This design comes from an exercise in tuning for small area, a short achievable clock period and few clock cycles on the open sky130 flow, not from production work.
Where RTL was checked, it was by simulation tests only, not by an equivalence proof against the original.
Some runs may be left out. An edit can pass the tests and still lose a function that they never use.
No functional check of the RTL was part of runs 3 to 5 and 7 to 9.

--- flow/run.sh ---
#!/bin/bash
# synth_recipe.tcl (not shown) runs the flow's synth.tcl, then flattens the netlist and writes it again
# the make line also repeats each setting of config.mk as NAME=value (left out here)
make -C /OpenROAD-flow-scripts/flow DESIGN_CONFIG=/design/flow/config.mk WORK_HOME=/design/flow/orfs CLKGATE_MAP_FILE= SYNTH_SCRIPT=/design/flow/synth_recipe.tcl finish
--- flow/design.v ---
module spram (
    input clk,
    input en,
    input wire [31:0] din,
    output wire [31:0] dout
);
reg [31:0] w [0:7];
integer i;
always @(posedge clk) begin
    if (en) begin
        for (i = 0; i < 7; i = i + 1) w[i] <= w[i+1];
        w[7] <= din;
    end
end
assign dout = w[0];
endmodule
module mat_trans (
    input clk,
    input rstn,
    input in_req,
    input in_vld,
    input out_ack,
    input wire [31:0] in_data,
    output in_ack,
    output reg out_req,
    output reg out_vld,
    output reg [31:0] out_data
);
reg vq;
reg [31:0] dq;
always @(posedge clk or negedge rstn) begin
    if (!rstn) vq <= 1'b0;
    else vq <= in_vld;
end
always @(posedge clk) dq <= in_data;
reg in_ack_q;
reg fr_on;           
reg fr_in;           
reg fr_out;          
reg st_full;         
reg mode;
reg [6:0] c;         
reg o_on;            
reg [6:0] o_n;       
reg in_done;         
reg [5:0] icnt;      
reg [7:0] sel;       
assign in_ack = in_ack_q;
wire in_grant  = in_req & in_ack_q;
wire out_grant = out_req & out_ack;
wire [6:0] lead = o_n - c;
wire can_ld = mode ? (lead[6:3] == 4'd0) : ((lead == 7'd0) | (o_n[2:0] == 3'd0));
wire ld     = o_on & fr_on & fr_out & can_ld;
wire ld_g   = out_grant & fr_on & fr_out & (c == 7'd0);
wire c0     = (c == 7'd0);
wire fstep  = c0 ? (!in_grant & fr_out & o_on & (lead != 7'd0) & !ld)
                 : ((lead != 7'd0) | ld);
wire step   = fr_on & (fr_in ? vq : fstep);
wire fr_last = step & (c == 7'd63);
reg fr_on_n, fr_in_n, fr_out_n, st_full_n, mode_n, pend_n, in_done_n;
reg [6:0] c_n;
always @(*) begin
    fr_on_n = fr_on; fr_in_n = fr_in; fr_out_n = fr_out;
    st_full_n = st_full; mode_n = mode; c_n = c; in_done_n = in_done;
    if (ld && o_n == 7'd63) fr_out_n = 1'b0;
    if (step) c_n = c + 7'd1;
    if (fr_last) fr_on_n = 1'b0;
    if (in_vld && icnt == 6'd63) in_done_n = 1'b1;
    if ((fr_last | !fr_on) & (st_full | in_grant)) begin
        fr_on_n = 1'b1;
        fr_in_n = in_grant;
        fr_out_n = st_full;
        st_full_n = in_grant;
        mode_n = ~mode;
        c_n = 7'd0;
    end else if (in_grant) begin
        fr_in_n = 1'b1;
        st_full_n = 1'b1;
    end
    if (in_grant) in_done_n = 1'b0;
    pend_n = in_grant ? 1'b1 : (out_grant ? 1'b0 : out_req);
end
wire [2:0] sidx = mode_n ? c_n[2:0] : c_n[5:3];
always @(posedge clk or negedge rstn) begin
    if (!rstn) begin
        fr_on <= 1'b0; fr_in <= 1'b0; fr_out <= 1'b0; st_full <= 1'b0;
        mode <= 1'b0; c <= 7'd0; out_req <= 1'b0; in_ack_q <= 1'b0;
        o_on <= 1'b0; o_n <= 7'd0; out_vld <= 1'b0; sel <= 8'd1;
        in_done <= 1'b0; icnt <= 6'd0;
    end else begin
        fr_on <= fr_on_n; fr_in <= fr_in_n; fr_out <= fr_out_n;
        st_full <= st_full_n; mode <= mode_n; c <= c_n;
        in_done <= in_done_n;
        out_req <= pend_n;
        in_ack_q <= !pend_n & (!fr_on_n | (fr_in_n ? in_done_n : c_n == 7'd0));
        sel <= 8'd1 << sidx;
        out_vld <= ld | ld_g;
        if (in_grant) icnt <= 6'd0;
        else if (in_vld) icnt <= icnt + 6'd1;
        if (out_grant) begin
            o_on <= 1'b1; o_n <= {6'd0, ld_g};
        end else if (ld) begin
            o_n <= o_n + 7'd1;
            if (o_n == 7'd63) o_on <= 1'b0;
        end
    end
end
wire [31:0] head [0:7];
genvar k;
generate for (k = 0; k < 8; k = k + 1) begin : g_ch
    spram u_ch (.clk(clk), .en(step & sel[k]), .din(dq), .dout(head[k]));
end endgenerate
wire [2:0] osel = mode ? o_n[2:0] : o_n[5:3];
always @(posedge clk) out_data <= head[osel];
endmodule
--- flow/config.mk ---
export PLATFORM = sky130hd
export DESIGN_NAME = mat_trans
export DESIGN_NICKNAME = mat_trans
export VERILOG_FILES = /design/flow/design.v
export SDC_FILE = /design/flow/constraint.sdc
export NUM_CORES = 4
export LEC_CHECK = 0
export CAP_MARGIN = 20
export CORE_MARGIN = 2
export CORE_UTILIZATION = 40
export PLACE_DENSITY = 0.6
export SLEW_MARGIN = 20
--- flow/constraint.sdc ---
create_clock -name core_clock -period 6.0 [get_ports {clk}]
set_input_delay 1.2000 -clock core_clock [delete_from_list [all_inputs] [get_ports {clk}]]
set_output_delay 1.2000 -clock core_clock [all_outputs]
set_load 0.01 [all_outputs]
==> reports/results.ini, run 1 <==
[synthesis]
ys.flop_type=edfxtp_1
synth-seq-cells=2151
synth_top_family_by_area=simple AND/OR/NAND/NOR gates
synth_xor_area_share_pct=0.234
synth_mux_area_share_pct=0.197
synthSimpleGateAreaFrac_pct=2.95
synthArstFlopShare_pct=1.81
synthAdderAreaFrac_pct=0.204
ys_warn_count=3
synth_compound_gate_area_share_pct=1.55
ys_seq_area_share_pct=94.5
syn_area_um2=67500
postSynthCellCount=2847
syn_avg_cell_area_um2=23.7
synthesis.nets=2895
synth-edff-count=2048
synth_cell_type_count=69

[worst_setup_path]
reg2reg_from=c[2]
worstSetupStartpoint=in_req
cp-start-kind=primary input
worstPathCellList=clkdlybuf4s50_1 -> and2_0 -> a211o_1 -> a21o_1 -> and2_4 -> a211oi_4 -> and2_4 -> buf_12
reg2reg_slack_ps=1980
rr_endpoint=g_ch[6].u_ch.w[7][14]
crit_fanout=51
critical_path_buf_inv_count=2
critPathRequiredTime_ps=6470
worstPathArrival_ps=4550
rr_worst_depth=9
timing_worst_setup_path_type=primary input to flop
slowest_stage=and2_4
path_delay_family=simple AND/OR/NAND/NOR gates
endpoint_kind=flop
max_stage_delay_ps=870
crit_top_cell=and2_4

[sta]
fin_setup_tns_ps=0
finalSetupViolCount=0
slew_headroom_pct=24.9
final_period_minus_worst_setup_slack_ps=4080
drv_slew=0
final_hold_viol_count=0
final.setup_skew_ps=26.1
tightest_slew_ps=1120
fin_crit_sh_pct=68.0
fmaxAchievable_mhz=245
hold_ws_ps=402
rsz0062_at_grt=false

[clocking]
cts_hold_buf=0
cts_resized=0
htree_levels=4
root_buffer=clkbuf_16
numCtsBuffers=201
cts_sinks=2151
cts_tree=built
clk_pin_slew_ps=60
clk_latency_ps=810
cts_setup_buffers=0
clockBufferDepth=3

[layout]
drive_gt1_share_pct=11.2
nets=3182
final_cell_mix=2,048 x edfxtp_1, 211 x nand2_1, 204 x clkbuf_16, 105 x nand3_1, 70 x clkdlybuf4s50_1
layout_commonest_cell=edfxtp_1
stdcell_count=5514
syn2layout_area_growth_pct=15.9

[grt]
grt-ovfl-total=0
grt_first_pass_wirelength_um=157000
grt_max_degree=97
antenna_found_initial=7
first_global_vias=25200

[worst_hold_path]
holdPathStages=0
min_to=g_ch[3].u_ch.w[0][19]
hold_path.class=flop to flop
min_from=g_ch[3].u_ch.w[1][19]

[drt]
dr.pass1.iters=5
antenna_left=0
vias_per_cell=4.66
drt_iter0_drc=2810
drcViolationCount=0

[floorplanning]
core_um2=167000
initial_core_util_pct=40.3

[job]
cap_violations=0

[run_status]
status=finished clean

[placed_design]
dp_hpwl_um=58600
routabilityCongestion=0.795
dp_cells=5135

Testbench counts for the RTL of run 1, summed over its fixed seeds: cycles 21,800.
run 1: layer usage:
layer	track usage (%)	vias to the layer above	share of wire, %	wire (um)
met5	0	-	0	0
met4	4.38	0	2.7	2820
met3	2.59	195	4.7	4890
met2	19.0	598	48	49800
met1	16.9	13000	45	47200
li1	-	11900	-	-
run 1: registers in the layout, indices dropped and copies added, names as in the netlist, 6 cells and up:
signal	flops
c	7
dq	32
g_ch.u_ch.w	2048
icnt	6
o_n	7
out_data	32
sel	8
run 1: kinds of logic after synthesis:
group	Yosys count
flops	2151
simple gates	435
fa+ha+maj	11
xor+xnor	18
mux	13
buf+inv	63
compound gates	156
run 1: stage by stage:
step	util (%)	area, um^2	setup WS, ps
after floorplan	-	67500	57.2
after global placement	42.8	71600	1100
after detailed placement	42.8	71600	1140
after CTS	46.7	78200	1990
after global routing	46.7	78200	1740
final	46.7	78200	1920
run 1: synthesized netlist by cell type (3+ instances only):
cell,instances,area (um^2)
a2bb2oi_1,6,52.6
xor2_1,3,26.3
and3_1,4,25.0
dfxtp_1,64,1280
nor3_1,12,60.1
and2_1,3,18.8
nor2_1,47,176
a22oi_1,8,60.1
a31oi_1,8,50.1
nor3b_1,5,37.5
or3_1,4,25.0
and2_2,8,60.1
xnor2_1,15,131
buf_1,9,33.8
dfrtp_1,38,951
o22ai_1,11,68.8
nor2b_1,5,31.3
a221oi_1,5,43.8
a2111oi_0,5,43.8
o21ai_0,34,170
nand3_1,105,526
inv_1,16,60.1
ha_1,11,138
nand2_1,211,792
mux2i_1,11,110
a211oi_1,5,37.5
nand4_1,12,75.1
edfxtp_1,2048,61500
a21oi_1,41,205
o211ai_1,6,45.0
clkbuf_1,37,139
nor4_1,4,25.0
run 1: final cells by class:
type | instances | area, um^2
fill | 13600 | 89200
sequential | 2151 | 63800
tap | 2204 | 2760
inverter | 16 | 60.1
clock inverter | 120 | 1210
clock buffer | 254 | 5350
multi-input combinational | 633 | 3520
timing repair buffer | 131 | 1530
antenna | 5 | 12.5
run 1: how the worst max path moves through the flow:
stage                            end  slack, ps  cells after the start
3_5_place_dp   g_ch[6].u_ch.w[7][21]       1140                      8
5_1_grt         g_ch[6].u_ch.w[2][3]       1740                      9
4_1_cts        g_ch[6].u_ch.w[7][21]       1990                      9
6_report       g_ch[6].u_ch.w[7][14]       1920                      8
2_1_floorplan   g_ch[0].u_ch.w[0][0]         60                      6
3_3_place_gp   g_ch[6].u_ch.w[7][10]       1100                      8
run_1/chip.png
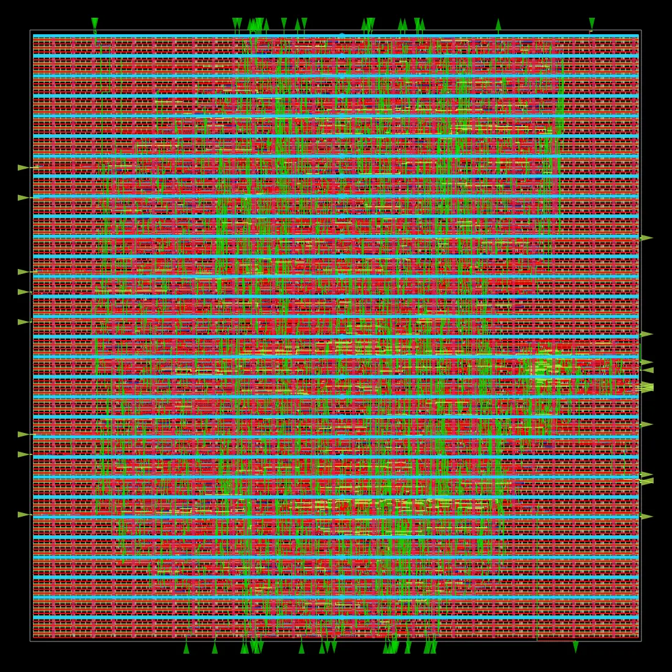
full die area: 172,000 um^2
Die W: 415 um
FP Rows: 150

run_1/io_fan.png
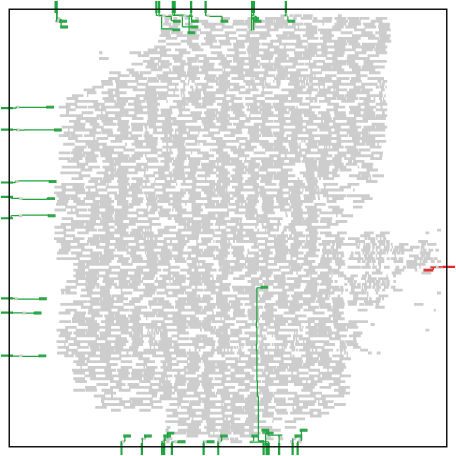
| color | port | bits | direction | edge | end cells | buffers | wire |
|---|---|---|---|---|---|---|---|
| green | in_data | 32 | input | 13 bottom, 11 top, 8 left | 32 | 32 | 819 um |
| red | out_req | 1 | output | right | 1 | 1 | 13.8 um |
port bufs: 71
IO Pins: 72

run_1/wires.png
Bar = 100 um. Only two layers are drawn.
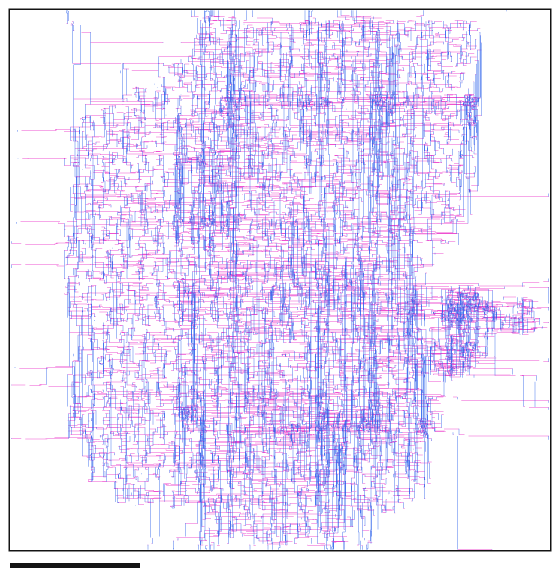
| color | layer | wire length |
|---|---|---|
| magenta | metal 1 | 47.2 mm |
| blue | metal 2 | 49.8 mm |
GR Util All Layers: 12.1%
DR vias: 25,700
final wirelength: 105,000 um
drt wl/cell: 19.0 um

run_1/clk_routes.png
Bar = 100 um.
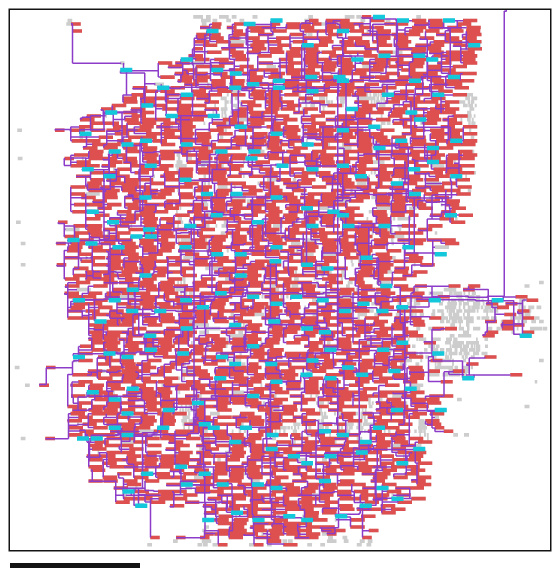

==> run 2: changes to the inputs <==
==> flow/design.v (replaced) <==
module spram (
    input clk,
    input en,
    input wire [31:0] din,
    output wire [31:0] dout
);
reg [31:0] w [0:7];
integer i;
always @(posedge clk) begin
    if (en) begin
        for (i = 0; i < 7; i = i + 1) w[i] <= w[i+1];
        w[7] <= din;
    end
end
assign dout = w[0];
endmodule
module mat_trans (
    input clk,
    input rstn,
    input in_req,
    input in_vld,
    input out_ack,
    input wire [31:0] in_data,
    output in_ack,
    output reg out_req,
    output reg out_vld,
    output reg [31:0] out_data
);
reg in_ack_q;
reg fr_on;           
reg fr_in;           
reg fr_out;          
reg st_full;         
reg mode;
reg [6:0] c;         
reg o_on;            
reg [6:0] o_n;       
reg can_q;           
reg fl_q;            
reg [7:0] en_in;     
reg [7:0] en_fl;     
assign in_ack = in_ack_q;
wire in_grant  = in_req & in_ack_q;
wire out_grant = out_req & out_ack;
wire c_is0     = (c == 7'd0);
wire ld      = o_on & fr_on & fr_out & can_q;
wire ld_g    = out_grant & fr_on & fr_out & c_is0 & !o_on;
wire step    = (in_vld & fr_in) | fl_q;
wire fr_last = step & (c == 7'd63);
reg fr_on_n, fr_in_n, fr_out_n, st_full_n, mode_n, pend_n, o_on_n, fl_n, can_n;
reg [6:0] c_n, o_n_n, lead_n;
reg [7:0] sel_n;
always @(*) begin
    fr_on_n = fr_on; fr_in_n = fr_in; fr_out_n = fr_out;
    st_full_n = st_full; mode_n = mode; c_n = c;
    if (ld && o_n == 7'd63) fr_out_n = 1'b0;
    if (step) c_n = c + 7'd1;
    if (fr_last) fr_on_n = 1'b0;
    if ((fr_last | !fr_on) & (st_full | in_grant)) begin
        fr_on_n = 1'b1;
        fr_in_n = in_grant;
        fr_out_n = st_full;
        st_full_n = in_grant;
        mode_n = ~mode;
        c_n = 7'd0;
    end else if (in_grant) begin
        fr_in_n = 1'b1;
        st_full_n = 1'b1;
    end
    pend_n = in_grant ? 1'b1 : (out_grant ? 1'b0 : out_req);
    o_on_n = o_on; o_n_n = o_n;
    if (out_grant) begin
        o_on_n = 1'b1; o_n_n = {6'd0, ld_g};
    end else if (ld) begin
        o_n_n = o_n + 7'd1;
        if (o_n == 7'd63) o_on_n = 1'b0;
    end
    fl_n = fr_on_n & !fr_in_n &
           ((c_n != 7'd0) | (o_on_n & fr_out_n & (mode_n ? (o_n_n[6:3] != 4'd0) : (o_n_n != 7'd0))));
    lead_n = o_n_n - c_n;
    can_n = mode_n ? (lead_n[6:3] == 4'd0) : ((lead_n == 7'd0) | (o_n_n[2:0] == 3'd0));
    sel_n = 8'd1 << (mode_n ? c_n[2:0] : c_n[5:3]);
end
always @(posedge clk or negedge rstn) begin
    if (!rstn) begin
        fr_on <= 1'b0; fr_in <= 1'b0; fr_out <= 1'b0; st_full <= 1'b0;
        mode <= 1'b0; c <= 7'd0; out_req <= 1'b0; in_ack_q <= 1'b0;
        o_on <= 1'b0; o_n <= 7'd0; out_vld <= 1'b0; can_q <= 1'b0;
        fl_q <= 1'b0; en_in <= 8'd0; en_fl <= 8'd0;
    end else begin
        fr_on <= fr_on_n; fr_in <= fr_in_n; fr_out <= fr_out_n;
        st_full <= st_full_n; mode <= mode_n; c <= c_n;
        out_req <= pend_n;
        in_ack_q <= !pend_n & (!fr_on_n | (!fr_in_n & (c_n == 7'd0) & !fl_n));
        o_on <= o_on_n; o_n <= o_n_n; can_q <= can_n;
        out_vld <= ld | ld_g;
        fl_q <= fl_n;
        en_in <= (fr_on_n & fr_in_n) ? sel_n : 8'd0;
        en_fl <= fl_n ? sel_n : 8'd0;
    end
end
wire [31:0] head [0:7];
genvar k;
generate for (k = 0; k < 8; k = k + 1) begin : g_ch
    spram u_ch (.clk(clk), .en((in_vld & en_in[k]) | en_fl[k]), .din(in_data), .dout(head[k]));
end endgenerate
wire [2:0] osel = mode ? o_n[2:0] : o_n[5:3];
always @(posedge clk) out_data <= head[osel];
endmodule
run_2/clk_routes.png
Bar = 100 um.
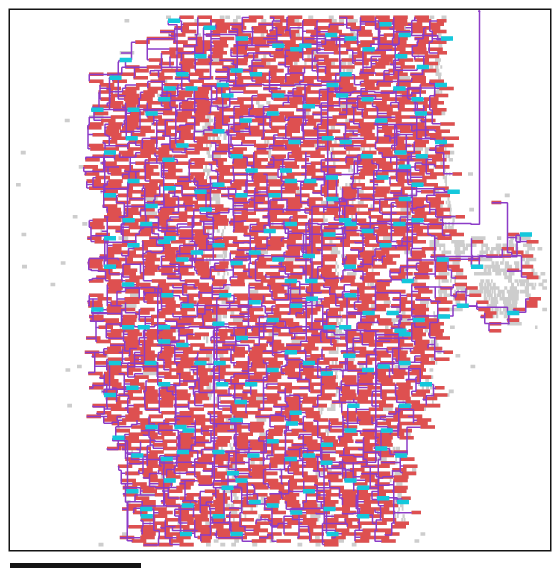
[red] flip-flops | count: 2,121
[purple] clock wires | length: 21.0 mm
[cyan] clock drivers | count: 195
routed clock nets: 196
final setup skew: 29.5 ps
clk latency of the worst-skew pair: 800 ps

run_2/chip.png
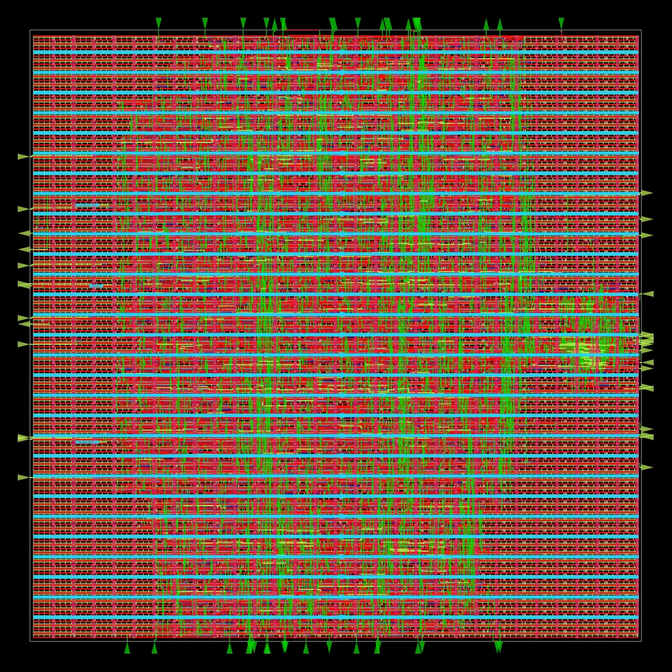
fin util: 46.6%
design area: 76,900 um^2

==> run 2 against run 1 <==
Net effect:
- via count decreased by 3.5%
- final cell count shrank 2.9%
- non-clock buffer count is 8 lower
- setup slack lost 190 ps
- synthesized area decreased by 1.2%
==> reports/results.ini, run 2 <==
[job]
cap_violations=0

[layout]
reg_top3=g_ch.u_ch.w (2048), out_data (32)
syn2layout_area_growth_pct=15.4
largest_register_ffs=2048
fillerInstances=13400
layout_commonest_cell=edfxtp_1
top_register=g_ch.u_ch.w

[synthesis]
synth-edff-count=2048
synth.area.top_cells=edfxtp_1 92%, dfrtp_1 1.5%, dfxtp_1 0.96%
synth-seq-cells=2121
ys_seq_area_share_pct=94.8
postSynthCellCount=2733
synthArstFlopShare_pct=1.93
yosysTopAreaCell=edfxtp_1
synth_cell_type_count=75
synth_common_cells=2,048 x edfxtp_1, 149 x nand2_1, 61 x nor2_1, 55 x a21oi_1, 44 x nand3_1
synth_top_area_share_pct=92.3
synthesis.nets=2779
ys.flop_type=edfxtp_1
ys_warn_count=3

[clocking]
clk_pin_slew_ps=60
cts_hold_buf=0
numCtsBuffers=195
cts_resized=0
cts_sinks=2121
cts_setup_buffers=0
root_buffer=clkbuf_16
clockBufferDepth=3

[floorplanning]
core_um2=165000
initial_core_util_pct=40.3
io_pins=72
die_area_um2=170000
rows=149
die_x_um=412

[grt]
grt_first_pass_wirelength_um=150000
grt-ovfl-total=0
grt_max_degree=145
first_global_vias=25300
antenna_found_initial=5

[worst_setup_path]
reg2reg_from=in_ack_q
max_stage_delay_ps=500
rr_endpoint=can_q
critPathRequiredTime_ps=6700
worstPathCellList=clkdlybuf4s50_1 -> buf_4 -> a21oi_1 -> buf_4 -> nor3_1 -> a21boi_2 -> nand2b_1 -> ha_1 -> nor2b_1 -> o21a_1 -> or4_1 -> a32oi_1 -> or3b_2 -> o311ai_2
endpoint_kind=flop
critical_path_buf_inv_count=3
timing_worst_setup_path_type=primary input to flop
path_delay_family=simple AND/OR/NAND/NOR gates
crit_fanout=12
rr_worst_depth=11
worstPathArrival_ps=4970
reg2reg_slack_ps=2240
crit_top_cell=buf_4

[sta]
fin_crit_sh_pct=71.1
finalSetupViolCount=0
setup_ws_ps=1730
slew_headroom_pct=28.3
drv_slew=0
tightest_slew_ps=1080
rsz0062_at_grt=false
fmaxAchievable_mhz=234
final_hold_viol_count=0

[drt]
dr.pass1.iters=6
vias=24800
topRoutingLayerUsed=met5
vias_per_cell=4.63
totalWireLength_um=97800
wl_met3_um=4440
drcViolationCount=0
wl_per_cell_um=18.3
antenna_left=0

[placed_design]
io_buffers=71
dpl_worst_slack_ps=983
dp_cells=4990
routabilityCongestion=0.726
dp_hpwl_um=50200

[worst_hold_path]
hold_path.class=flop to flop
min_to=g_ch[7].u_ch.w[4][16]
min_from=g_ch[7].u_ch.w[5][16]
holdPathStages=0

[run_status]
status=finished clean

Testbench counts for the RTL of run 2, summed over its fixed seeds: cycles 21,640.
run_2/flops_by_reg.png
Bar = 100 um.
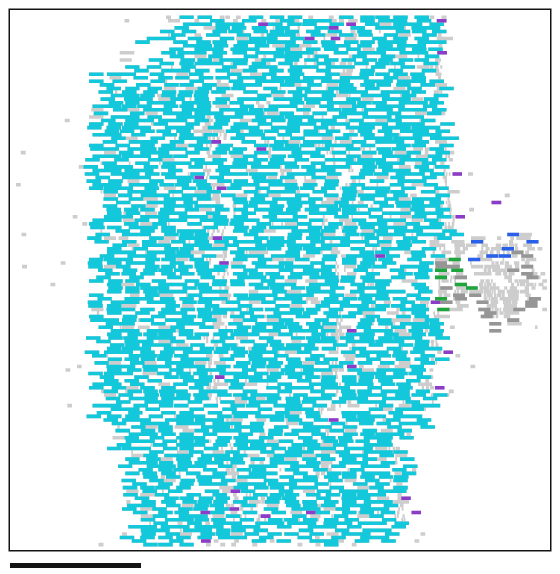
| color | signal | flops |
|---|---|---|
| cyan | g_ch.u_ch.w | 2,048 |
| blue | o_n | 7 |
| purple | out_data | 32 |
| green | en_fl | 8 |
not colored: 26
Seq/total area: 82.1%
Storage cell area: 63,200 um^2

run 2: routing by layer:
layer  track usage, %  up-vias
met5                0        -
met4             3.95        6
met3             2.69      193
met2             17.9      507
met1             16.3    12600
li1                 -    11500
run 2: final cells by class:
type                    count  area [um^2]  share of cell area [%]
clock buffers             266         5350                    6.96
clock inverters            97          861                    1.12
inverters                  13         48.8                  0.0634
multi-input cells         547         3290                    4.27
flip-flops and latches   2121        63200                    82.1
well taps                2189         2740                    3.56
repair buffers            123         1460                    1.89
run 2: worst max path at each step:
stage | start | to | cells after the start
after global placement | in_vld | can_q | 14
after detailed placement | in_vld | can_q | 14
final | in_vld | can_q | 14
after global routing | in_vld | can_q | 14
after floorplan | in_vld | g_ch[6].u_ch.w[0][0] | 2
after CTS | in_vld | can_q | 14
run 2: through the flow:
step / area, um^2
2_1_floorplan: 66600
3_3_place_gp: 70600
3_5_place_dp: 70600
4_1_cts: 76800
5_1_grt: 76900
6_report: 76900
run 2: logic make-up after synthesis:
logic type               count (synthesis)  synth area share [%]
AND/OR/NAND/NOR                        294                  1.93
buffers and inverters                   65                 0.411
flip-flops                            2121                  94.8
adder cells (fa/ha/maj)                  9                 0.169
XOR/XNOR                                15                 0.197
AO/OA/AOI/OAI                          218                  2.30
multiplexers                            11                 0.177
run_2/wires.png
Bar = 100 um. Only two layers are drawn.
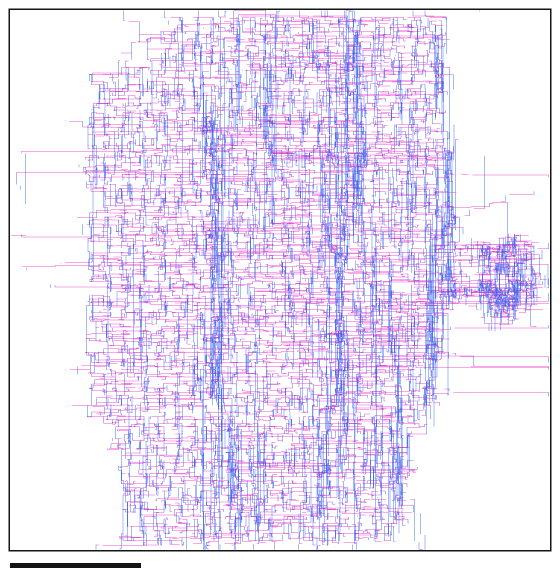

==> run 3: changes to the inputs <==
==> flow/design.v (replaced) <==
module spram (
    input clk,
    input en,
    input wire [31:0] din,
    output wire [31:0] dout
);
reg [31:0] w [0:7];
integer i;
always @(posedge clk) begin
    if (en) begin
        for (i = 0; i < 7; i = i + 1) w[i] <= w[i+1];
        w[7] <= din;
    end
end
assign dout = w[0];
endmodule
module mat_trans (
    input clk,
    input rstn,
    input in_req,
    input in_vld,
    input out_ack,
    input wire [31:0] in_data,
    output in_ack,
    output reg out_req,
    output reg out_vld,
    output reg [31:0] out_data
);
reg in_ack_q;
reg fr_on;           
reg fr_in;           
reg fr_out;          
reg st_full;         
reg mode;
reg [5:0] c;         
reg c0_q, c63_q;     
reg o_on;            
reg [5:0] o_n;       
reg [3:0] lead;      
reg can_q;           
reg fl_q;            
reg [7:0] en_in;     
reg [7:0] en_fl;     
reg [7:0] osel;      
assign in_ack = in_ack_q;
wire in_grant  = in_req & in_ack_q;
wire out_grant = out_req & out_ack;
wire ld      = o_on & fr_on & fr_out & can_q;
wire ld_g    = out_grant & fr_on & fr_out & c0_q & !o_on;
wire step    = (in_vld & fr_in) | fl_q;
wire fr_last = step & c63_q;
wire open    = (fr_last | !fr_on) & (st_full | in_grant);
wire o_last  = (o_n == 6'd63);
reg fr_on_n, fr_in_n, fr_out_n, st_full_n, mode_n, pend_n, o_on_n, fl_n, can_n;
reg c0_n, c63_n;
reg [5:0] c_n, o_n_n;
reg [3:0] lead_n;
always @(*) begin
    fr_on_n   = open | (fr_on & !fr_last);
    fr_in_n   = open ? in_grant : (fr_in | in_grant);
    fr_out_n  = open ? st_full : (fr_out & !(ld & o_last));
    st_full_n = open ? in_grant : (st_full | in_grant);
    mode_n    = mode ^ open;
    c_n       = open ? 6'd0 : (step ? c + 6'd1 : c);
    c0_n      = open | (c0_q & !step);
    c63_n     = !open & (step ? (c == 6'd62) : c63_q);
    pend_n    = in_grant | (out_req & !out_grant);
    o_on_n = o_on; o_n_n = o_n;
    if (out_grant) begin
        o_on_n = 1'b1; o_n_n = {5'd0, ld_g};
    end else if (ld) begin
        o_n_n = o_n + 6'd1;
        if (o_last) o_on_n = 1'b0;
    end
    if (open | out_grant) lead_n = {3'd0, ld_g};
    else lead_n = lead + {3'd0, ld} - {3'd0, step};
    can_n = mode_n ? !lead_n[3] : ((lead_n == 4'd0) | (o_n_n[2:0] == 3'd0));
    fl_n = fr_on_n & !fr_in_n &
           ((fl_q & !open) | (o_on_n & fr_out_n & (mode_n ? lead_n[3] : (lead_n != 4'd0))));
end
always @(posedge clk or negedge rstn) begin
    if (!rstn) begin
        fr_on <= 1'b0; fr_in <= 1'b0; fr_out <= 1'b0; st_full <= 1'b0;
        mode <= 1'b0; c <= 6'd0; c0_q <= 1'b1; c63_q <= 1'b0;
        out_req <= 1'b0; in_ack_q <= 1'b0;
        o_on <= 1'b0; o_n <= 6'd0; lead <= 4'd0; out_vld <= 1'b0; can_q <= 1'b0;
        fl_q <= 1'b0; en_in <= 8'd0; en_fl <= 8'd0; osel <= 8'd1;
    end else begin
        fr_on <= fr_on_n; fr_in <= fr_in_n; fr_out <= fr_out_n;
        st_full <= st_full_n; mode <= mode_n; c <= c_n;
        c0_q <= c0_n; c63_q <= c63_n;
        out_req <= pend_n;
        in_ack_q <= !pend_n & (!fr_on_n | (!fr_in_n & c0_n & !fl_n));
        o_on <= o_on_n; o_n <= o_n_n; lead <= lead_n; can_q <= can_n;
        out_vld <= ld | ld_g;
        fl_q <= fl_n;
        en_in <= (fr_on_n & fr_in_n) ? (8'd1 << (mode_n ? c_n[2:0] : c_n[5:3])) : 8'd0;
        en_fl <= fl_n ? (8'd1 << (mode_n ? c_n[2:0] : c_n[5:3])) : 8'd0;
        osel <= 8'd1 << (mode_n ? o_n_n[2:0] : o_n_n[5:3]);
    end
end
wire [31:0] head [0:7];
genvar k;
generate for (k = 0; k < 8; k = k + 1) begin : g_ch
    spram u_ch (.clk(clk), .en((in_vld & en_in[k]) | en_fl[k]), .din(in_data), .dout(head[k]));
end endgenerate
reg [31:0] omux;
integer j;
always @(*) begin
    omux = 32'd0;
    for (j = 0; j < 8; j = j + 1) omux = omux | (head[j] & {32{osel[j]}});
end
always @(posedge clk) out_data <= omux;
endmodule
--- a/flow/config.mk
+++ b/flow/config.mk
@@ -9,4 +9,5 @@
 export CORE_MARGIN = 2
 export CORE_UTILIZATION = 40
 export PLACE_DENSITY = 0.6
+export SETUP_SLACK_MARGIN = 3.5
 export SLEW_MARGIN = 20
run_3/wires.png
Bar = 100 um. Only two layers are drawn.
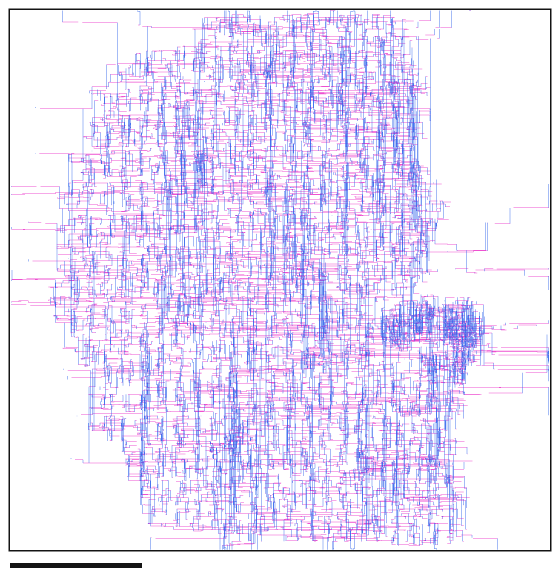
| color | layer | wire length |
|---|---|---|
| magenta | metal 1 | 44.3 mm |
| blue | metal 2 | 47.8 mm |
final wirelength: 100,000 um
GR Util All Layers: 11.9%
drt wl/cell: 19.4 um
DR vias: 23,900

run_3/io_fan.png
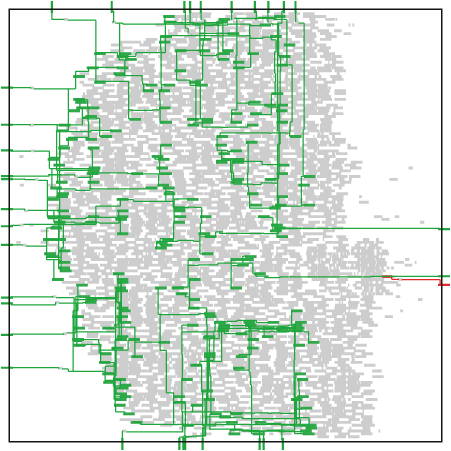
| color | port | bits | direction | edge | end cells | buffers | wire |
|---|---|---|---|---|---|---|---|
| green | in_data | 32 | input | 12 left, 10 top, 8 bottom, 2 right | 256 | 32 | 9,710 um |
| red | out_req | 1 | output | right | 1 | 1 | 51.7 um |

==> run 3 against run 2 <==
Net effect:
- still clean
- clock skew rose by 3.0 ps
- first-iteration DRC count grew 25%
- register-to-register slack better by 1100 ps
- global-route usage increased by 0.29 points
- sequential share of layout area is 1.2 points higher
- setup slack improved by 1500 ps
- utilization shrank 0.20 points
- wire length increased by 2.2%
- cell area down 0.89%
- die area shrank 0.99%
- critical path type unchanged
- highest routed layer unchanged
==> reports/results.ini, run 3 <==
[sta]
slew_headroom_pct=22.8
fin_crit_sh_pct=45.5
final.setup_skew_ps=32.5
setup_ws_ps=3270
finalSetupViolCount=0
rsz0062_at_grt=true
final_period_minus_worst_setup_slack_ps=2730
drv_slew=0
fin_setup_tns_ps=0
final_hold_viol_count=0
tightest_slew_ps=1160
fmaxAchievable_mhz=366

[worst_hold_path]
min_from=g_ch[3].u_ch.w[3][1]
hold_path.class=flop to flop

[synthesis]
ys_seq_area_share_pct=96.2
synthArstFlopShare_pct=2.48
yosysMostFrequentCell=edfxtp_1
synth_cell_type_count=56
synth-edff-count=2048
synth_common_cells=2,048 x edfxtp_1, 128 x a22oi_1, 51 x dfrtp_1, 35 x nand4_1, 32 x dfxtp_1
yosysTopAreaCell=edfxtp_1
postSynthCellCount=2505
syn_avg_cell_area_um2=26.3
synth_top_area_share_pct=93.2
synth-seq-cells=2133
ys.flop_type=edfxtp_1
synth.area.top_cells=edfxtp_1 93%, dfrtp_1 1.9%, a22oi_1 1.5%
ys_warn_count=3
syn_area_um2=66000
synthesis.nets=2549

[grt]
first_global_vias=24600
antenna_found_initial=7
grt-ovfl-total=0
grt_max_degree=162
grt_first_pass_wirelength_um=151000

[layout]
layout_commonest_cell=edfxtp_1
design_area_um2=76200
top_register=g_ch.u_ch.w
final_cell_mix=2,048 x edfxtp_1, 196 x clkbuf_16, 128 x a22oi_1, 53 x clkbuf_1, 42 x clkinv_1
nets=2837
drive_gt1_share_pct=14.2
syn2layout_area_growth_pct=15.6
reg_top3=g_ch.u_ch.w (2048), out_data (32)
largest_register_ffs=2048

[worst_setup_path]
path_delay_family=compound AO/OA/AOI/OAI gates
crit_fanout=4
cp-start-kind=primary input
slowest_stage=fa_2
worstPathCellList=buf_12 -> a21oi_4 -> xnor2_2 -> ha_2 -> fa_2 -> nor2_2 -> a21o_1 -> a22oi_2 -> a21o_1 -> a41oi_4 -> clkbuf_16 -> nor3_2
worstSetupStartpoint=in_vld
critical_path_buf_inv_count=2
timing_worst_setup_path_type=primary input to flop
critPathRequiredTime_ps=6670
crit_top_cell=a21o_1
max_stage_delay_ps=450
endpoint_kind=flop
worstPathArrival_ps=3400
reg2reg_from=o_on

[job]
cap_violations=0

[floorplanning]
io_pins=72
core_um2=164000
die_x_um=410
die_y_um=410
die_area_um2=168000
rows=149
initial_core_util_pct=40.1

[clocking]
clockBufferDepth=3
clk_latency_ps=800
cts_hold_buf=0
htree_levels=4
root_buffer=clkbuf_16
cts_tree=built
numCtsBuffers=192
clk_pin_slew_ps=60
cts_sinks=2133

[placed_design]
io_buffers=71
routabilityCongestion=0.788
placed_cell_area_um2=69800
dp_hpwl_um=52200
dpl_worst_slack_ps=1070

[drt]
drt_iter0_drc=2441
antenna_left=0
vias_per_cell=4.65
drcViolationCount=0
dr.pass1.iters=5

[run_status]
status=finished clean

run_3/flops_by_reg.png
Bar = 100 um.
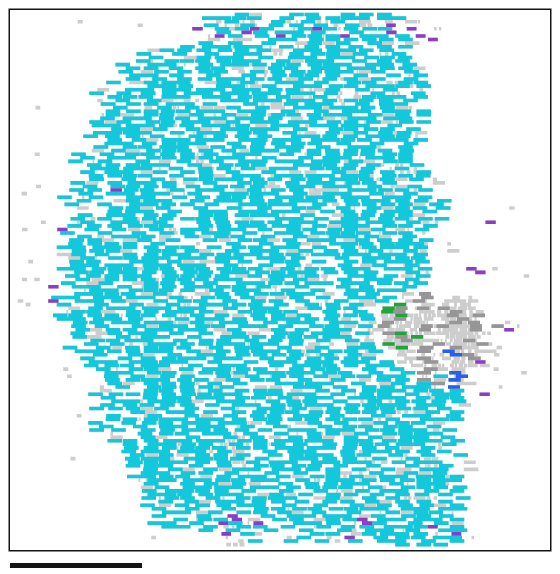
| color | signal | flops |
|---|---|---|
| purple | out_data | 32 |
| cyan | g_ch.u_ch.w | 2,048 |
| green | en_fl | 8 |
| blue | o_n | 6 |
not colored: 39
Storage cell area: 63,500 um^2
Seq/total area: 83.3%
fin util: 46.4%

-- run 3: layout make-up --
cell class | instances | area, um^2
diodes | 4 | 10.0
clock buffers | 256 | 5190
clock inverters | 97 | 885
fillers | 13200 | 88200
inverters | 10 | 37.5
multi-input cells | 333 | 2500
flip-flops and latches | 2133 | 63500
well taps | 2189 | 2740
repair buffers | 123 | 1340
-- run 3: kinds of logic after synthesis --
| logic type | synth area share, % |
|---|---|
| AO/OA/AOI/OAI | 2.03 |
| XOR/XNOR | 0.175 |
| adder cells (fa/ha/maj) | 0.144 |
| buffers and inverters | 0.249 |
| flip-flops | 96.2 |
| multiplexers | 0.0797 |
| AND/OR/NAND/NOR | 1.09 |
-- run 3: worst paths after layout --
check / slack, ps / endpoint / depth (start not counted)
max in group asynchronous: 5040 / osel[3] / 1
worst max-delay path: 3270 / en_fl[1] / 12
worst max register to register: 3320 / en_fl[1] / 11
worst min register to register: 390 / g_ch[3].u_ch.w[2][1] / 0
min in group asynchronous: 440 / osel[5] / 1
worst min-delay path: 390 / g_ch[3].u_ch.w[2][1] / 0
-- run 3: metrics by stage --
step,hold WS (ps),std cells
after global routing,395,5141
after CTS,388,5133
after floorplan,400,2505
after global placement,400,4765
after detailed placement,405,4765
final,392,5145
-- run 3: metal layers --
layer	global-route usage, %	routed length [um]
met1	16.4	44300
met2	18.5	47800
met3	2.57	4970
met4	4.78	2780
met5	0	24
-- run 3: what timing repair did --
action	4_1_cts	5_1_grt
setup endpoints to repair	1787	27
pin swaps	5	10
gates cloned	0	1
resized for setup	215	6
setup buffers	15	7
endpoints found under the hold margin	0	0
run_3/chip.png
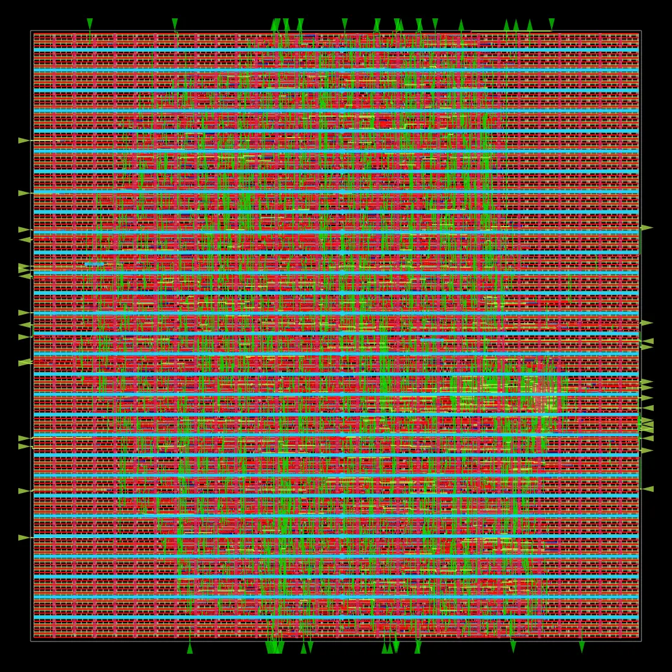

==> run 4: changes to the inputs <==
--- a/flow/config.mk
+++ b/flow/config.mk
@@ -5,9 +5,10 @@
 export SDC_FILE = /design/flow/constraint.sdc
 export NUM_CORES = 4
 export LEC_CHECK = 0
+export ABC_CLOCK_PERIOD_IN_PS = 2500
 export CAP_MARGIN = 20
 export CORE_MARGIN = 2
-export CORE_UTILIZATION = 40
-export PLACE_DENSITY = 0.6
+export CORE_UTILIZATION = 65
+export PLACE_DENSITY = 0.75
 export SETUP_SLACK_MARGIN = 3.5
 export SLEW_MARGIN = 20
run_4/chip.png
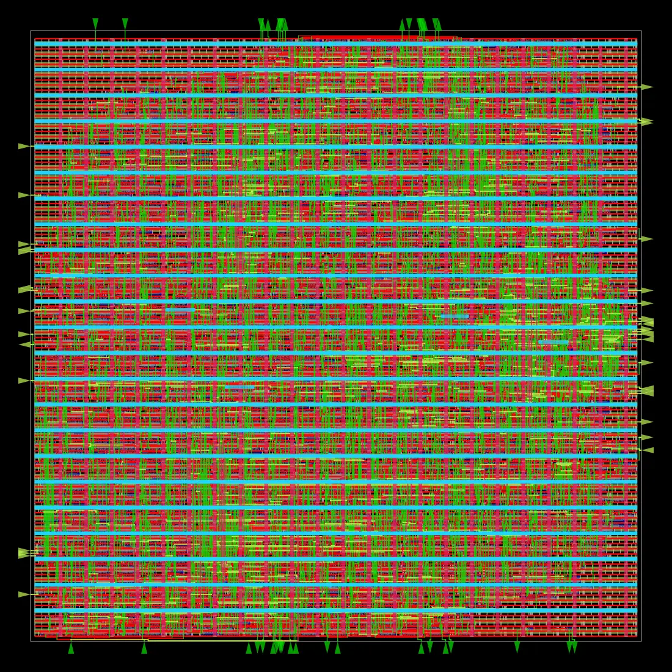
full die area: 104,000 um^2
FP Rows: 116
final wirelength: 117,000 um
fin util: 74.6%

run_4/io_fan.png
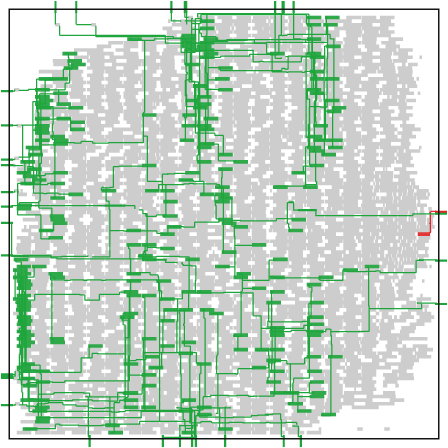
| color | port | bits | direction | edge | end cells | buffers | wire |
|---|---|---|---|---|---|---|---|
| red | out_req | 1 | output | right | 1 | 1 | 22.5 um |
| green | in_data | 32 | input | 12 left, 9 top, 8 bottom, 3 right | 256 | 32 | 10,600 um |

==> run 4 against run 3 <==
Net effect:
- critical endpoint is now en_fl[6]
- critical path type unchanged
- fmax grew 1.6%
- final cell count shrank 16%
- sequential share of layout area grew 1.6 points
==> reports/results.ini, run 4 <==
[placed_design]
placed_cell_area_um2=68700
io_buffers=71
dp_hpwl_um=53100
routabilityCongestion=0.807
dpl_worst_slack_ps=1190
dp_cells=3936

[drt]
vias_per_cell=5.82
vias=25000
wl_per_cell_um=27.1
dr.pass1.iters=7
drcViolationCount=0
drt_iter0_drc=3048
antenna_left=0

[sta]
setup_ws_ps=3320
finalSetupViolCount=0
tightest_slew_ps=1150
fin_setup_tns_ps=0
rsz0062_at_grt=true
final_period_minus_worst_setup_slack_ps=2680
final_hold_viol_count=0
drv_slew=0
final.setup_skew_ps=32.0
slew_headroom_pct=23.0
fin_crit_sh_pct=44.7
fmaxAchievable_mhz=372

[worst_setup_path]
critPathRequiredTime_ps=6680
cp-start-kind=primary input
crit_fanout=9
max_stage_delay_ps=520
slowest_stage=fa_1
endpoint_kind=flop
worstPathCellList=buf_12 -> a21oi_4 -> xnor2_2 -> ha_2 -> fa_1 -> nor2_2 -> a21o_1 -> a22oi_2 -> a21o_1 -> a41oi_4 -> buf_12 -> nor3_1
worstPathArrival_ps=3360
timing_worst_setup_path_type=primary input to flop

[floorplanning]
die_y_um=323
die_x_um=323
io_pins=72
core_um2=100000
initial_core_util_pct=65.8

[clocking]
htree_levels=4
clk_latency_ps=770
root_buffer=clkbuf_16
cts_sinks=2133
clockBufferDepth=3
cts_tree=built
numCtsBuffers=186
clk_pin_slew_ps=60

[synthesis]
synth.area.top_cells=edfxtp_1 93%, dfrtp_1 1.9%, a22oi_1 1.5%
postSynthCellCount=2505
syn_avg_cell_area_um2=26.3
syn_area_um2=66000
synth_cell_type_count=56
ys_seq_area_share_pct=96.2
ys_warn_count=3
synth-seq-cells=2133
synthesis.nets=2549
yosysMostFrequentCell=edfxtp_1
ys.flop_type=edfxtp_1
synthArstFlopShare_pct=2.48
yosysTopAreaCell=edfxtp_1
synth-edff-count=2048
synth_top_area_share_pct=93.2
synth_common_cells=2,048 x edfxtp_1, 128 x a22oi_1, 51 x dfrtp_1, 35 x nand4_1, 32 x dfxtp_1

[layout]
largest_register_ffs=2048
top_register=g_ch.u_ch.w
n_antenna_cell=0
seq_area_um2=63500
stdcell_count=4302
multi_input_area_um2=2470
reg_top3=g_ch.u_ch.w (2048), out_data (32)
design_area_um2=74800
layout_commonest_cell=edfxtp_1
final_cell_mix=2,048 x edfxtp_1, 189 x clkbuf_16, 128 x a22oi_1, 51 x clkinv_1, 46 x clkbuf_1
fillerInstances=4974
nets=2836
syn2layout_area_growth_pct=13.4
drive_gt1_share_pct=13.5

[grt]
first_global_vias=25800
grt_use_total_pct=23.0
grt_first_pass_wirelength_um=171000
antenna_found_initial=7
grt-ovfl-total=0
grt_max_degree=137

[run_status]
status=finished clean

[worst_hold_path]
hold_path.class=flop to flop

[job]
cap_violations=0

run_4/flops_by_reg.png
Bar = 100 um.
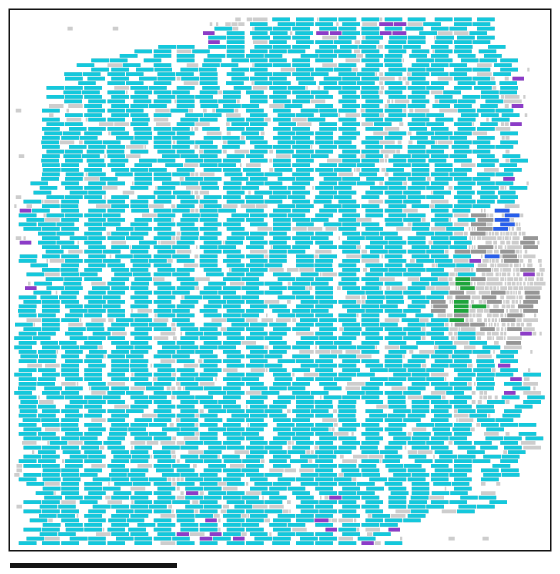
| color | signal | flops | where |
|---|---|---|---|
| green | en_fl | 8 | right middle |
| cyan | g_ch.u_ch.w | 2,048 | widely spread |
| purple | out_data | 32 | widely spread |
| blue | o_n | 6 | right middle |
not colored: 39
Seq/total area: 84.9%

==> run 4: cell counts after synthesis <==
No cell type changed its count.
==> run 4: area by class of cell <==
type,count,area share [%]
inverter,10,0.0502
timing repair buffer,126,1.66
clock inverter,103,1.21
clock buffer,238,6.61
sequential,2133,84.9
multi-input combinational,335,3.31
tap,1357,2.27
==> run 4: worst paths after layout <==
check	startpoint	to	slack, ps	cells past startpoint
max reg2reg	o_on	en_fl[6]	3370	11
max	in_vld	en_fl[6]	3320	12
min reg2reg	g_ch[0].u_ch.w[2][25]	g_ch[0].u_ch.w[1][25]	400	0
min	g_ch[0].u_ch.w[2][25]	g_ch[0].u_ch.w[1][25]	400	0
max in group asynchronous	rstn	osel[2]	4950	2
min in group asynchronous	rstn	c[5]	550	2
==> run 4: cell families after synthesis <==
group,Yosys count,synth area share (%)
flip-flops,2133,96.2
AO/OA/AOI/OAI,177,2.03
AND/OR/NAND/NOR,133,1.09
buffers and inverters,39,0.249
XOR/XNOR,11,0.175
adder cells (fa/ha/maj),7,0.144
multiplexers,5,0.0797
==> run 4: stage by stage <==
stage / hold WS, ps
floorplan: 400
global placement: 400
CTS: 402
finish: 401
global route: 408
detailed placement: 405
==> run 4: critical path: cells and delay by family <==
| family | cells | cell delay, ps |
|---|---|---|
| fa+ha+maj | 2 | 720 |
| xor+xnor | 1 | 90 |
| simple gates | 2 | 260 |
| buf+inv | 2 | 280 |
| compound gates | 5 | 810 |
==> run 4: timing repair <==
| action | CTS | global route |
|---|---|---|
| gates cloned | 0 | 2 |
| endpoints found under the hold margin | 0 | 0 |
| pin swaps | 4 | 3 |
| hold buffers | 0 | 0 |
| setup buffers | 16 | 6 |
| setup endpoints to repair | 2050 | 172 |
| resized for setup | 187 | 6 |
==> run 4: routing by layer <==
| metal | share of wire [%] | routed length, um | track usage, % |
|---|---|---|---|
| met5 | 0.046 | 54 | 0 |
| met4 | 2.6 | 3000 | 7.44 |
| met3 | 7.1 | 8300 | 4.54 |
| met2 | 51 | 59300 | 37.1 |
| met1 | 39 | 46100 | 32.5 |
==> run 5: changes to the inputs <==
--- a/flow/config.mk
+++ b/flow/config.mk
@@ -8,7 +8,8 @@
 export ABC_CLOCK_PERIOD_IN_PS = 2500
 export CAP_MARGIN = 20
 export CORE_MARGIN = 2
-export CORE_UTILIZATION = 65
-export PLACE_DENSITY = 0.75
+export CORE_UTILIZATION = 75
+export CTS_CLUSTER_SIZE = 30
+export PLACE_DENSITY = 0.85
 export SETUP_SLACK_MARGIN = 3.5
 export SLEW_MARGIN = 20
==> run 5 against run 4 <==
Net effect:
- the flow now stops in clock tree synthesis (4_1_cts)
- synthesized cell count did not move
- synthesized area stayed put
==> reports/results.ini, run 5 <==
[synthesis]
postSynthCellCount=2505
synth-seq-cells=2133
yosysTopAreaCell=edfxtp_1
ys_warn_count=3
synth_cell_type_count=56
synth_top_area_share_pct=93.2
yosysMostFrequentCell=edfxtp_1
ys.flop_type=edfxtp_1
synthesis.nets=2549
synthArstFlopShare_pct=2.48
synth_common_cells=2,048 x edfxtp_1, 128 x a22oi_1, 51 x dfrtp_1, 35 x nand4_1, 32 x dfxtp_1
syn_area_um2=66000
synth-edff-count=2048
ys_seq_area_share_pct=96.2
synth.area.top_cells=edfxtp_1 93%, dfrtp_1 1.9%, a22oi_1 1.5%
syn_avg_cell_area_um2=26.3

[clocking]
cts_sinks=2133
htree_levels=4
clockBufferDepth=3
cts_resized=207
cts_setup_buffers=25
root_buffer=clkbuf_16
cts_hold_buf=0
numCtsBuffers=185

[placed_design]
dp_hpwl_um=55100
dp_cells=3729
dpl_worst_slack_ps=1100
routabilityCongestion=0.831
io_buffers=71
placed_cell_area_um2=68500

[run_status]
lastStage=clock tree synthesis (4_1_cts)
error_line=[ERROR DPL-0033] detailed placement checks failed during check placement.
status=stopped before the end

[floorplanning]
die_y_um=301
initial_core_util_pct=75.8
rows=108
io_pins=72
die_x_um=301

[run 5: cell counts after synthesis]
Identical to the previous run, type by type.
[run 5: cell families after synthesis]
logic type | Yosys count | synth area share, %
adders and majority gates | 7 | 0.144
buffers and inverters | 39 | 0.249
xor gates and xnor gates | 11 | 0.175
and+or+nand+nor | 133 | 1.09
muxes | 5 | 0.0797
AOI/OAI and AO/OA | 177 | 2.03
DFF | 2133 | 96.2
[run 5: worst max path at each step]
stage,start,slack (ps),to,cells past startpoint
3_5_place_dp,in_vld,1100,en_fl[0],11
2_1_floorplan,in_vld,2560,g_ch[0].u_ch.w[0][0],2
3_3_place_gp,in_vld,1420,en_fl[0],11
## Run 6: files that changed since run 5, shown whole
==> flow/design.v <==
module spram (
    input clk,
    input en,
    input hold,
    input wire [31:0] din,
    output wire [31:0] dout
);
reg [31:0] w [0:7];
integer i;
always @(posedge clk) begin
    for (i = 0; i < 7; i = i + 1)
        w[i] <= (w[i+1] & {32{en}}) | (w[i] & {32{hold}});
    w[7] <= (din & {32{en}}) | (w[7] & {32{hold}});
end
assign dout = w[0];
endmodule
module mat_trans (
    input clk,
    input rstn,
    input in_req,
    input in_vld,
    input out_ack,
    input wire [31:0] in_data,
    output in_ack,
    output reg out_req,
    output reg out_vld,
    output reg [31:0] out_data
);
reg in_ack_q;
reg fr_on;           
reg fr_in;           
reg fr_out;          
reg st_full;         
reg mode;
reg [5:0] c;         
reg c0_q, c63_q;     
reg [7:0] sel;       
reg o_on;            
reg [5:0] o_n;       
reg [7:0] osel;      
reg [7:0] lt;        
reg can_q;           
reg fl_q;            
reg [7:0] en_in;     
reg [7:0] en_fl;     
reg [7:0] hd_in;     
reg [7:0] hd_fl;     
assign in_ack = in_ack_q;
wire in_grant  = in_req & in_ack_q;
wire out_grant = out_req & out_ack;
wire ld      = o_on & fr_on & fr_out & can_q;
wire ld_g    = out_grant & fr_on & fr_out & c0_q & !o_on;
wire step    = (in_vld & fr_in) | fl_q;
wire fr_last = step & c63_q;
wire open    = (fr_last | !fr_on) & (st_full | in_grant);
wire o_last  = (o_n == 6'd63);
wire [7:0] sel_inc  = (mode | (c[2:0] == 3'd7)) ? {sel[6:0], sel[7]} : sel;
wire [7:0] osel_inc = (mode | (o_n[2:0] == 3'd7)) ? {osel[6:0], osel[7]} : osel;
wire c62 = (c == 6'd62);
wire fr_on_n   = open | (fr_on & !fr_last);
wire fr_in_n   = open ? in_grant : (fr_in | in_grant);
wire fr_out_n  = open ? st_full : (fr_out & !(ld & o_last));
wire st_full_n = open ? in_grant : (st_full | in_grant);
wire mode_n    = mode ^ open;
wire [5:0] c_n = open ? 6'd0 : (step ? c + 6'd1 : c);
wire c0_n      = open | (c0_q & !step);
wire c63_n     = !open & (step ? c62 : c63_q);
wire [7:0] sel_n = open ? 8'd1 : (step ? sel_inc : sel);
wire pend_n    = in_grant | (out_req & !out_grant);
wire o_on_n    = out_grant | (o_on & !(ld & o_last));
wire [5:0] o_n_n = out_grant ? {5'd0, ld_g} : (ld ? o_n + 6'd1 : o_n);
wire [7:0] osel_n = open ? 8'd1 :
                    out_grant ? ((ld_g & mode) ? 8'd2 : 8'd1) :
                    ld ? osel_inc : osel;
wire on_low0_n = out_grant ? !ld_g : (ld ? (o_n[2:0] == 3'd7) : (o_n[2:0] == 3'd0));
wire [7:0] lt_n = (open | out_grant) ? {7'd0, ld_g} :
                  (ld & !step) ? {lt[6:0], 1'b1} :
                  (step & !ld) ? {1'b0, lt[7:1]} : lt;
wire can_n = mode_n ? !lt_n[7] : (!lt_n[0] | on_low0_n);
wire fl_n = fr_on_n & !fr_in_n &
            ((fl_q & !open) | (o_on_n & fr_out_n & (mode_n ? lt_n[7] : lt_n[0])));
always @(posedge clk or negedge rstn) begin
    if (!rstn) begin
        fr_on <= 1'b0; fr_in <= 1'b0; fr_out <= 1'b0; st_full <= 1'b0;
        mode <= 1'b0; c <= 6'd0; c0_q <= 1'b1; c63_q <= 1'b0; sel <= 8'd1;
        out_req <= 1'b0; in_ack_q <= 1'b0;
        o_on <= 1'b0; o_n <= 6'd0; osel <= 8'd1; lt <= 8'd0; can_q <= 1'b0;
        out_vld <= 1'b0; fl_q <= 1'b0; en_in <= 8'd0; en_fl <= 8'd0;
        hd_in <= 8'hff; hd_fl <= 8'hff;
    end else begin
        fr_on <= fr_on_n; fr_in <= fr_in_n; fr_out <= fr_out_n;
        st_full <= st_full_n; mode <= mode_n; c <= c_n;
        c0_q <= c0_n; c63_q <= c63_n; sel <= sel_n;
        out_req <= pend_n;
        in_ack_q <= !pend_n & (!fr_on_n | (!fr_in_n & c0_n & !fl_n));
        o_on <= o_on_n; o_n <= o_n_n; osel <= osel_n; lt <= lt_n; can_q <= can_n;
        out_vld <= ld | ld_g;
        fl_q <= fl_n;
        en_in <= sel_n & {8{fr_on_n & fr_in_n}};
        en_fl <= sel_n & {8{fl_n}};
        hd_in <= ~(sel_n & {8{fr_on_n & fr_in_n}});
        hd_fl <= ~(sel_n & {8{fl_n}});
    end
end
wire [31:0] head [0:7];
genvar k;
generate for (k = 0; k < 8; k = k + 1) begin : g_ch
    spram u_ch (.clk(clk), .en((in_vld & en_in[k]) | en_fl[k]),
                .hold((!in_vld | hd_in[k]) & hd_fl[k]), .din(in_data), .dout(head[k]));
end endgenerate
reg [31:0] omux;
integer j;
always @(*) begin
    omux = 32'd0;
    for (j = 0; j < 8; j = j + 1) omux = omux | (head[j] & {32{osel[j]}});
end
always @(posedge clk) out_data <= omux;
endmodule
==> flow/config.mk <==
export PLATFORM = sky130hd
export DESIGN_NAME = mat_trans
export DESIGN_NICKNAME = mat_trans
export VERILOG_FILES = /design/flow/design.v
export SDC_FILE = /design/flow/constraint.sdc
export NUM_CORES = 4
export LEC_CHECK = 0
export ABC_CLOCK_PERIOD_IN_PS = 2500
export CAP_MARGIN = 20
export CORE_MARGIN = 2
export CORE_UTILIZATION = 65
export CTS_CLUSTER_DIAMETER = 80
export CTS_CLUSTER_SIZE = 25
export PLACE_DENSITY = 0.75
export SETUP_SLACK_MARGIN = 3.5
export SLEW_MARGIN = 20
run_6/wires.png
Bar = 100 um. Only two layers are drawn.
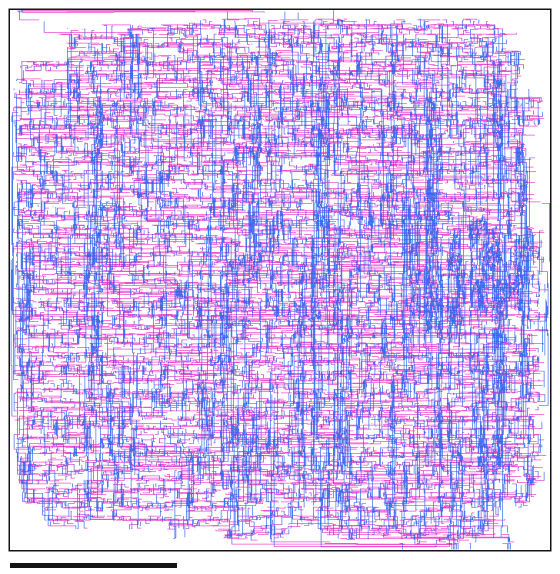
| color | layer | wire length |
|---|---|---|
| blue | metal 2 | 55.3 mm |
| magenta | metal 1 | 67.3 mm |
DR vias: 39,400
drt wl/cell: 21.1 um
GR Util All Layers: 24.5%

run_6/flops_by_reg.png
Bar = 100 um.
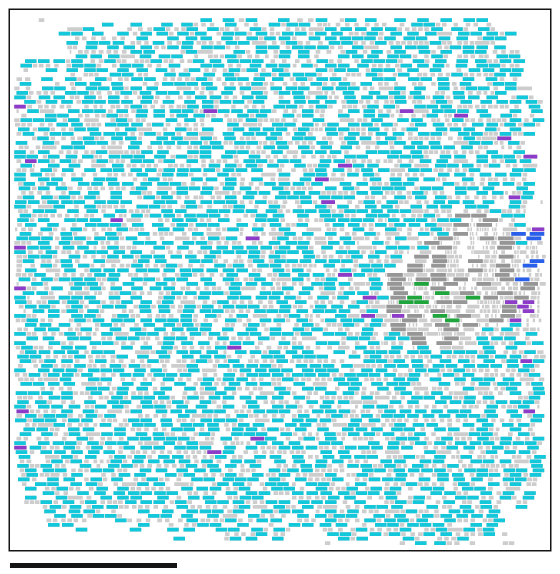
| color | signal | flops |
|---|---|---|
| blue | o_n | 6 |
| purple | out_data | 32 |
| cyan | g_ch.u_ch.w | 2,048 |
| green | en_fl | 8 |
Storage cell area: 43,800 um^2
Seq/total area: 62.5%
fin util: 69.7%

run_6/chip.png
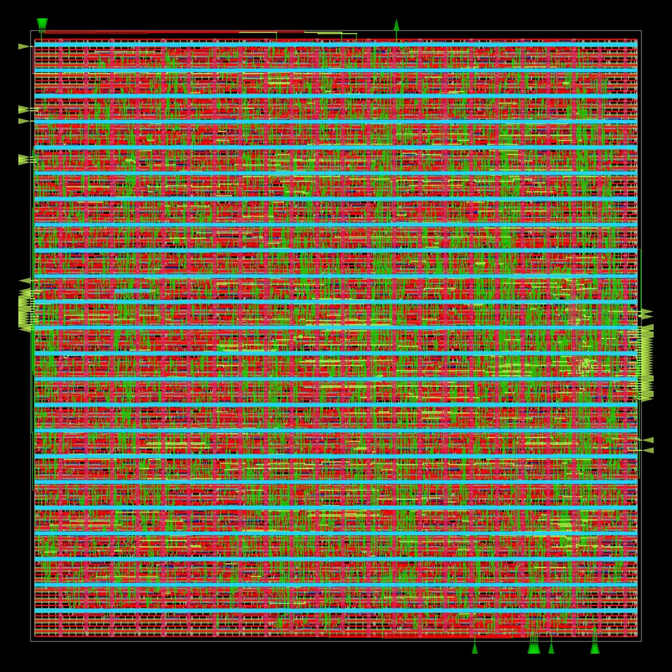
Die W: 323 um
full die area: 104,000 um^2
design area: 70,100 um^2
die height: 323 um
final wirelength: 131,000 um

==> run 6 against run 5 <==
Net effect:
- synthesized cell count increased by 100%
- synthesized area increased by 0.24%
- the run now finishes clean
==> reports/results.ini, run 6 <==
[grt]
first_global_vias=36100
grt_max_degree=217
antenna_found_initial=7
grt_first_pass_wirelength_um=206000
grt-ovfl-total=0

[sta]
final.setup_skew_ps=20.4
drv_slew=0
final_hold_viol_count=0
slew_headroom_pct=24.2
final_period_minus_worst_setup_slack_ps=2510
finalSetupViolCount=0
fin_setup_tns_ps=0
fin_crit_sh_pct=41.8
fmaxAchievable_mhz=399
rsz0062_at_grt=true
hold_ws_ps=456
tightest_slew_ps=1140

[drt]
drcViolationCount=0
antenna_left=0
drt_iter0_drc=3206
dr.pass1.iters=7
vias_per_cell=6.35

[clocking]
clk_latency_ps=700
clk_pin_slew_ps=100
cts_tree=built
htree_levels=3
numCtsBuffers=96
root_buffer=clkbuf_16
cts_sinks=2161
clockBufferDepth=3

[synthesis]
yosysMostFrequentCell=dfxtp_1
syn_avg_cell_area_um2=12.9
synth_common_cells=2,080 x dfxtp_1, 2,048 x a22o_1, 460 x clkbuf_1, 129 x a22oi_1, 62 x dfrtp_1
synth-edff-count=0
postSynthCellCount=5123
ys_seq_area_share_pct=66.1
syn_area_um2=66100
ys.flop_type=dfxtp_1
synthesis.nets=5166
synth_xor_area_share_pct=0.134
ys_warn_count=3
synth.area.top_cells=dfxtp_1 63%, a22o_1 27%, clkbuf_1 2.6%
synthSimpleGateAreaFrac_pct=1.11
synth-seq-cells=2161
yosysTopAreaCell=dfxtp_1
synth_cell_type_count=51
synth_top_area_share_pct=63.0
synthArstFlopShare_pct=3.75
synthAdderAreaFrac_pct=0.114
synth_top_family_by_area=compound AO/OA/AOI/OAI gates
synth_compound_gate_area_share_pct=29.3
synth_mux_area_share_pct=0.121

[worst_setup_path]
slowest_stage=xnor2_4
critPathRequiredTime_ps=6640
crit_fanout=12
reg2reg_slack_ps=3710
path_delay_family=compound AO/OA/AOI/OAI gates
worstPathArrival_ps=3150
timing_worst_setup_path_type=primary input to flop
cp-start-kind=primary input
endpoint_kind=flop
worstPathCellList=buf_4 -> buf_8 -> a21o_4 -> xnor2_4 -> a21o_1 -> a211oi_4 -> o31ai_4 -> buf_12 -> inv_4 -> nand2_1
critical_path_buf_inv_count=4
max_stage_delay_ps=290

[placed_design]
dp_hpwl_um=73300
routabilityCongestion=0.788
dp_cells=6080
io_buffers=71

[floorplanning]
io_pins=72
core_um2=100000
rows=116
initial_core_util_pct=65.8

[layout]
stdcell_count=6203
largest_register_ffs=2048
nets=4875
top_register=g_ch.u_ch.w
syn2layout_area_growth_pct=5.96
layout_commonest_cell=dfxtp_1
final_cell_mix=2,059 x dfxtp_1, 2,048 x a22o_1, 129 x a22oi_1, 99 x clkbuf_16, 61 x nand2_1
reg_top3=g_ch.u_ch.w (2048), out_data (32)
fillerInstances=7213
n_antenna_cell=0
drive_gt1_share_pct=5.84

[job]
cap_violations=0

[worst_hold_path]
hold_path.class=flop to flop

[run_status]
status=finished clean

Testbench counts for the RTL of run 6, summed over its fixed seeds: cycles 21,640.
-- run 6: through the flow --
step / worst slack (ps) / cell area (um^2)
6_report: 3490 / 70100
5_1_grt: 3470 / 70100
4_1_cts: 3470 / 70000
3_5_place_dp: 1730 / 67400
3_3_place_gp: 1760 / 67400
2_1_floorplan: 3310 / 66400
-- run 6: final timing paths --
path | from | to | cells past startpoint
worst min register to register | g_ch[3].u_ch.w[3][10] | g_ch[3].u_ch.w[2][10] | 1
worst max register to register | hd_in[4] | g_ch[4].u_ch.w[0][25] | 4
min in group asynchronous | rstn | o_n[5] | 1
worst min-delay path | g_ch[3].u_ch.w[3][10] | g_ch[3].u_ch.w[2][10] | 1
max in group asynchronous | rstn | osel[6] | 1
worst max-delay path | in_vld | hd_fl[6] | 10
-- run 6: cells by family (layout without fill, tap and decap cells) --
group,count (synthesis),count (layout)
compound gates,2239,2242
flops,2161,2161
buf+inv,547,267
simple gates,154,154
xor+xnor,8,8
mux,8,8
fa+ha+maj,6,6
-- run 6: layer usage --
metal  track usage (%)  vias to the layer above  routed length, um
met5                 0                        -                 16
met4              4.90                        2               2410
met3              2.77                      152               5870
met2              36.6                      815              55300
met1              38.4                    19400              67300
li1                  -                    19000                  -
-- run 6: cell type report --
class / count / area (um^2) / area share (%)
timing repair buffer: 129 / 1350 / 1.92
clock buffer: 108 / 2510 / 3.58
multi-input combinational: 2418 / 20600 / 29.4
inverter: 26 / 100 / 0.143
sequential: 2161 / 43800 / 62.5
clock inverter: 4 / 42.5 / 0.0607
tap: 1357 / 1700 / 2.42
-- run 6: what timing repair did --
item / CTS / global route
endpoints found under the setup margin: 2124 / 252
setup buffers: 3 / 5
gates resized for setup: 181 / 16
cloned: 1 / 2
pin swaps: 2 / 5
hold buffers: 0 / 0
run_6/clk_routes.png
Bar = 100 um.
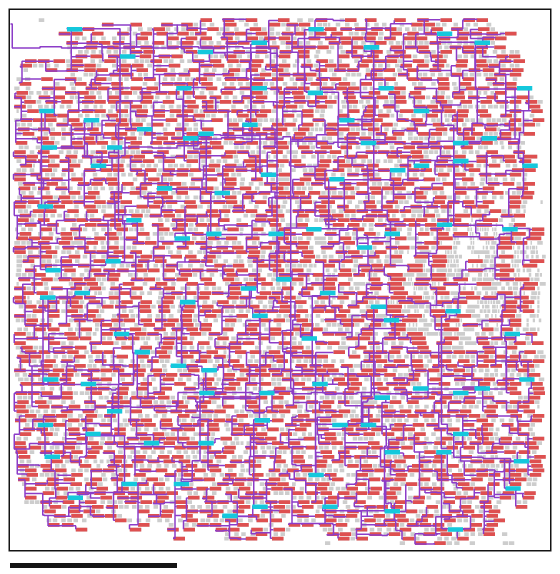

==> run 7: changes to the inputs <==
--- a/flow/design.v
+++ b/flow/design.v
@@ -3,14 +3,14 @@
     input en,
     input hold,
     input wire [31:0] din,
-    output wire [31:0] dout
+    output wire [32:0] dout
 );
-reg [31:0] w [0:7];
+reg [32:0] w [0:7];
 integer i;
 always @(posedge clk) begin
     for (i = 0; i < 7; i = i + 1)
-        w[i] <= (w[i+1] & {32{en}}) | (w[i] & {32{hold}});
-    w[7] <= (din & {32{en}}) | (w[7] & {32{hold}});
+        w[i] <= ~((w[i] | {33{en}}) & (w[i+1] | {33{hold}}));
+    w[7] <= ~((w[7] | {33{en}}) & ({1'b0, din} | {33{hold}}));
 end
 assign dout = w[0];
 endmodule
@@ -77,8 +77,11 @@
                   (ld & !step) ? {lt[6:0], 1'b1} :
                   (step & !ld) ? {1'b0, lt[7:1]} : lt;
 wire can_n = mode_n ? !lt_n[7] : (!lt_n[0] | on_low0_n);
-wire fl_n = fr_on_n & !fr_in_n &
-            ((fl_q & !open) | (o_on_n & fr_out_n & (mode_n ? lt_n[7] : lt_n[0])));
+wire [7:0] lt_f = out_grant ? {7'd0, ld_g} :
+                  (ld & !fl_q) ? {lt[6:0], 1'b1} :
+                  (fl_q & !ld) ? {1'b0, lt[7:1]} : lt;
+wire fl_n = fr_on & !fr_in & !in_grant & !(fl_q & c63_q) &
+            (fl_q | (o_on_n & fr_out_n & (mode ? lt_f[7] : lt_f[0])));
 always @(posedge clk or negedge rstn) begin
     if (!rstn) begin
         fr_on <= 1'b0; fr_in <= 1'b0; fr_out <= 1'b0; st_full <= 1'b0;
@@ -102,17 +105,17 @@
         hd_fl <= ~(sel_n & {8{fl_n}});
     end
 end
-wire [31:0] head [0:7];
+wire [32:0] head [0:7];
 genvar k;
 generate for (k = 0; k < 8; k = k + 1) begin : g_ch
     spram u_ch (.clk(clk), .en((in_vld & en_in[k]) | en_fl[k]),
                 .hold((!in_vld | hd_in[k]) & hd_fl[k]), .din(in_data), .dout(head[k]));
 end endgenerate
-reg [31:0] omux;
+reg [32:0] omux;
 integer j;
 always @(*) begin
-    omux = 32'd0;
-    for (j = 0; j < 8; j = j + 1) omux = omux | (head[j] & {32{osel[j]}});
+    omux = 33'd0;
+    for (j = 0; j < 8; j = j + 1) omux = omux | (head[j] & {33{osel[j]}});
 end
-always @(posedge clk) out_data <= omux;
+always @(posedge clk) out_data <= omux[31:0] ^ {32{omux[32]}};
 endmodule
run_7/clk_routes.png
Bar = 100 um.
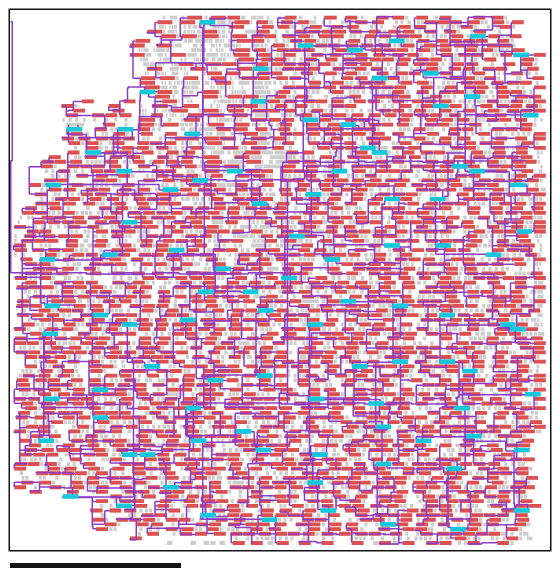
[cyan] clock drivers | count: 99
[red] flip-flops | count: 2,225
[purple] clock wires | length: 18,800 um
flops lie: widely spread
clk latency of the worst-skew pair: 710 ps
final setup skew: 35.8 ps

run_7/chip.png
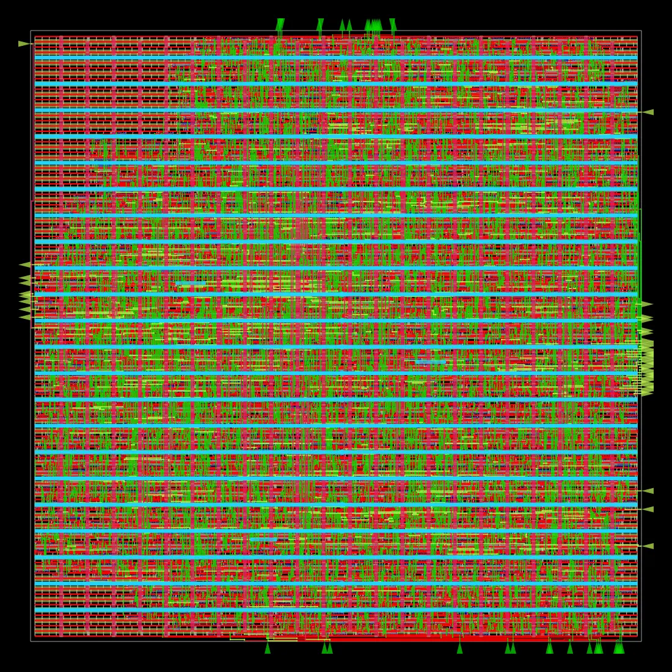
Die W: 316 um
FP Rows: 114
die height: 316 um
design area: 67,200 um^2

==> run 7 against run 6 <==
Net effect:
- clock skew rose by 15 ps
- first-iteration DRC count rose by 2.3%
- register-to-register slack got worse by 190 ps
- die area fell by 4.3%
- highest routed layer unchanged
==> reports/results.ini, run 7 <==
[layout]
nets=5071
reg_top3=g_ch.u_ch.w (2112), out_data (32)
stdcell_count=6320
drive_gt1_share_pct=5.85
top_register=g_ch.u_ch.w
syn2layout_area_growth_pct=6.26
layout_commonest_cell=dfxtp_1
final_cell_mix=2,137 x dfxtp_1, 2,104 x o22ai_1, 135 x a22oi_1, 105 x clkbuf_16, 66 x nand2_1

[drt]
drt_iter0_drc=3279
antenna_left=0
totalWireLength_um=141000
dr.pass1.iters=6
vias=41900
drcViolationCount=0
vias_per_cell=6.63

[grt]
grt_use_total_pct=27.3
antenna_found_initial=9
grt_first_pass_wirelength_um=217000
first_global_vias=39200
grt_max_degree=265
grt-ovfl-total=0

[floorplanning]
io_pins=72
die_area_um2=99800
initial_core_util_pct=65.5
core_um2=96600

[synthesis]
synth-seq-cells=2225
yosysTopAreaCell=dfxtp_1
synth-edff-count=0
postSynthCellCount=5316
synth_cell_type_count=51
ys.flop_type=dfxtp_1
synthesis.nets=5359
synth_common_cells=2,144 x dfxtp_1, 2,104 x o22ai_1, 349 x clkbuf_1, 135 x a22oi_1, 96 x buf_1
ys_seq_area_share_pct=71.1
yosysMostFrequentCell=dfxtp_1
synthArstFlopShare_pct=3.64
ys_warn_count=3
syn_avg_cell_area_um2=11.9

[sta]
tightest_slew_ps=1140
finalSetupViolCount=0
drv_slew=0
final_hold_viol_count=0
setup_ws_ps=3450
slew_headroom_pct=24.2
fmaxAchievable_mhz=391
final_period_minus_worst_setup_slack_ps=2550
fin_crit_sh_pct=42.6
fin_setup_tns_ps=0
rsz0062_at_grt=true

[placed_design]
dp_cells=6173
dp_hpwl_um=75000
dpl_worst_slack_ps=2160
routabilityCongestion=0.748
io_buffers=71
placed_cell_area_um2=64200

[job]
cap_violations=0

[worst_setup_path]
max_stage_delay_ps=420
crit_fanout=136
path_delay_family=buffers and inverters
cp-start-kind=primary input
slowest_stage=a21o_4
critical_path_buf_inv_count=3
endpoint_kind=flop
timing_worst_setup_path_type=primary input to flop
reg2reg_slack_ps=3520
worstPathArrival_ps=3110

[clocking]
clockBufferDepth=3
root_buffer=clkbuf_16
numCtsBuffers=99
htree_levels=3
cts_hold_buf=0
cts_tree=built
clk_pin_slew_ps=90
cts_sinks=2225

[run_status]
status=finished clean

run_7/io_fan.png
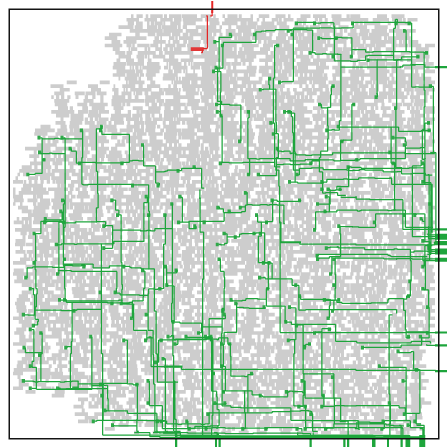
| color | port | bits | direction | edge | end cells | buffers | wire |
|---|---|---|---|---|---|---|---|
| red | out_req | 1 | output | top | 1 | 1 | 35.9 um |
| green | in_data | 32 | input | 17 bottom, 15 right | 256 | 32 | 12,000 um |

==> run 7: cell types whose count changed after synthesis, sizes merged, moves of 32 or more <==
cell and delta:
a22o -2048, o22ai +2104, clkbuf -110, dfxtp +64, buf +133, xor2 +32
==> run 7: cell type report <==
cell class | count | area [um^2]
flip-flops and latches | 2225 | 45000
clock buffers | 108 | 2570
multi-input cells | 2546 | 16300
clock inverters | 6 | 88.8
inverters | 15 | 56.3
repair buffers | 141 | 1550
fillers | 6852 | 29400
diodes | 3 | 7.51
well taps | 1276 | 1600
==> run 7: logic make-up after synthesis <==
group                    after synthesis  synth area share [%]
adder cells (fa/ha/maj)                6                 0.119
XOR/XNOR                              40                 0.578
buffers and inverters                559                  3.53
AO/OA/AOI/OAI                       2318                  23.3
multiplexers                           2                0.0415
flip-flops                          2225                  71.1
AND/OR/NAND/NOR                      166                  1.31
==> run 7: per-stage QoR <==
stage                     utilization (%)  hold slack, ps
after floorplan                         -             412
after global placement               66.4             417
after detailed placement             66.5             427
after CTS                            69.5             441
after global routing                 69.6             449
final                                69.6             436
==> run 7: worst paths after layout <==
path / endpoint / cells after the start / start
worst min-delay path: g_ch[2].u_ch.w[4][27] / 1 / g_ch[2].u_ch.w[4][27]
min in group asynchronous: o_n[3] / 1 / rstn
worst max-delay path: g_ch[6].u_ch.w[4][6] / 5 / in_vld
max in group asynchronous: osel[0] / 2 / rstn
worst min register to register: g_ch[2].u_ch.w[4][27] / 1 / g_ch[2].u_ch.w[4][27]
worst max register to register: out_data[30] / 5 / osel[1]
==> run 7: layer usage <==
layer  vias up  track usage [%]  wire, um
met5         -                0        39
met4         6             9.68      5180
met2      1011             44.1     64600
met1     20600             37.9     64100
li1      20000                -         -
met3       253             3.74      7070
==> run 7: timing repair <==
item / in CTS / in global routing
cloned: 13 / 4
pin swaps: 7 / 2
resized for setup: 136 / 38
endpoints found under the hold margin: 0 / 0
endpoints found under the setup margin: 2028 / 786
setup buffers: 9 / 3
==> run 7: worst reg2reg max path, stage by stage, from the launching register on <==
cell and delay (ps):
dfrtp_2 880, a22oi_1 280, nand4_1 130, buf_4 150
buf_12 250, xor2_1 640
run_7/wires.png
Bar = 100 um. Only two layers are drawn.
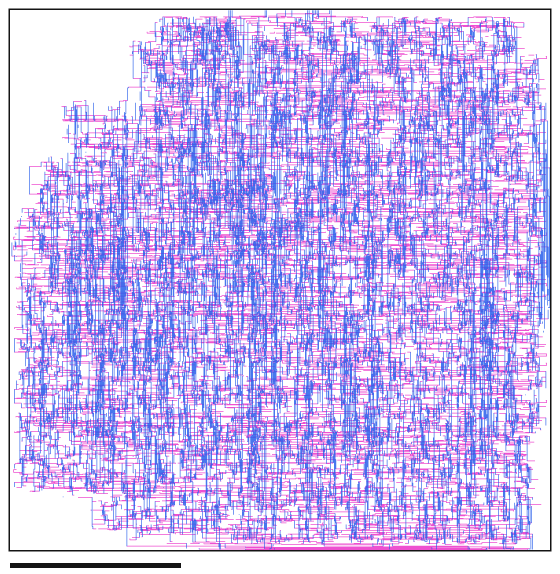

==> run 8: changes to the inputs <==
--- a/flow/design.v
+++ b/flow/design.v
@@ -3,14 +3,14 @@
     input en,
     input hold,
     input wire [31:0] din,
-    output wire [32:0] dout
+    output wire [31:0] dout
 );
-reg [32:0] w [0:7];
+reg [31:0] w [0:7];
 integer i;
 always @(posedge clk) begin
     for (i = 0; i < 7; i = i + 1)
-        w[i] <= ~((w[i] | {33{en}}) & (w[i+1] | {33{hold}}));
-    w[7] <= ~((w[7] | {33{en}}) & ({1'b0, din} | {33{hold}}));
+        w[i] <= ~((w[i] | {32{en}}) & (w[i+1] | {32{hold}}));
+    w[7] <= ~((w[7] | {32{en}}) & (din | {32{hold}}));
 end
 assign dout = w[0];
 endmodule
@@ -45,6 +45,8 @@
 reg [7:0] en_fl;     
 reg [7:0] hd_in;     
 reg [7:0] hd_fl;     
+reg [3:0] par_i;
+reg [3:0] par_o;
 assign in_ack = in_ack_q;
 wire in_grant  = in_req & in_ack_q;
 wire out_grant = out_req & out_ack;
@@ -89,7 +91,7 @@
         out_req <= 1'b0; in_ack_q <= 1'b0;
         o_on <= 1'b0; o_n <= 6'd0; osel <= 8'd1; lt <= 8'd0; can_q <= 1'b0;
         out_vld <= 1'b0; fl_q <= 1'b0; en_in <= 8'd0; en_fl <= 8'd0;
-        hd_in <= 8'hff; hd_fl <= 8'hff;
+        hd_in <= 8'hff; hd_fl <= 8'hff; par_i <= 4'd0; par_o <= 4'd0;
     end else begin
         fr_on <= fr_on_n; fr_in <= fr_in_n; fr_out <= fr_out_n;
         st_full <= st_full_n; mode <= mode_n; c <= c_n;
@@ -103,19 +105,21 @@
         en_fl <= sel_n & {8{fl_n}};
         hd_in <= ~(sel_n & {8{fr_on_n & fr_in_n}});
         hd_fl <= ~(sel_n & {8{fl_n}});
+        par_i <= ~par_i;
+        par_o <= ~par_o;
     end
 end
-wire [32:0] head [0:7];
+wire [31:0] head [0:7];
 genvar k;
 generate for (k = 0; k < 8; k = k + 1) begin : g_ch
     spram u_ch (.clk(clk), .en((in_vld & en_in[k]) | en_fl[k]),
-                .hold((!in_vld | hd_in[k]) & hd_fl[k]), .din(in_data), .dout(head[k]));
+                .hold((!in_vld | hd_in[k]) & hd_fl[k]), .din(in_data ^ {{8{par_i[3]}}, {8{par_i[2]}}, {8{par_i[1]}}, {8{par_i[0]}}}), .dout(head[k]));
 end endgenerate
-reg [32:0] omux;
+reg [31:0] omux;
 integer j;
 always @(*) begin
-    omux = 33'd0;
-    for (j = 0; j < 8; j = j + 1) omux = omux | (head[j] & {33{osel[j]}});
+    omux = 32'd0;
+    for (j = 0; j < 8; j = j + 1) omux = omux | (head[j] & {32{osel[j]}});
 end
-always @(posedge clk) out_data <= omux[31:0] ^ {32{omux[32]}};
+always @(posedge clk) out_data <= omux ^ {{8{par_o[3]}}, {8{par_o[2]}}, {8{par_o[1]}}, {8{par_o[0]}}};
 endmodule
run_8/wires.png
Bar = 100 um. Only two layers are drawn.
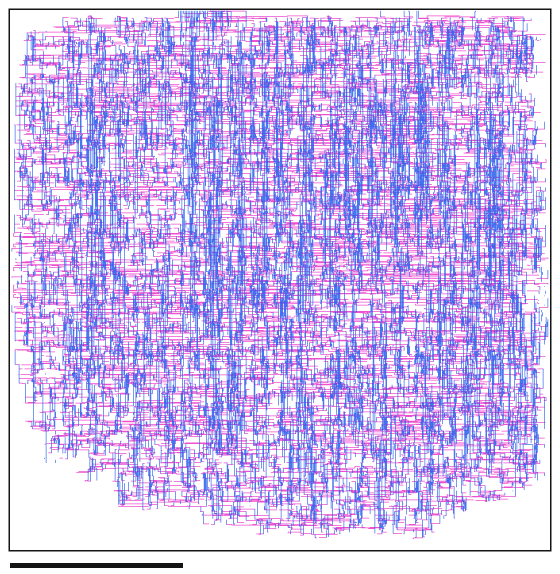
| color | layer | wire length |
|---|---|---|
| magenta | metal 1 | 61.4 mm |
| blue | metal 2 | 62.5 mm |
final wirelength: 134,000 um
GR Util All Layers: 26.6%
DR vias: 41,300
drt wl/cell: 21.5 um

run_8/chip.png
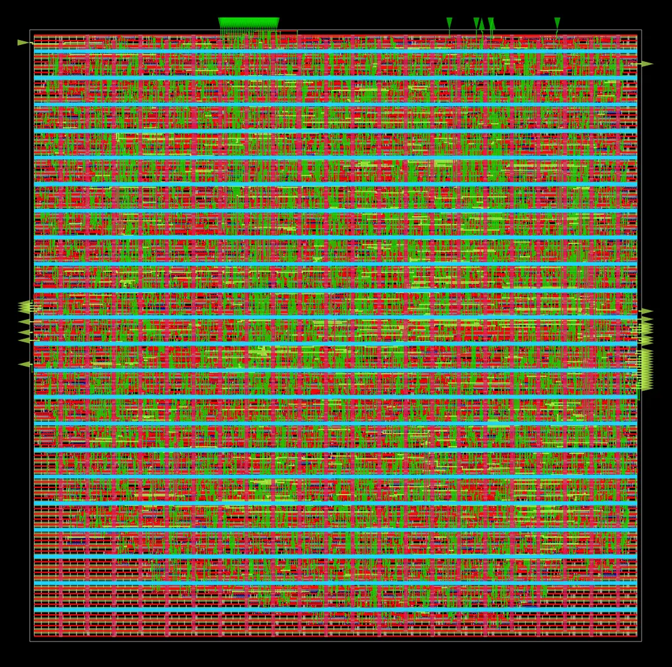
design area: 66,400 um^2
die height: 313 um
fin util: 70.1%
Post-Layout Cell Count: 6,252

run_8/io_fan.png
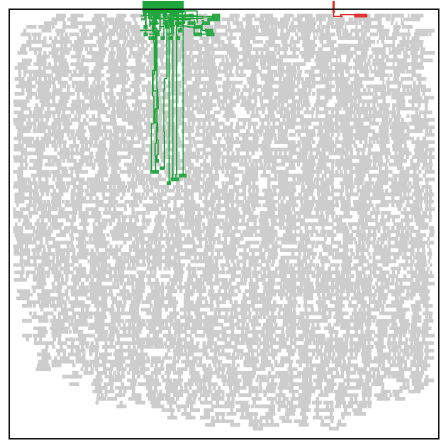
| color | port | bits | direction | edge | end cells | buffers | wire |
|---|---|---|---|---|---|---|---|
| green | in_data | 32 | input | top | 32 | 32 | 1,580 um |
| red | out_req | 1 | output | top | 1 | 1 | 31.6 um |

==> run 8 against run 7 <==
Net effect:
- sequential share of layout area shrank 0.80 points
- die area shrank 1.9%
- critical path depth did not move
- register-to-register slack gained 40 ps
- still clean on timing, DRC and antenna
- global-route usage down 0.72 points
- via count down 1.4%
- largest cell class unchanged
==> reports/results.ini, run 8 <==
[worst_setup_path]
endpoint_kind=flop
timing_worst_setup_path_type=primary input to flop
slowest_stage=a21o_4
worstPathArrival_ps=3100
cp-start-kind=primary input
rr_worst_depth=4
reg2reg_from=osel[2]
max_stage_delay_ps=620
critPathRequiredTime_ps=6560
crit_fanout=57
critical_path_buf_inv_count=3
rr_endpoint=out_data[13]
path_delay_family=buffers and inverters
worstPathCellList=clkdlybuf4s15_2 -> buf_8 -> a21o_4 -> buf_12 -> o22ai_1
reg2reg_slack_ps=3560

[floorplanning]
io_pins=72
rows=113
die_area_um2=97900
core_um2=94700
initial_core_util_pct=65.5
die_x_um=313

[synthesis]
ys_warn_count=3
yosysMostFrequentCell=dfxtp_1
synthArstFlopShare_pct=4.10
synth-edff-count=0
ys_seq_area_share_pct=70.8
synthesis.nets=5227
synth_top_area_share_pct=67.1
synth_common_cells=2,080 x dfxtp_1, 2,048 x o22ai_1, 237 x clkbuf_1, 210 x buf_2, 131 x a22oi_1
synth.area.top_cells=dfxtp_1 67%, o22ai_1 21%, dfrtp_1 2.8%
synth-seq-cells=2169
syn_avg_cell_area_um2=12.0
synth_cell_type_count=55
ys.flop_type=dfxtp_1
syn_area_um2=62000
postSynthCellCount=5184
yosysTopAreaCell=dfxtp_1

[drt]
topRoutingLayerUsed=met4
antenna_left=0
drt_iter0_drc=3360
wl_met3_um=6430
vias_per_cell=6.61
drcViolationCount=0
wl_met1_um=61400
dr.pass1.iters=6
wl_met2_um=62500

[placed_design]
routabilityCongestion=0.781
io_buffers=71
dp_cells=6105
dpl_worst_slack_ps=1960
dp_hpwl_um=75800
placed_cell_area_um2=63400

[sta]
finalSetupViolCount=0
setup_ws_ps=3460
final_period_minus_worst_setup_slack_ps=2540
rsz0062_at_grt=true
slew_headroom_pct=23.4
fmaxAchievable_mhz=393
drv_slew=0
hold_ws_ps=430
final.setup_skew_ps=29.9
final_hold_viol_count=0
fin_crit_sh_pct=42.4
fin_setup_tns_ps=0
tightest_slew_ps=1140

[clocking]
clockBufferDepth=3
htree_levels=3
cts_hold_buf=0
numCtsBuffers=97
cts_sinks=2169
clk_latency_ps=700
clk_pin_slew_ps=100
cts_tree=built
root_buffer=clkbuf_16

[layout]
drive_gt1_share_pct=6.88
top_register=g_ch.u_ch.w
n_antenna_cell=0
layout_commonest_cell=dfxtp_1
syn2layout_area_growth_pct=7.04
reg_top3=g_ch.u_ch.w (2048), out_data (32)
nets=5009
final_cell_mix=2,070 x dfxtp_1, 2,048 x o22ai_1, 131 x a22oi_1, 101 x clkbuf_16, 66 x nand2_1
largest_register_ffs=2048

[grt]
first_global_vias=38200
grt_max_degree=191
grt-ovfl-total=0
grt_first_pass_wirelength_um=210000
antenna_found_initial=2

[worst_hold_path]
hold_path.class=primary input to async pin

[job]
cap_violations=0

[run_status]
status=finished clean

-- run 8: cell type report --
type,instances,area (um^2)
Tap cell,1265,1580
Fill cell,6760,28300
Clock buffer,115,2580
Multi-Input combinational cell,2503,16300
Clock inverter,5,86.3
Timing Repair Buffer,172,1880
Sequential cell,2169,43900
Inverter,23,86.3
-- run 8: repair_timing --
action,CTS,global route
pin swaps,8,5
gates resized for setup,122,22
gates cloned,8,1
endpoints found under the setup margin,2142,724
buffers inserted,6,12
-- run 8: routing by layer --
layer,vias to the layer above,global-route usage (%)
li1,19600,-
met1,20500,37.7
met2,976,43.4
met3,220,3.05
met4,0,7.62
met5,-,0
-- run 8: worst max-delay path by stage --
stage	startpoint	to	slack, ps	depth (start not counted)
5_1_grt	in_vld	g_ch[2].u_ch.w[0][15]	3400	5
2_1_floorplan	in_vld	g_ch[7].u_ch.w[0][0]	3490	6
4_1_cts	in_vld	g_ch[5].u_ch.w[3][28]	3440	5
6_report	in_vld	g_ch[2].u_ch.w[0][15]	3460	5
3_5_place_dp	in_vld	g_ch[5].u_ch.w[7][5]	1960	5
3_3_place_gp	in_vld	g_ch[5].u_ch.w[7][5]	2020	5
-- run 8: kinds of logic (layout without fill, tap and decap cells) --
kind of cell / count (synthesis) / count (layout) / share of synthesized area [%]
AO/OA/AOI/OAI: 2250 / 2258 / 23.1
flip-flops: 2169 / 2169 / 70.8
buffers and inverters: 520 / 315 / 3.60
AND/OR/NAND/NOR: 165 / 165 / 1.35
XOR/XNOR: 72 / 72 / 1.04
adder cells (fa/ha/maj): 6 / 6 / 0.121
multiplexers: 2 / 2 / 0.0424
run_8/clk_routes.png
Bar = 100 um.
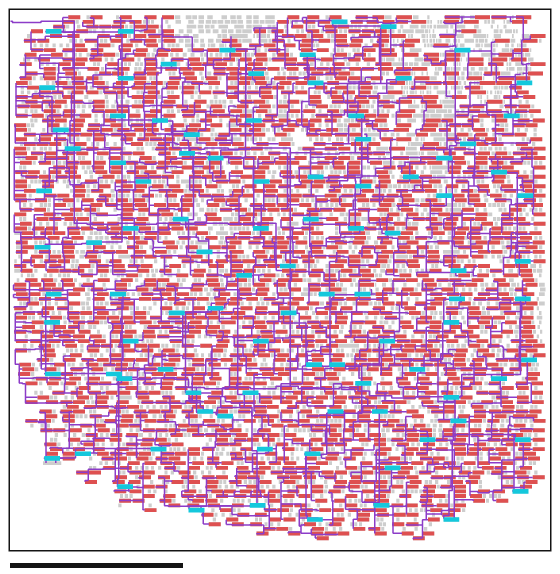

==> run 9: changes to the inputs <==
==> flow/config.mk (replaced) <==
export PLATFORM = sky130hd
export DESIGN_NAME = mat_trans
export DESIGN_NICKNAME = mat_trans
export VERILOG_FILES = /design/flow/design.v
export SDC_FILE = /design/flow/constraint.sdc
export NUM_CORES = 4
export LEC_CHECK = 0
export ABC_CLOCK_PERIOD_IN_PS = 2000
export CAP_MARGIN = 20
export CORE_MARGIN = 2
export CORE_UTILIZATION = 70
export CTS_CLUSTER_DIAMETER = 80
export CTS_CLUSTER_SIZE = 30
export PLACE_DENSITY = 0.8
export SETUP_SLACK_MARGIN = 3.8
export SLEW_MARGIN = 20
run_9/clk_routes.png
Bar = 100 um.
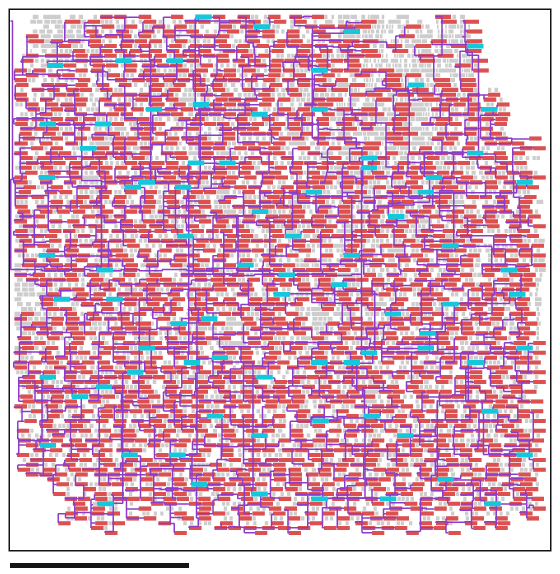
[purple] clock wires | length: 17,200 um
[red] flip-flops | count: 2,169
[cyan] clock drivers | count: 82
flops lie: widely spread
clk latency of the worst-skew pair: 680 ps
final setup skew: 30.7 ps

run_9/flops_by_reg.png
Bar = 100 um.
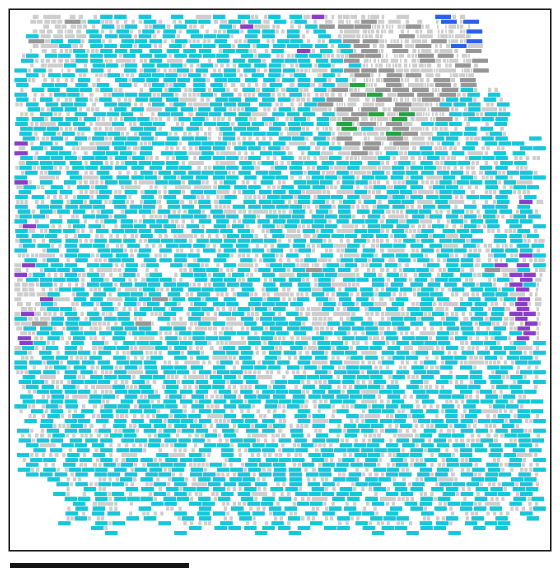
| color | signal | flops |
|---|---|---|
| purple | out_data | 32 |
| green | en_fl | 8 |
| cyan | g_ch.u_ch.w | 2,048 |
| blue | o_n | 6 |
Storage cell area: 43,900 um^2
Seq/total area: 66.1%
fin util: 75.5%

==> run 9 against run 8 <==
Net effect:
- still clean on timing, DRC and antenna
- die area fell by 7.1%
- via count rose by 2.4%
- final cell count fell by 1.4%
- critical path depth fell by 4
- worst hold slack improved by 9.0 ps
- cell area rose by 0.14%
- fmax rose by 4.6%
- first-iteration DRC count rose by 16%
- global-route usage rose by 2.6 points
- clock skew rose by 0.81 ps
==> reports/results.ini, run 9 <==
[synthesis]
syn_avg_cell_area_um2=12.0
syn_area_um2=62000
synth_cell_type_count=55
synth-seq-cells=2169
synth_top_area_share_pct=67.1
synthesis.nets=5227
ys_warn_count=3
ys_seq_area_share_pct=70.8
yosysMostFrequentCell=dfxtp_1
synthArstFlopShare_pct=4.10
synth-edff-count=0
synth_common_cells=2,080 x dfxtp_1, 2,048 x o22ai_1, 237 x clkbuf_1, 210 x buf_2, 131 x a22oi_1
ys.flop_type=dfxtp_1
synth.area.top_cells=dfxtp_1 67%, o22ai_1 21%, dfrtp_1 2.8%
yosysTopAreaCell=dfxtp_1
postSynthCellCount=5184

[layout]
drive_gt1_share_pct=7.72
largest_register_ffs=2048
layout_commonest_cell=dfxtp_1
final_cell_mix=2,062 x dfxtp_1, 2,048 x o22ai_1, 131 x a22oi_1, 93 x clkbuf_16, 66 x buf_4
stdcell_count=6166
top_register=g_ch.u_ch.w
syn2layout_area_growth_pct=7.19
fillerInstances=5641
nets=5026
reg_top3=g_ch.u_ch.w (2048), out_data (32)

[grt]
antenna_found_initial=6
grt-ovfl-total=0
grt_max_degree=194
first_global_vias=37800
grt_use_total_pct=29.1
grt_first_pass_wirelength_um=211000

[floorplanning]
initial_core_util_pct=70.4
io_pins=72
core_um2=88100
rows=109
die_area_um2=91000

[worst_hold_path]
hold_path.class=flop to flop

[drt]
topRoutingLayerUsed=met5
vias=42300
wl_per_cell_um=23.3
drt_iter0_drc=3883
drcViolationCount=0
antenna_left=0
wl_met1_um=62800
wl_met3_um=10400
dr.pass1.iters=6
wl_met2_um=66300
vias_per_cell=6.86

[sta]
finalSetupViolCount=0
drv_slew=0
fin_crit_sh_pct=40.5
rsz0062_at_grt=true
fmaxAchievable_mhz=411
slew_headroom_pct=31.0
tightest_slew_ps=1030
fin_setup_tns_ps=0
final_hold_viol_count=0
final_period_minus_worst_setup_slack_ps=2430

[worst_setup_path]
endpoint_kind=output pin
max_stage_delay_ps=440
path_delay_family=flip-flops
worstPathCellList=buf_6
crit_fanout=2
slowest_stage=dfrtp_2
cp-start-kind=flop
critical_path_buf_inv_count=1
worstPathArrival_ps=1230
timing_worst_setup_path_type=flop to output pin
critPathRequiredTime_ps=4800

[clocking]
clockBufferDepth=3
htree_levels=3
numCtsBuffers=82
cts_hold_buf=0
root_buffer=clkbuf_16
cts_tree=built
cts_sinks=2169
clk_pin_slew_ps=110

[placed_design]
routabilityCongestion=0.777
dp_cells=5991
dp_hpwl_um=75100
io_buffers=71

[job]
cap_violations=0

[run_status]
status=finished clean

run_9/chip.png
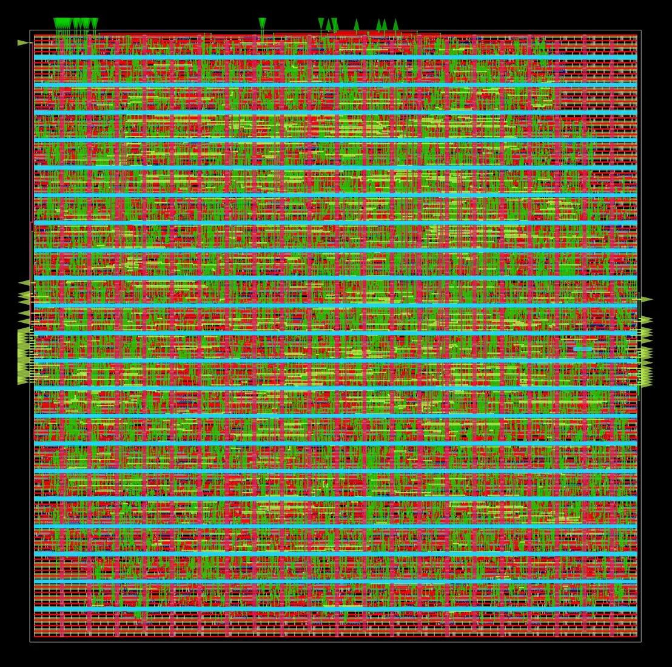
Die W: 302 um
final wirelength: 143,000 um

run 9: worst paths after layout:
kind / cells past startpoint / from / end / slack [ps]
worst min register to register: 1 / g_ch[2].u_ch.w[4][14] / g_ch[2].u_ch.w[4][14] / 440
max in group asynchronous: 2 / rstn / osel[2] / 4150
worst max-delay path: 1 / out_req / out_req / 3570
min in group asynchronous: 1 / rstn / par_i[0] / 540
worst max register to register: 4 / osel[5] / out_data[6] / 3740
worst min-delay path: 1 / g_ch[2].u_ch.w[4][14] / g_ch[2].u_ch.w[4][14] / 440
run 9: area by class of cell:
type / instances / area [um^2] / share of cell area [%]
flip-flops and latches: 2169 / 43900 / 66.1
multi-input cells: 2515 / 16500 / 24.8
repair buffers: 192 / 2250 / 3.39
clock buffers: 97 / 2190 / 3.30
well taps: 1165 / 1460 / 2.19
inverters: 23 / 86.3 / 0.130
clock inverters: 4 / 47.5 / 0.0715
diodes: 1 / 2.50 / 0.00376
run 9: cells by family (layout without fill, tap and decap cells):
kind of cell / count (synthesis) / in the layout / synth area share, %
fa+ha+maj: 6 / 6 / 0.121
flops: 2169 / 2169 / 70.8
other cells: 0 / 1 / 0
buf+inv: 520 / 316 / 3.60
simple gates: 165 / 165 / 1.35
mux: 2 / 2 / 0.0424
compound gates: 2250 / 2270 / 23.1
xor+xnor: 72 / 72 / 1.04
run 9: timing repair:
action,CTS,global route
pin swaps,12,8
gates cloned,20,12
gates resized for setup,228,63
setup endpoints to repair,2157,877
buffers inserted,19,22
run 9: per-stage QoR:
step	setup slack, ps	util, %	area [um^2]	hold slack [ps]
6_report	3570	75.5	66500	439
5_1_grt	3540	75.5	66500	450
4_1_cts	3550	74.8	65900	439
3_5_place_dp	1970	71.6	63000	427
3_3_place_gp	2000	71.5	63000	417
2_1_floorplan	3700	-	62600	412
run 9: per-layer routing:
metal / global-route usage (%) / vias to the layer above
li1: - / 19700
met1: 42.2 / 20900
met2: 46.0 / 1509
met3: 3.74 / 220
met4: 8.79 / 2
met5: 0 / -
run_9/io_fan.png
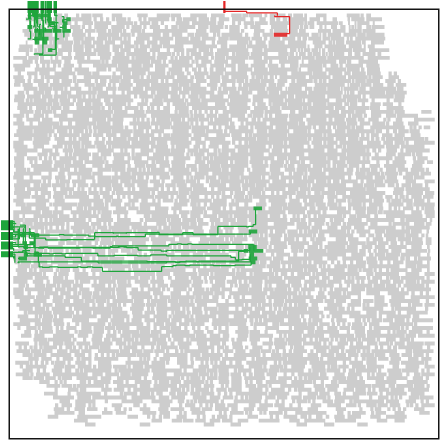

==> run 10: changes to the inputs <==
--- a/flow/design.v
+++ b/flow/design.v
@@ -45,8 +45,7 @@
 reg [7:0] en_fl;     
 reg [7:0] hd_in;     
 reg [7:0] hd_fl;     
-reg [3:0] par_i;
-reg [3:0] par_o;
+reg par;             
 assign in_ack = in_ack_q;
 wire in_grant  = in_req & in_ack_q;
 wire out_grant = out_req & out_ack;
@@ -91,7 +90,7 @@
         out_req <= 1'b0; in_ack_q <= 1'b0;
         o_on <= 1'b0; o_n <= 6'd0; osel <= 8'd1; lt <= 8'd0; can_q <= 1'b0;
         out_vld <= 1'b0; fl_q <= 1'b0; en_in <= 8'd0; en_fl <= 8'd0;
-        hd_in <= 8'hff; hd_fl <= 8'hff; par_i <= 4'd0; par_o <= 4'd0;
+        hd_in <= 8'hff; hd_fl <= 8'hff; par <= 1'b0;
     end else begin
         fr_on <= fr_on_n; fr_in <= fr_in_n; fr_out <= fr_out_n;
         st_full <= st_full_n; mode <= mode_n; c <= c_n;
@@ -105,15 +104,14 @@
         en_fl <= sel_n & {8{fl_n}};
         hd_in <= ~(sel_n & {8{fr_on_n & fr_in_n}});
         hd_fl <= ~(sel_n & {8{fl_n}});
-        par_i <= ~par_i;
-        par_o <= ~par_o;
+        par <= ~par;
     end
 end
 wire [31:0] head [0:7];
 genvar k;
 generate for (k = 0; k < 8; k = k + 1) begin : g_ch
     spram u_ch (.clk(clk), .en((in_vld & en_in[k]) | en_fl[k]),
-                .hold((!in_vld | hd_in[k]) & hd_fl[k]), .din(in_data ^ {{8{par_i[3]}}, {8{par_i[2]}}, {8{par_i[1]}}, {8{par_i[0]}}}), .dout(head[k]));
+                .hold((!in_vld | hd_in[k]) & hd_fl[k]), .din(in_data ^ {32{par}}), .dout(head[k]));
 end endgenerate
 reg [31:0] omux;
 integer j;
@@ -121,5 +119,5 @@
     omux = 32'd0;
     for (j = 0; j < 8; j = j + 1) omux = omux | (head[j] & {32{osel[j]}});
 end
-always @(posedge clk) out_data <= omux ^ {{8{par_o[3]}}, {8{par_o[2]}}, {8{par_o[1]}}, {8{par_o[0]}}};
+always @(posedge clk) out_data <= omux ^ {32{par}};
 endmodule
==> flow/config.mk (replaced) <==
export PLATFORM = sky130hd
export DESIGN_NAME = mat_trans
export DESIGN_NICKNAME = mat_trans
export VERILOG_FILES = /design/flow/design.v
export SDC_FILE = /design/flow/constraint.sdc
export NUM_CORES = 4
export LEC_CHECK = 0
export ABC_CLOCK_PERIOD_IN_PS = 2500
export CAP_MARGIN = 20
export CORE_MARGIN = 2
export CORE_UTILIZATION = 65
export CTS_CLUSTER_DIAMETER = 80
export CTS_CLUSTER_SIZE = 25
export PLACE_DENSITY = 0.75
export SETUP_SLACK_MARGIN = 3.5
export SLEW_MARGIN = 20
run_10/io_fan.png
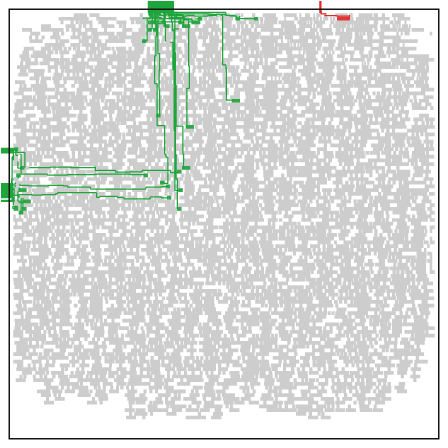
| color | port | bits | direction | edge | end cells | buffers | wire |
|---|---|---|---|---|---|---|---|
| red | out_req | 1 | output | top | 1 | 1 | 28.4 um |
| green | in_data | 32 | input | 20 top, 12 left | 32 | 32 | 1,870 um |

run_10/flops_by_reg.png
Bar = 100 um.
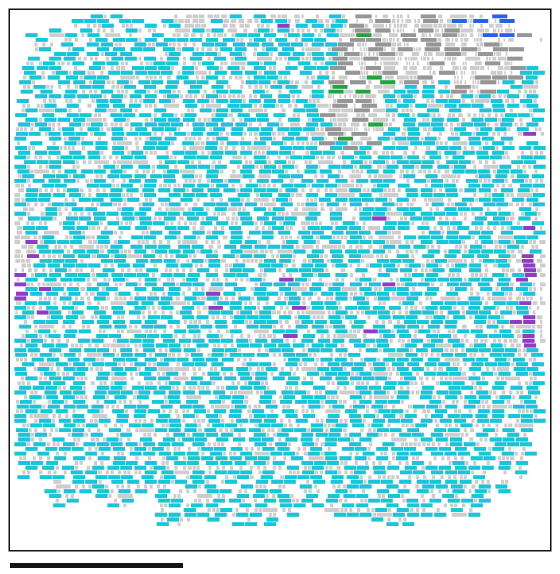
| color | signal | flops |
|---|---|---|
| blue | o_n | 6 |
| purple | out_data | 32 |
| green | en_fl | 8 |
| cyan | g_ch.u_ch.w | 2,048 |
not colored: 68
Seq/total area: 66.5%
Storage cell area: 43,800 um^2
fin util: 69.6%

run_10/clk_routes.png
Bar = 100 um.
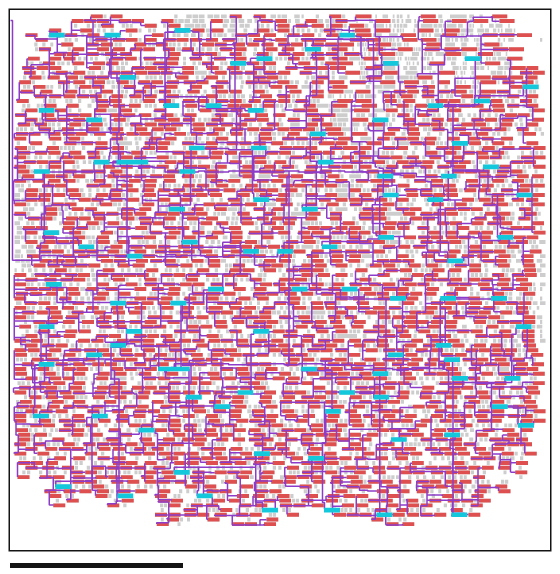
[red] flip-flops | count: 2,162
[purple] clock wires | length: 18,100 um
[cyan] clock drivers | count: 96
routed clock nets: 97
final setup skew: 21.9 ps
clk latency of the worst-skew pair: 690 ps

==> run 10 against run 9 <==
Net effect:
- still clean on timing, DRC and antenna
- setup slack got worse by 100 ps
- non-clock buffer count decreased by 38
- utilization decreased by 5.9 points
- synthesized area decreased by 0.33%
- count of clock-buffer cells in the layout increased by 13
- fmax decreased by 4.0%
- largest cell class unchanged
==> reports/results.ini, run 10 <==
[worst_hold_path]
hold_path.class=primary input to async pin

[synthesis]
synth-seq-cells=2162
ys.flop_type=dfxtp_1
yosysTopAreaCell=dfxtp_1
synthAdderAreaFrac_pct=0.121
synth.area.top_cells=dfxtp_1 67%, o22ai_1 21%, dfrtp_1 2.6%
ys_seq_area_share_pct=70.7
synth_compound_gate_area_share_pct=23.2
ys_warn_count=3
postSynthCellCount=5173
synthSimpleGateAreaFrac_pct=1.35
synth_xor_area_share_pct=1.04
synth_top_family_by_area=compound AO/OA/AOI/OAI gates
synthesis.nets=5216
yosysMostFrequentCell=dfxtp_1
synth_cell_type_count=55
syn_avg_cell_area_um2=12.0
synth_common_cells=2,080 x dfxtp_1, 2,048 x o22ai_1, 250 x clkbuf_1, 198 x buf_2, 131 x a22oi_1
synthArstFlopShare_pct=3.79
syn_area_um2=61800
synth-edff-count=0

[layout]
syn2layout_area_growth_pct=6.42
nets=4970
layout_commonest_cell=dfxtp_1
largest_register_ffs=2048
drive_gt1_share_pct=6.11
final_cell_mix=2,071 x dfxtp_1, 2,048 x o22ai_1, 131 x a22oi_1, 100 x clkbuf_16, 66 x nand2_1
fillerInstances=6829
reg_top3=g_ch.u_ch.w (2048), out_data (32)

[placed_design]
dp_hpwl_um=73800
dpl_worst_slack_ps=1840
io_buffers=71

[clocking]
cts_sinks=2162
cts_hold_buf=0
numCtsBuffers=96
clk_pin_slew_ps=100
htree_levels=3
clockBufferDepth=3
root_buffer=clkbuf_16
cts_tree=built

[sta]
rsz0062_at_grt=true
drv_slew=0
fin_setup_tns_ps=0
fmaxAchievable_mhz=395
final_hold_viol_count=0
hold_ws_ps=386
finalSetupViolCount=0
slew_headroom_pct=26.6
final_period_minus_worst_setup_slack_ps=2530

[worst_setup_path]
timing_worst_setup_path_type=flop to flop
crit_fanout=31
cp-start-kind=flop
worstSetupStartpoint=par
crit_top_cell=buf_4
reg2reg_from=par
slowest_stage=dfrtp_2
max_stage_delay_ps=740
endpoint_kind=flop
worstPathCellList=buf_4 -> inv_2 -> buf_4 -> xnor2_1
crit_end=out_data[7]
rr_worst_depth=4
critPathRequiredTime_ps=6520
rr_endpoint=out_data[7]

[drt]
vias_per_cell=6.57
dr.pass1.iters=5
vias=40800
wl_per_cell_um=21.0
antenna_left=0
totalWireLength_um=131000
drcViolationCount=0
drt_iter0_drc=3142

[grt]
grt_first_pass_wirelength_um=205000
first_global_vias=37500
antenna_found_initial=1

[floorplanning]
io_pins=72
die_area_um2=97600
rows=113
die_x_um=312
die_y_um=312
initial_core_util_pct=65.4

[run_status]
status=finished clean

[job]
cap_violations=0

Testbench counts for the RTL of run 10, summed over its fixed seeds: cycles 21,640.
[run 10: changes by cell type after synthesis, sizes merged]
cell    previous run  this run
clkbuf           238       251
dfrtp             70        63
buf              259       249
inv               23        16
[run 10: critical path: cells and delay by family, from the launching register on]
| kind | cells | cell delay (ps) |
|---|---|---|
| DFF | 1 | 740 |
| xor gates and xnor gates | 1 | 570 |
| buffers and inverters | 3 | 950 |
[run 10: repair_timing]
action                                   CTS  global route
endpoints found under the setup margin  2154            27
gates resized for setup                  113            22
endpoints found under the hold margin      0             0
pin swaps                                  2             0
buffers inserted                           5             0
cloned                                     4             0
[run 10: cell type report]
type / instances / area [um^2] / share of cell area, %
Sequential cell: 2162 / 43800 / 66.5
Multi-Input combinational cell: 2497 / 16100 / 24.5
Clock buffer: 110 / 2550 / 3.88
Timing Repair Buffer: 154 / 1660 / 2.53
Tap cell: 1265 / 1580 / 2.41
Inverter: 16 / 60.1 / 0.0913
Clock inverter: 4 / 35.0 / 0.0533
Antenna cell: 1 / 2.50 / 0.00380
[run 10: layer usage]
metal / vias to the layer above / wire, um / GRT usage [%]
met4: 0 / 2600 / 5.93
li1: 19500 / - / -
met1: 20200 / 60700 / 37.5
met2: 955 / 60600 / 42.5
met3: 157 / 6640 / 2.74
met5: - / 0 / 0
[run 10: worst min path at each step]
stage | endpoint | cells after the start
final | o_n[4] | 1
after global routing | o_n[4] | 1
after CTS | g_ch[0].u_ch.w[0][2] | 1
after detailed placement | g_ch[0].u_ch.w[0][2] | 1
after global placement | g_ch[4].u_ch.w[7][1] | 1
after floorplan | g_ch[2].u_ch.w[0][10] | 1
[run 10: cell families after synthesis]
| logic type | count (synthesis) |
|---|---|
| AO/OA/AOI/OAI | 2250 |
| XOR/XNOR | 72 |
| adder cells (fa/ha/maj) | 6 |
| buffers and inverters | 516 |
| flip-flops | 2162 |
| multiplexers | 2 |
| AND/OR/NAND/NOR | 165 |
[run 10: through the flow]
step | instance area, um^2 | instances
floorplan | 61800 | 5173
global placement | 63000 | 6084
detailed placement | 63000 | 6084
CTS | 65800 | 6207
global route | 65800 | 6208
finish | 65800 | 6209
run_10/wires.png
Bar = 100 um. Only two layers are drawn.
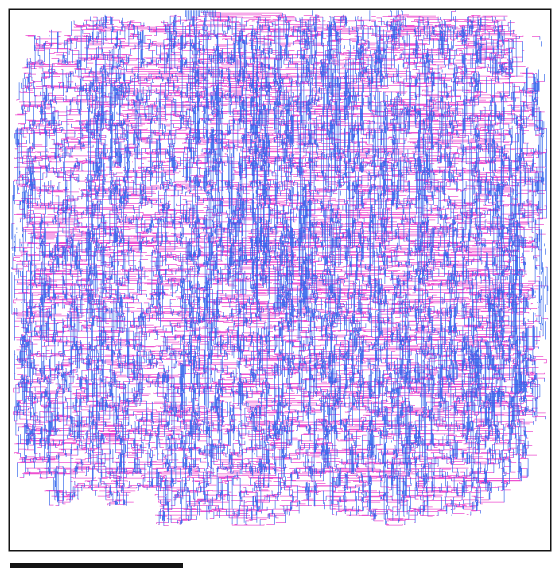

==> run 11: changes to the inputs <==
--- a/flow/design.v
+++ b/flow/design.v
@@ -26,6 +26,8 @@
     output reg out_vld,
     output reg [31:0] out_data
 );
+reg vq;
+reg [31:0] dq;
 reg in_ack_q;
 reg fr_on;           
 reg fr_in;           
@@ -41,17 +43,16 @@
 reg [7:0] lt;        
 reg can_q;           
 reg fl_q;            
-reg [7:0] en_in;     
-reg [7:0] en_fl;     
-reg [7:0] hd_in;     
-reg [7:0] hd_fl;     
-reg par;             
+reg [7:0] en_q;      
+reg [7:0] hd_q;      
+reg [3:0] par_i;
+reg [3:0] par_o;
 assign in_ack = in_ack_q;
 wire in_grant  = in_req & in_ack_q;
 wire out_grant = out_req & out_ack;
 wire ld      = o_on & fr_on & fr_out & can_q;
 wire ld_g    = out_grant & fr_on & fr_out & c0_q & !o_on;
-wire step    = (in_vld & fr_in) | fl_q;
+wire step    = (vq & fr_in) | fl_q;
 wire fr_last = step & c63_q;
 wire open    = (fr_last | !fr_on) & (st_full | in_grant);
 wire o_last  = (o_n == 6'd63);
@@ -89,29 +90,30 @@
         mode <= 1'b0; c <= 6'd0; c0_q <= 1'b1; c63_q <= 1'b0; sel <= 8'd1;
         out_req <= 1'b0; in_ack_q <= 1'b0;
         o_on <= 1'b0; o_n <= 6'd0; osel <= 8'd1; lt <= 8'd0; can_q <= 1'b0;
-        out_vld <= 1'b0; fl_q <= 1'b0; en_in <= 8'd0; en_fl <= 8'd0;
-        hd_in <= 8'hff; hd_fl <= 8'hff; par <= 1'b0;
+        out_vld <= 1'b0; fl_q <= 1'b0; en_q <= 8'd0; hd_q <= 8'hff;
+        par_i <= 4'd0; par_o <= 4'd0; vq <= 1'b0;
     end else begin
         fr_on <= fr_on_n; fr_in <= fr_in_n; fr_out <= fr_out_n;
         st_full <= st_full_n; mode <= mode_n; c <= c_n;
         c0_q <= c0_n; c63_q <= c63_n; sel <= sel_n;
         out_req <= pend_n;
-        in_ack_q <= !pend_n & (!fr_on_n | (!fr_in_n & c0_n & !fl_n));
+        in_ack_q <= !pend_n & (!fr_on_n | (!fr_in_n & c0_n & !fl_n) |
+                               (fr_in_n & c63_n & in_vld));
         o_on <= o_on_n; o_n <= o_n_n; osel <= osel_n; lt <= lt_n; can_q <= can_n;
         out_vld <= ld | ld_g;
         fl_q <= fl_n;
-        en_in <= sel_n & {8{fr_on_n & fr_in_n}};
-        en_fl <= sel_n & {8{fl_n}};
-        hd_in <= ~(sel_n & {8{fr_on_n & fr_in_n}});
-        hd_fl <= ~(sel_n & {8{fl_n}});
-        par <= ~par;
+        vq <= in_vld;
+        en_q <= sel_n & {8{(in_vld & fr_on_n & fr_in_n) | fl_n}};
+        hd_q <= ~(sel_n & {8{(in_vld & fr_on_n & fr_in_n) | fl_n}});
+        par_i <= ~par_i;
+        par_o <= ~par_o;
     end
 end
+always @(posedge clk) dq <= in_data;
 wire [31:0] head [0:7];
 genvar k;
 generate for (k = 0; k < 8; k = k + 1) begin : g_ch
-    spram u_ch (.clk(clk), .en((in_vld & en_in[k]) | en_fl[k]),
-                .hold((!in_vld | hd_in[k]) & hd_fl[k]), .din(in_data ^ {32{par}}), .dout(head[k]));
+    spram u_ch (.clk(clk), .en(en_q[k]), .hold(hd_q[k]), .din(dq ^ {{8{par_i[3]}}, {8{par_i[2]}}, {8{par_i[1]}}, {8{par_i[0]}}}), .dout(head[k]));
 end endgenerate
 reg [31:0] omux;
 integer j;
@@ -119,5 +121,5 @@
     omux = 32'd0;
     for (j = 0; j < 8; j = j + 1) omux = omux | (head[j] & {32{osel[j]}});
 end
-always @(posedge clk) out_data <= omux ^ {32{par}};
+always @(posedge clk) out_data <= omux ^ {{8{par_o[3]}}, {8{par_o[2]}}, {8{par_o[1]}}, {8{par_o[0]}}};
 endmodule
--- a/flow/config.mk
+++ b/flow/config.mk
@@ -10,7 +10,7 @@
 export CORE_MARGIN = 2
 export CORE_UTILIZATION = 65
 export CTS_CLUSTER_DIAMETER = 80
-export CTS_CLUSTER_SIZE = 25
+export CTS_CLUSTER_SIZE = 30
 export PLACE_DENSITY = 0.75
-export SETUP_SLACK_MARGIN = 3.5
+export SETUP_SLACK_MARGIN = 3.6
 export SLEW_MARGIN = 20
run_11/wires.png
Bar = 100 um. Only two layers are drawn.
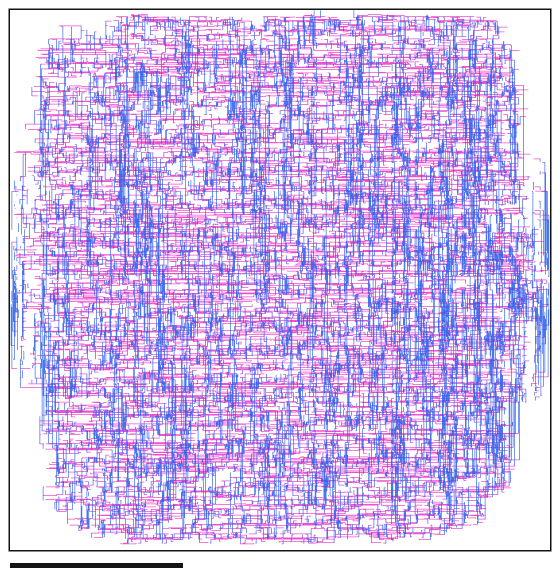
| color | layer | wire length |
|---|---|---|
| blue | metal 2 | 54.8 mm |
| magenta | metal 1 | 61.6 mm |
final wirelength: 126,000 um
drt wl/cell: 20.5 um
DR vias: 39,500

run_11/chip.png
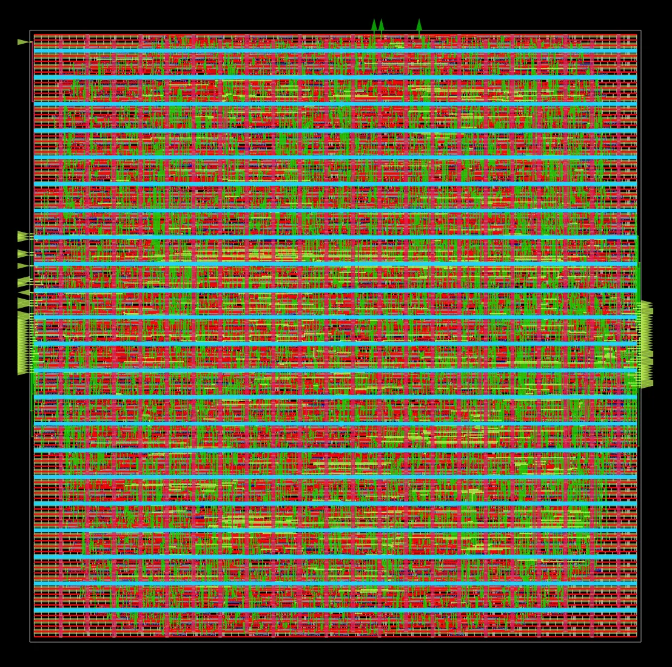
design area: 65,300 um^2
Die W: 312 um
die height: 312 um
Post-Layout Cell Count: 6,158

==> run 11 against run 10 <==
Net effect:
- die area about the same
- flip-flop and latch count grew 24
- still clean on timing, DRC and antenna
==> reports/results.ini, run 11 <==
[run_status]
status=finished clean

[synthesis]
yosysTopAreaCell=dfxtp_1
synth.area.top_cells=dfxtp_1 68%, o22ai_1 21%, clkbuf_1 2.7%
ys_seq_area_share_pct=71.5
synth_top_area_share_pct=68.4
synth_common_cells=2,112 x dfxtp_1, 2,050 x o22ai_1, 446 x clkbuf_1, 130 x a22oi_1, 63 x dfrtp_1
synth_cell_type_count=53
ys.flop_type=dfxtp_1
syn_avg_cell_area_um2=12.0
syn_area_um2=61800
ys_warn_count=3
yosysMostFrequentCell=dfxtp_1
synth-edff-count=0
synthesis.nets=5196
postSynthCellCount=5153
synth-seq-cells=2186
synthArstFlopShare_pct=3.39

[grt]
antenna_found_initial=4
grt_max_degree=257
grt-ovfl-total=0
grt_use_total_pct=25.2
grt_first_pass_wirelength_um=199000
first_global_vias=36000

[clocking]
cts_sinks=2186
cts_tree=built
clk_latency_ps=690
clk_pin_slew_ps=110
cts_hold_buf=0
htree_levels=3
clockBufferDepth=3
numCtsBuffers=83
root_buffer=clkbuf_16

[worst_setup_path]
crit_fanout=26
cp-start-kind=flop
critPathRequiredTime_ps=6520
max_stage_delay_ps=590
timing_worst_setup_path_type=flop to flop
reg2reg_from=osel[4]
rr_worst_depth=4
reg2reg_slack_ps=3500
worstPathArrival_ps=3010
slowest_stage=xnor2_1
worstPathCellList=buf_4 -> a22oi_1 -> nand4_1 -> xnor2_1
rr_endpoint=out_data[12]
endpoint_kind=flop

[sta]
final.setup_skew_ps=22.3
final_hold_viol_count=0
drv_slew=0
fmaxAchievable_mhz=400
hold_ws_ps=439
finalSetupViolCount=0
tightest_slew_ps=1150
slew_headroom_pct=23.1
fin_crit_sh_pct=41.6
setup_ws_ps=3500
fin_setup_tns_ps=0
rsz0062_at_grt=true
final_period_minus_worst_setup_slack_ps=2500

[placed_design]
dp_hpwl_um=68900
io_buffers=71
routabilityCongestion=0.765
dpl_worst_slack_ps=2690

[layout]
layout_commonest_cell=dfxtp_1
nets=4918
largest_register_ffs=2048
reg_top3=g_ch.u_ch.w (2048), dq (32), out_data (32)
syn2layout_area_growth_pct=5.68
final_cell_mix=2,107 x dfxtp_1, 2,050 x o22ai_1, 130 x a22oi_1, 87 x clkbuf_16, 48 x dfrtp_1
drive_gt1_share_pct=5.27
n_antenna_cell=0
top_register=g_ch.u_ch.w

[drt]
antenna_left=0
dr.pass1.iters=5
vias_per_cell=6.41
wl_met1_um=61600
wl_met2_um=54800
drcViolationCount=0
drt_iter0_drc=2825
topRoutingLayerUsed=met4
wl_met3_um=7520

[floorplanning]
rows=113
io_pins=72
core_um2=94600
die_area_um2=97500
initial_core_util_pct=65.3

[worst_hold_path]
min_to=g_ch[5].u_ch.w[3][1]
hold_path.class=flop to flop
min_from=g_ch[5].u_ch.w[4][1]
holdPathStages=1

[job]
cap_violations=0

Testbench counts for the RTL of run 11, summed over its fixed seeds: cycles 21,800.
run_11/flops_by_reg.png
Bar = 100 um.
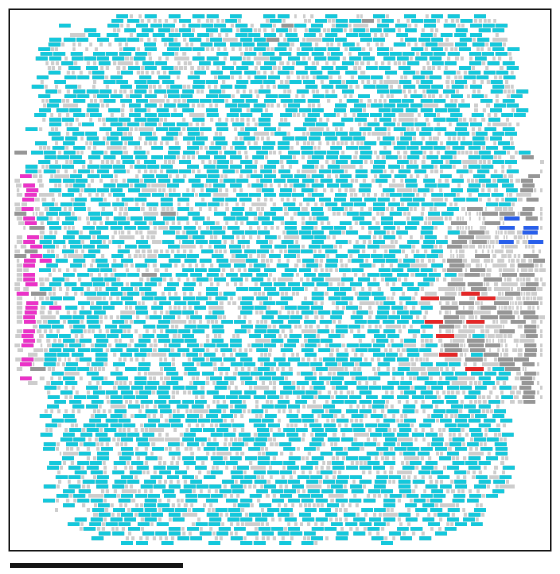
| color | signal | flops | where |
|---|---|---|---|
| cyan | g_ch.u_ch.w | 2,048 | widely spread |
| magenta | dq | 32 | left middle |
| blue | o_n | 6 | right middle |
| red | hd_q | 8 | right middle |
not colored: 92
Storage cell area: 44,200 um^2
Seq/total area: 67.7%
fin util: 69.0%

[run 11: cell types whose count changed in the layout (fill, tap and decap cells not counted), moves of 10 or more]
cell	delta
clkbuf_16	-13
buf_4	-18
dfstp_2	-17
buf_2	+21
clkdlybuf4s15_1	-11
and2_1	-10
nand2_1	-33
dfxtp_1	+36
buf_12	-13
[run 11: metrics by stage]
| stage | instance area [um^2] | instances | utilization, % |
|---|---|---|---|
| after floorplan | 61800 | 5153 | - |
| after global placement | 62800 | 6039 | 66.4 |
| after detailed placement | 62800 | 6039 | 66.4 |
| after CTS | 65000 | 6148 | 68.8 |
| after global routing | 65300 | 6158 | 69.0 |
| final | 65300 | 6158 | 69.0 |
[run 11: worst max-delay path by stage]
| stage | from | slack [ps] | to | cells past startpoint |
|---|---|---|---|---|
| floorplan | out_ack | 3610 | fl_q | 5 |
| global placement | in_req | 2540 | en_q[7] | 5 |
| detailed placement | out_ack | 2690 | en_q[3] | 6 |
| CTS | out_req | 3460 | out_req | 1 |
| global route | in_ack_q | 3540 | in_ack | 1 |
| finish | osel[4] | 3500 | out_data[12] | 4 |
[run 11: logic make-up after synthesis]
logic type      after synthesis  share of synthesized area, %
xor+xnor                     71                          1.01
mux                          11                         0.188
fa+ha+maj                     6                         0.122
buf+inv                     512                          3.14
compound gates             2230                          22.9
simple gates                137                          1.18
flops                      2186                          71.5
[run 11: routing by layer]
| layer | global-route usage, % | vias up |
|---|---|---|
| met5 | 0 | - |
| met4 | 6.15 | 0 |
| met3 | 4.23 | 162 |
| met2 | 38.6 | 857 |
| met1 | 37.5 | 19100 |
| li1 | - | 19400 |
[run 11: repair_timing]
item                                    in CTS  in global routing
hold endpoints to repair                     0                  0
setup buffers                                6                  7
pin swaps                                    1                  7
gates resized for setup                    149                 13
endpoints found under the setup margin     311                278
[run 11: layout make-up]
class | count | area (um^2)
sequential | 2186 | 44200
multi-input combinational | 2455 | 15800
fill | 6963 | 29300
tap | 1265 | 1580
clock buffer | 98 | 2220
timing repair buffer | 130 | 1320
inverter | 19 | 71.3
clock inverter | 5 | 50.0
[run 11: worst max-delay path, delay by kind of cell, from the launching register on]
family,cells,cell delay (ps)
compound gates,1,550
xor+xnor,1,590
buf+inv,1,410
flops,1,550
simple gates,1,180

-- port drivers added, routing unchanged --
How much do the figures lean on ideal ports? The routed layouts below were timed once more, with nothing changed but the port constraints. Step 1 sets driving cells, clkbuf_16 on the clock port and buf_2 on the other inputs (assumed; they add their load-dependent delay and slew). Step 2, shift: input delay + t, output delay - t, t = (earliest + latest rising clock arrival at the registers) / 2. This alone moves slack from input paths to output paths. Slacks: no drivers / after step 1 / after step 2; pairs: no drivers / after step 1.
run	shift t [ns]	slack for setup (ns)	worst setup path after step 2	worst register clock-pin slew, ns	pins driven straight from the clock port
run 1	0.875	1.920 / 1.972 / 1.097	input to register	0.07 / 0.07	1
run 2	0.860	1.733 / 1.777 / 0.917	input to register	0.07 / 0.07	1
run 3	0.859	3.271 / 3.284 / 2.425	input to register	0.07 / 0.07	1
run 4	0.831	3.315 / 3.335 / 2.504	input to register	0.08 / 0.08	1
run 6	0.766	3.494 / 3.436 / 2.770	input to register	0.10 / 0.10	1
run 7	0.762	3.446 / 3.462 / 2.726	input to register	0.10 / 0.10	1
run 8	0.760	3.455 / 3.463 / 2.747	input to register	0.10 / 0.10	1
run 9	0.732	3.568 / 3.500 / 3.056	input to register	0.11 / 0.11	1
run 10	0.749	3.468 / 3.468 / 2.889	input to register	0.10 / 0.10	1
run 11	0.748	3.502 / 3.502 / 2.940	input to register	0.11 / 0.11	1
After both steps setup and hold are still met in every run listed. For run 3, which loses most, drivers alone change the setup slack by +0.013 ns; drivers and shift together by -0.846 ns.
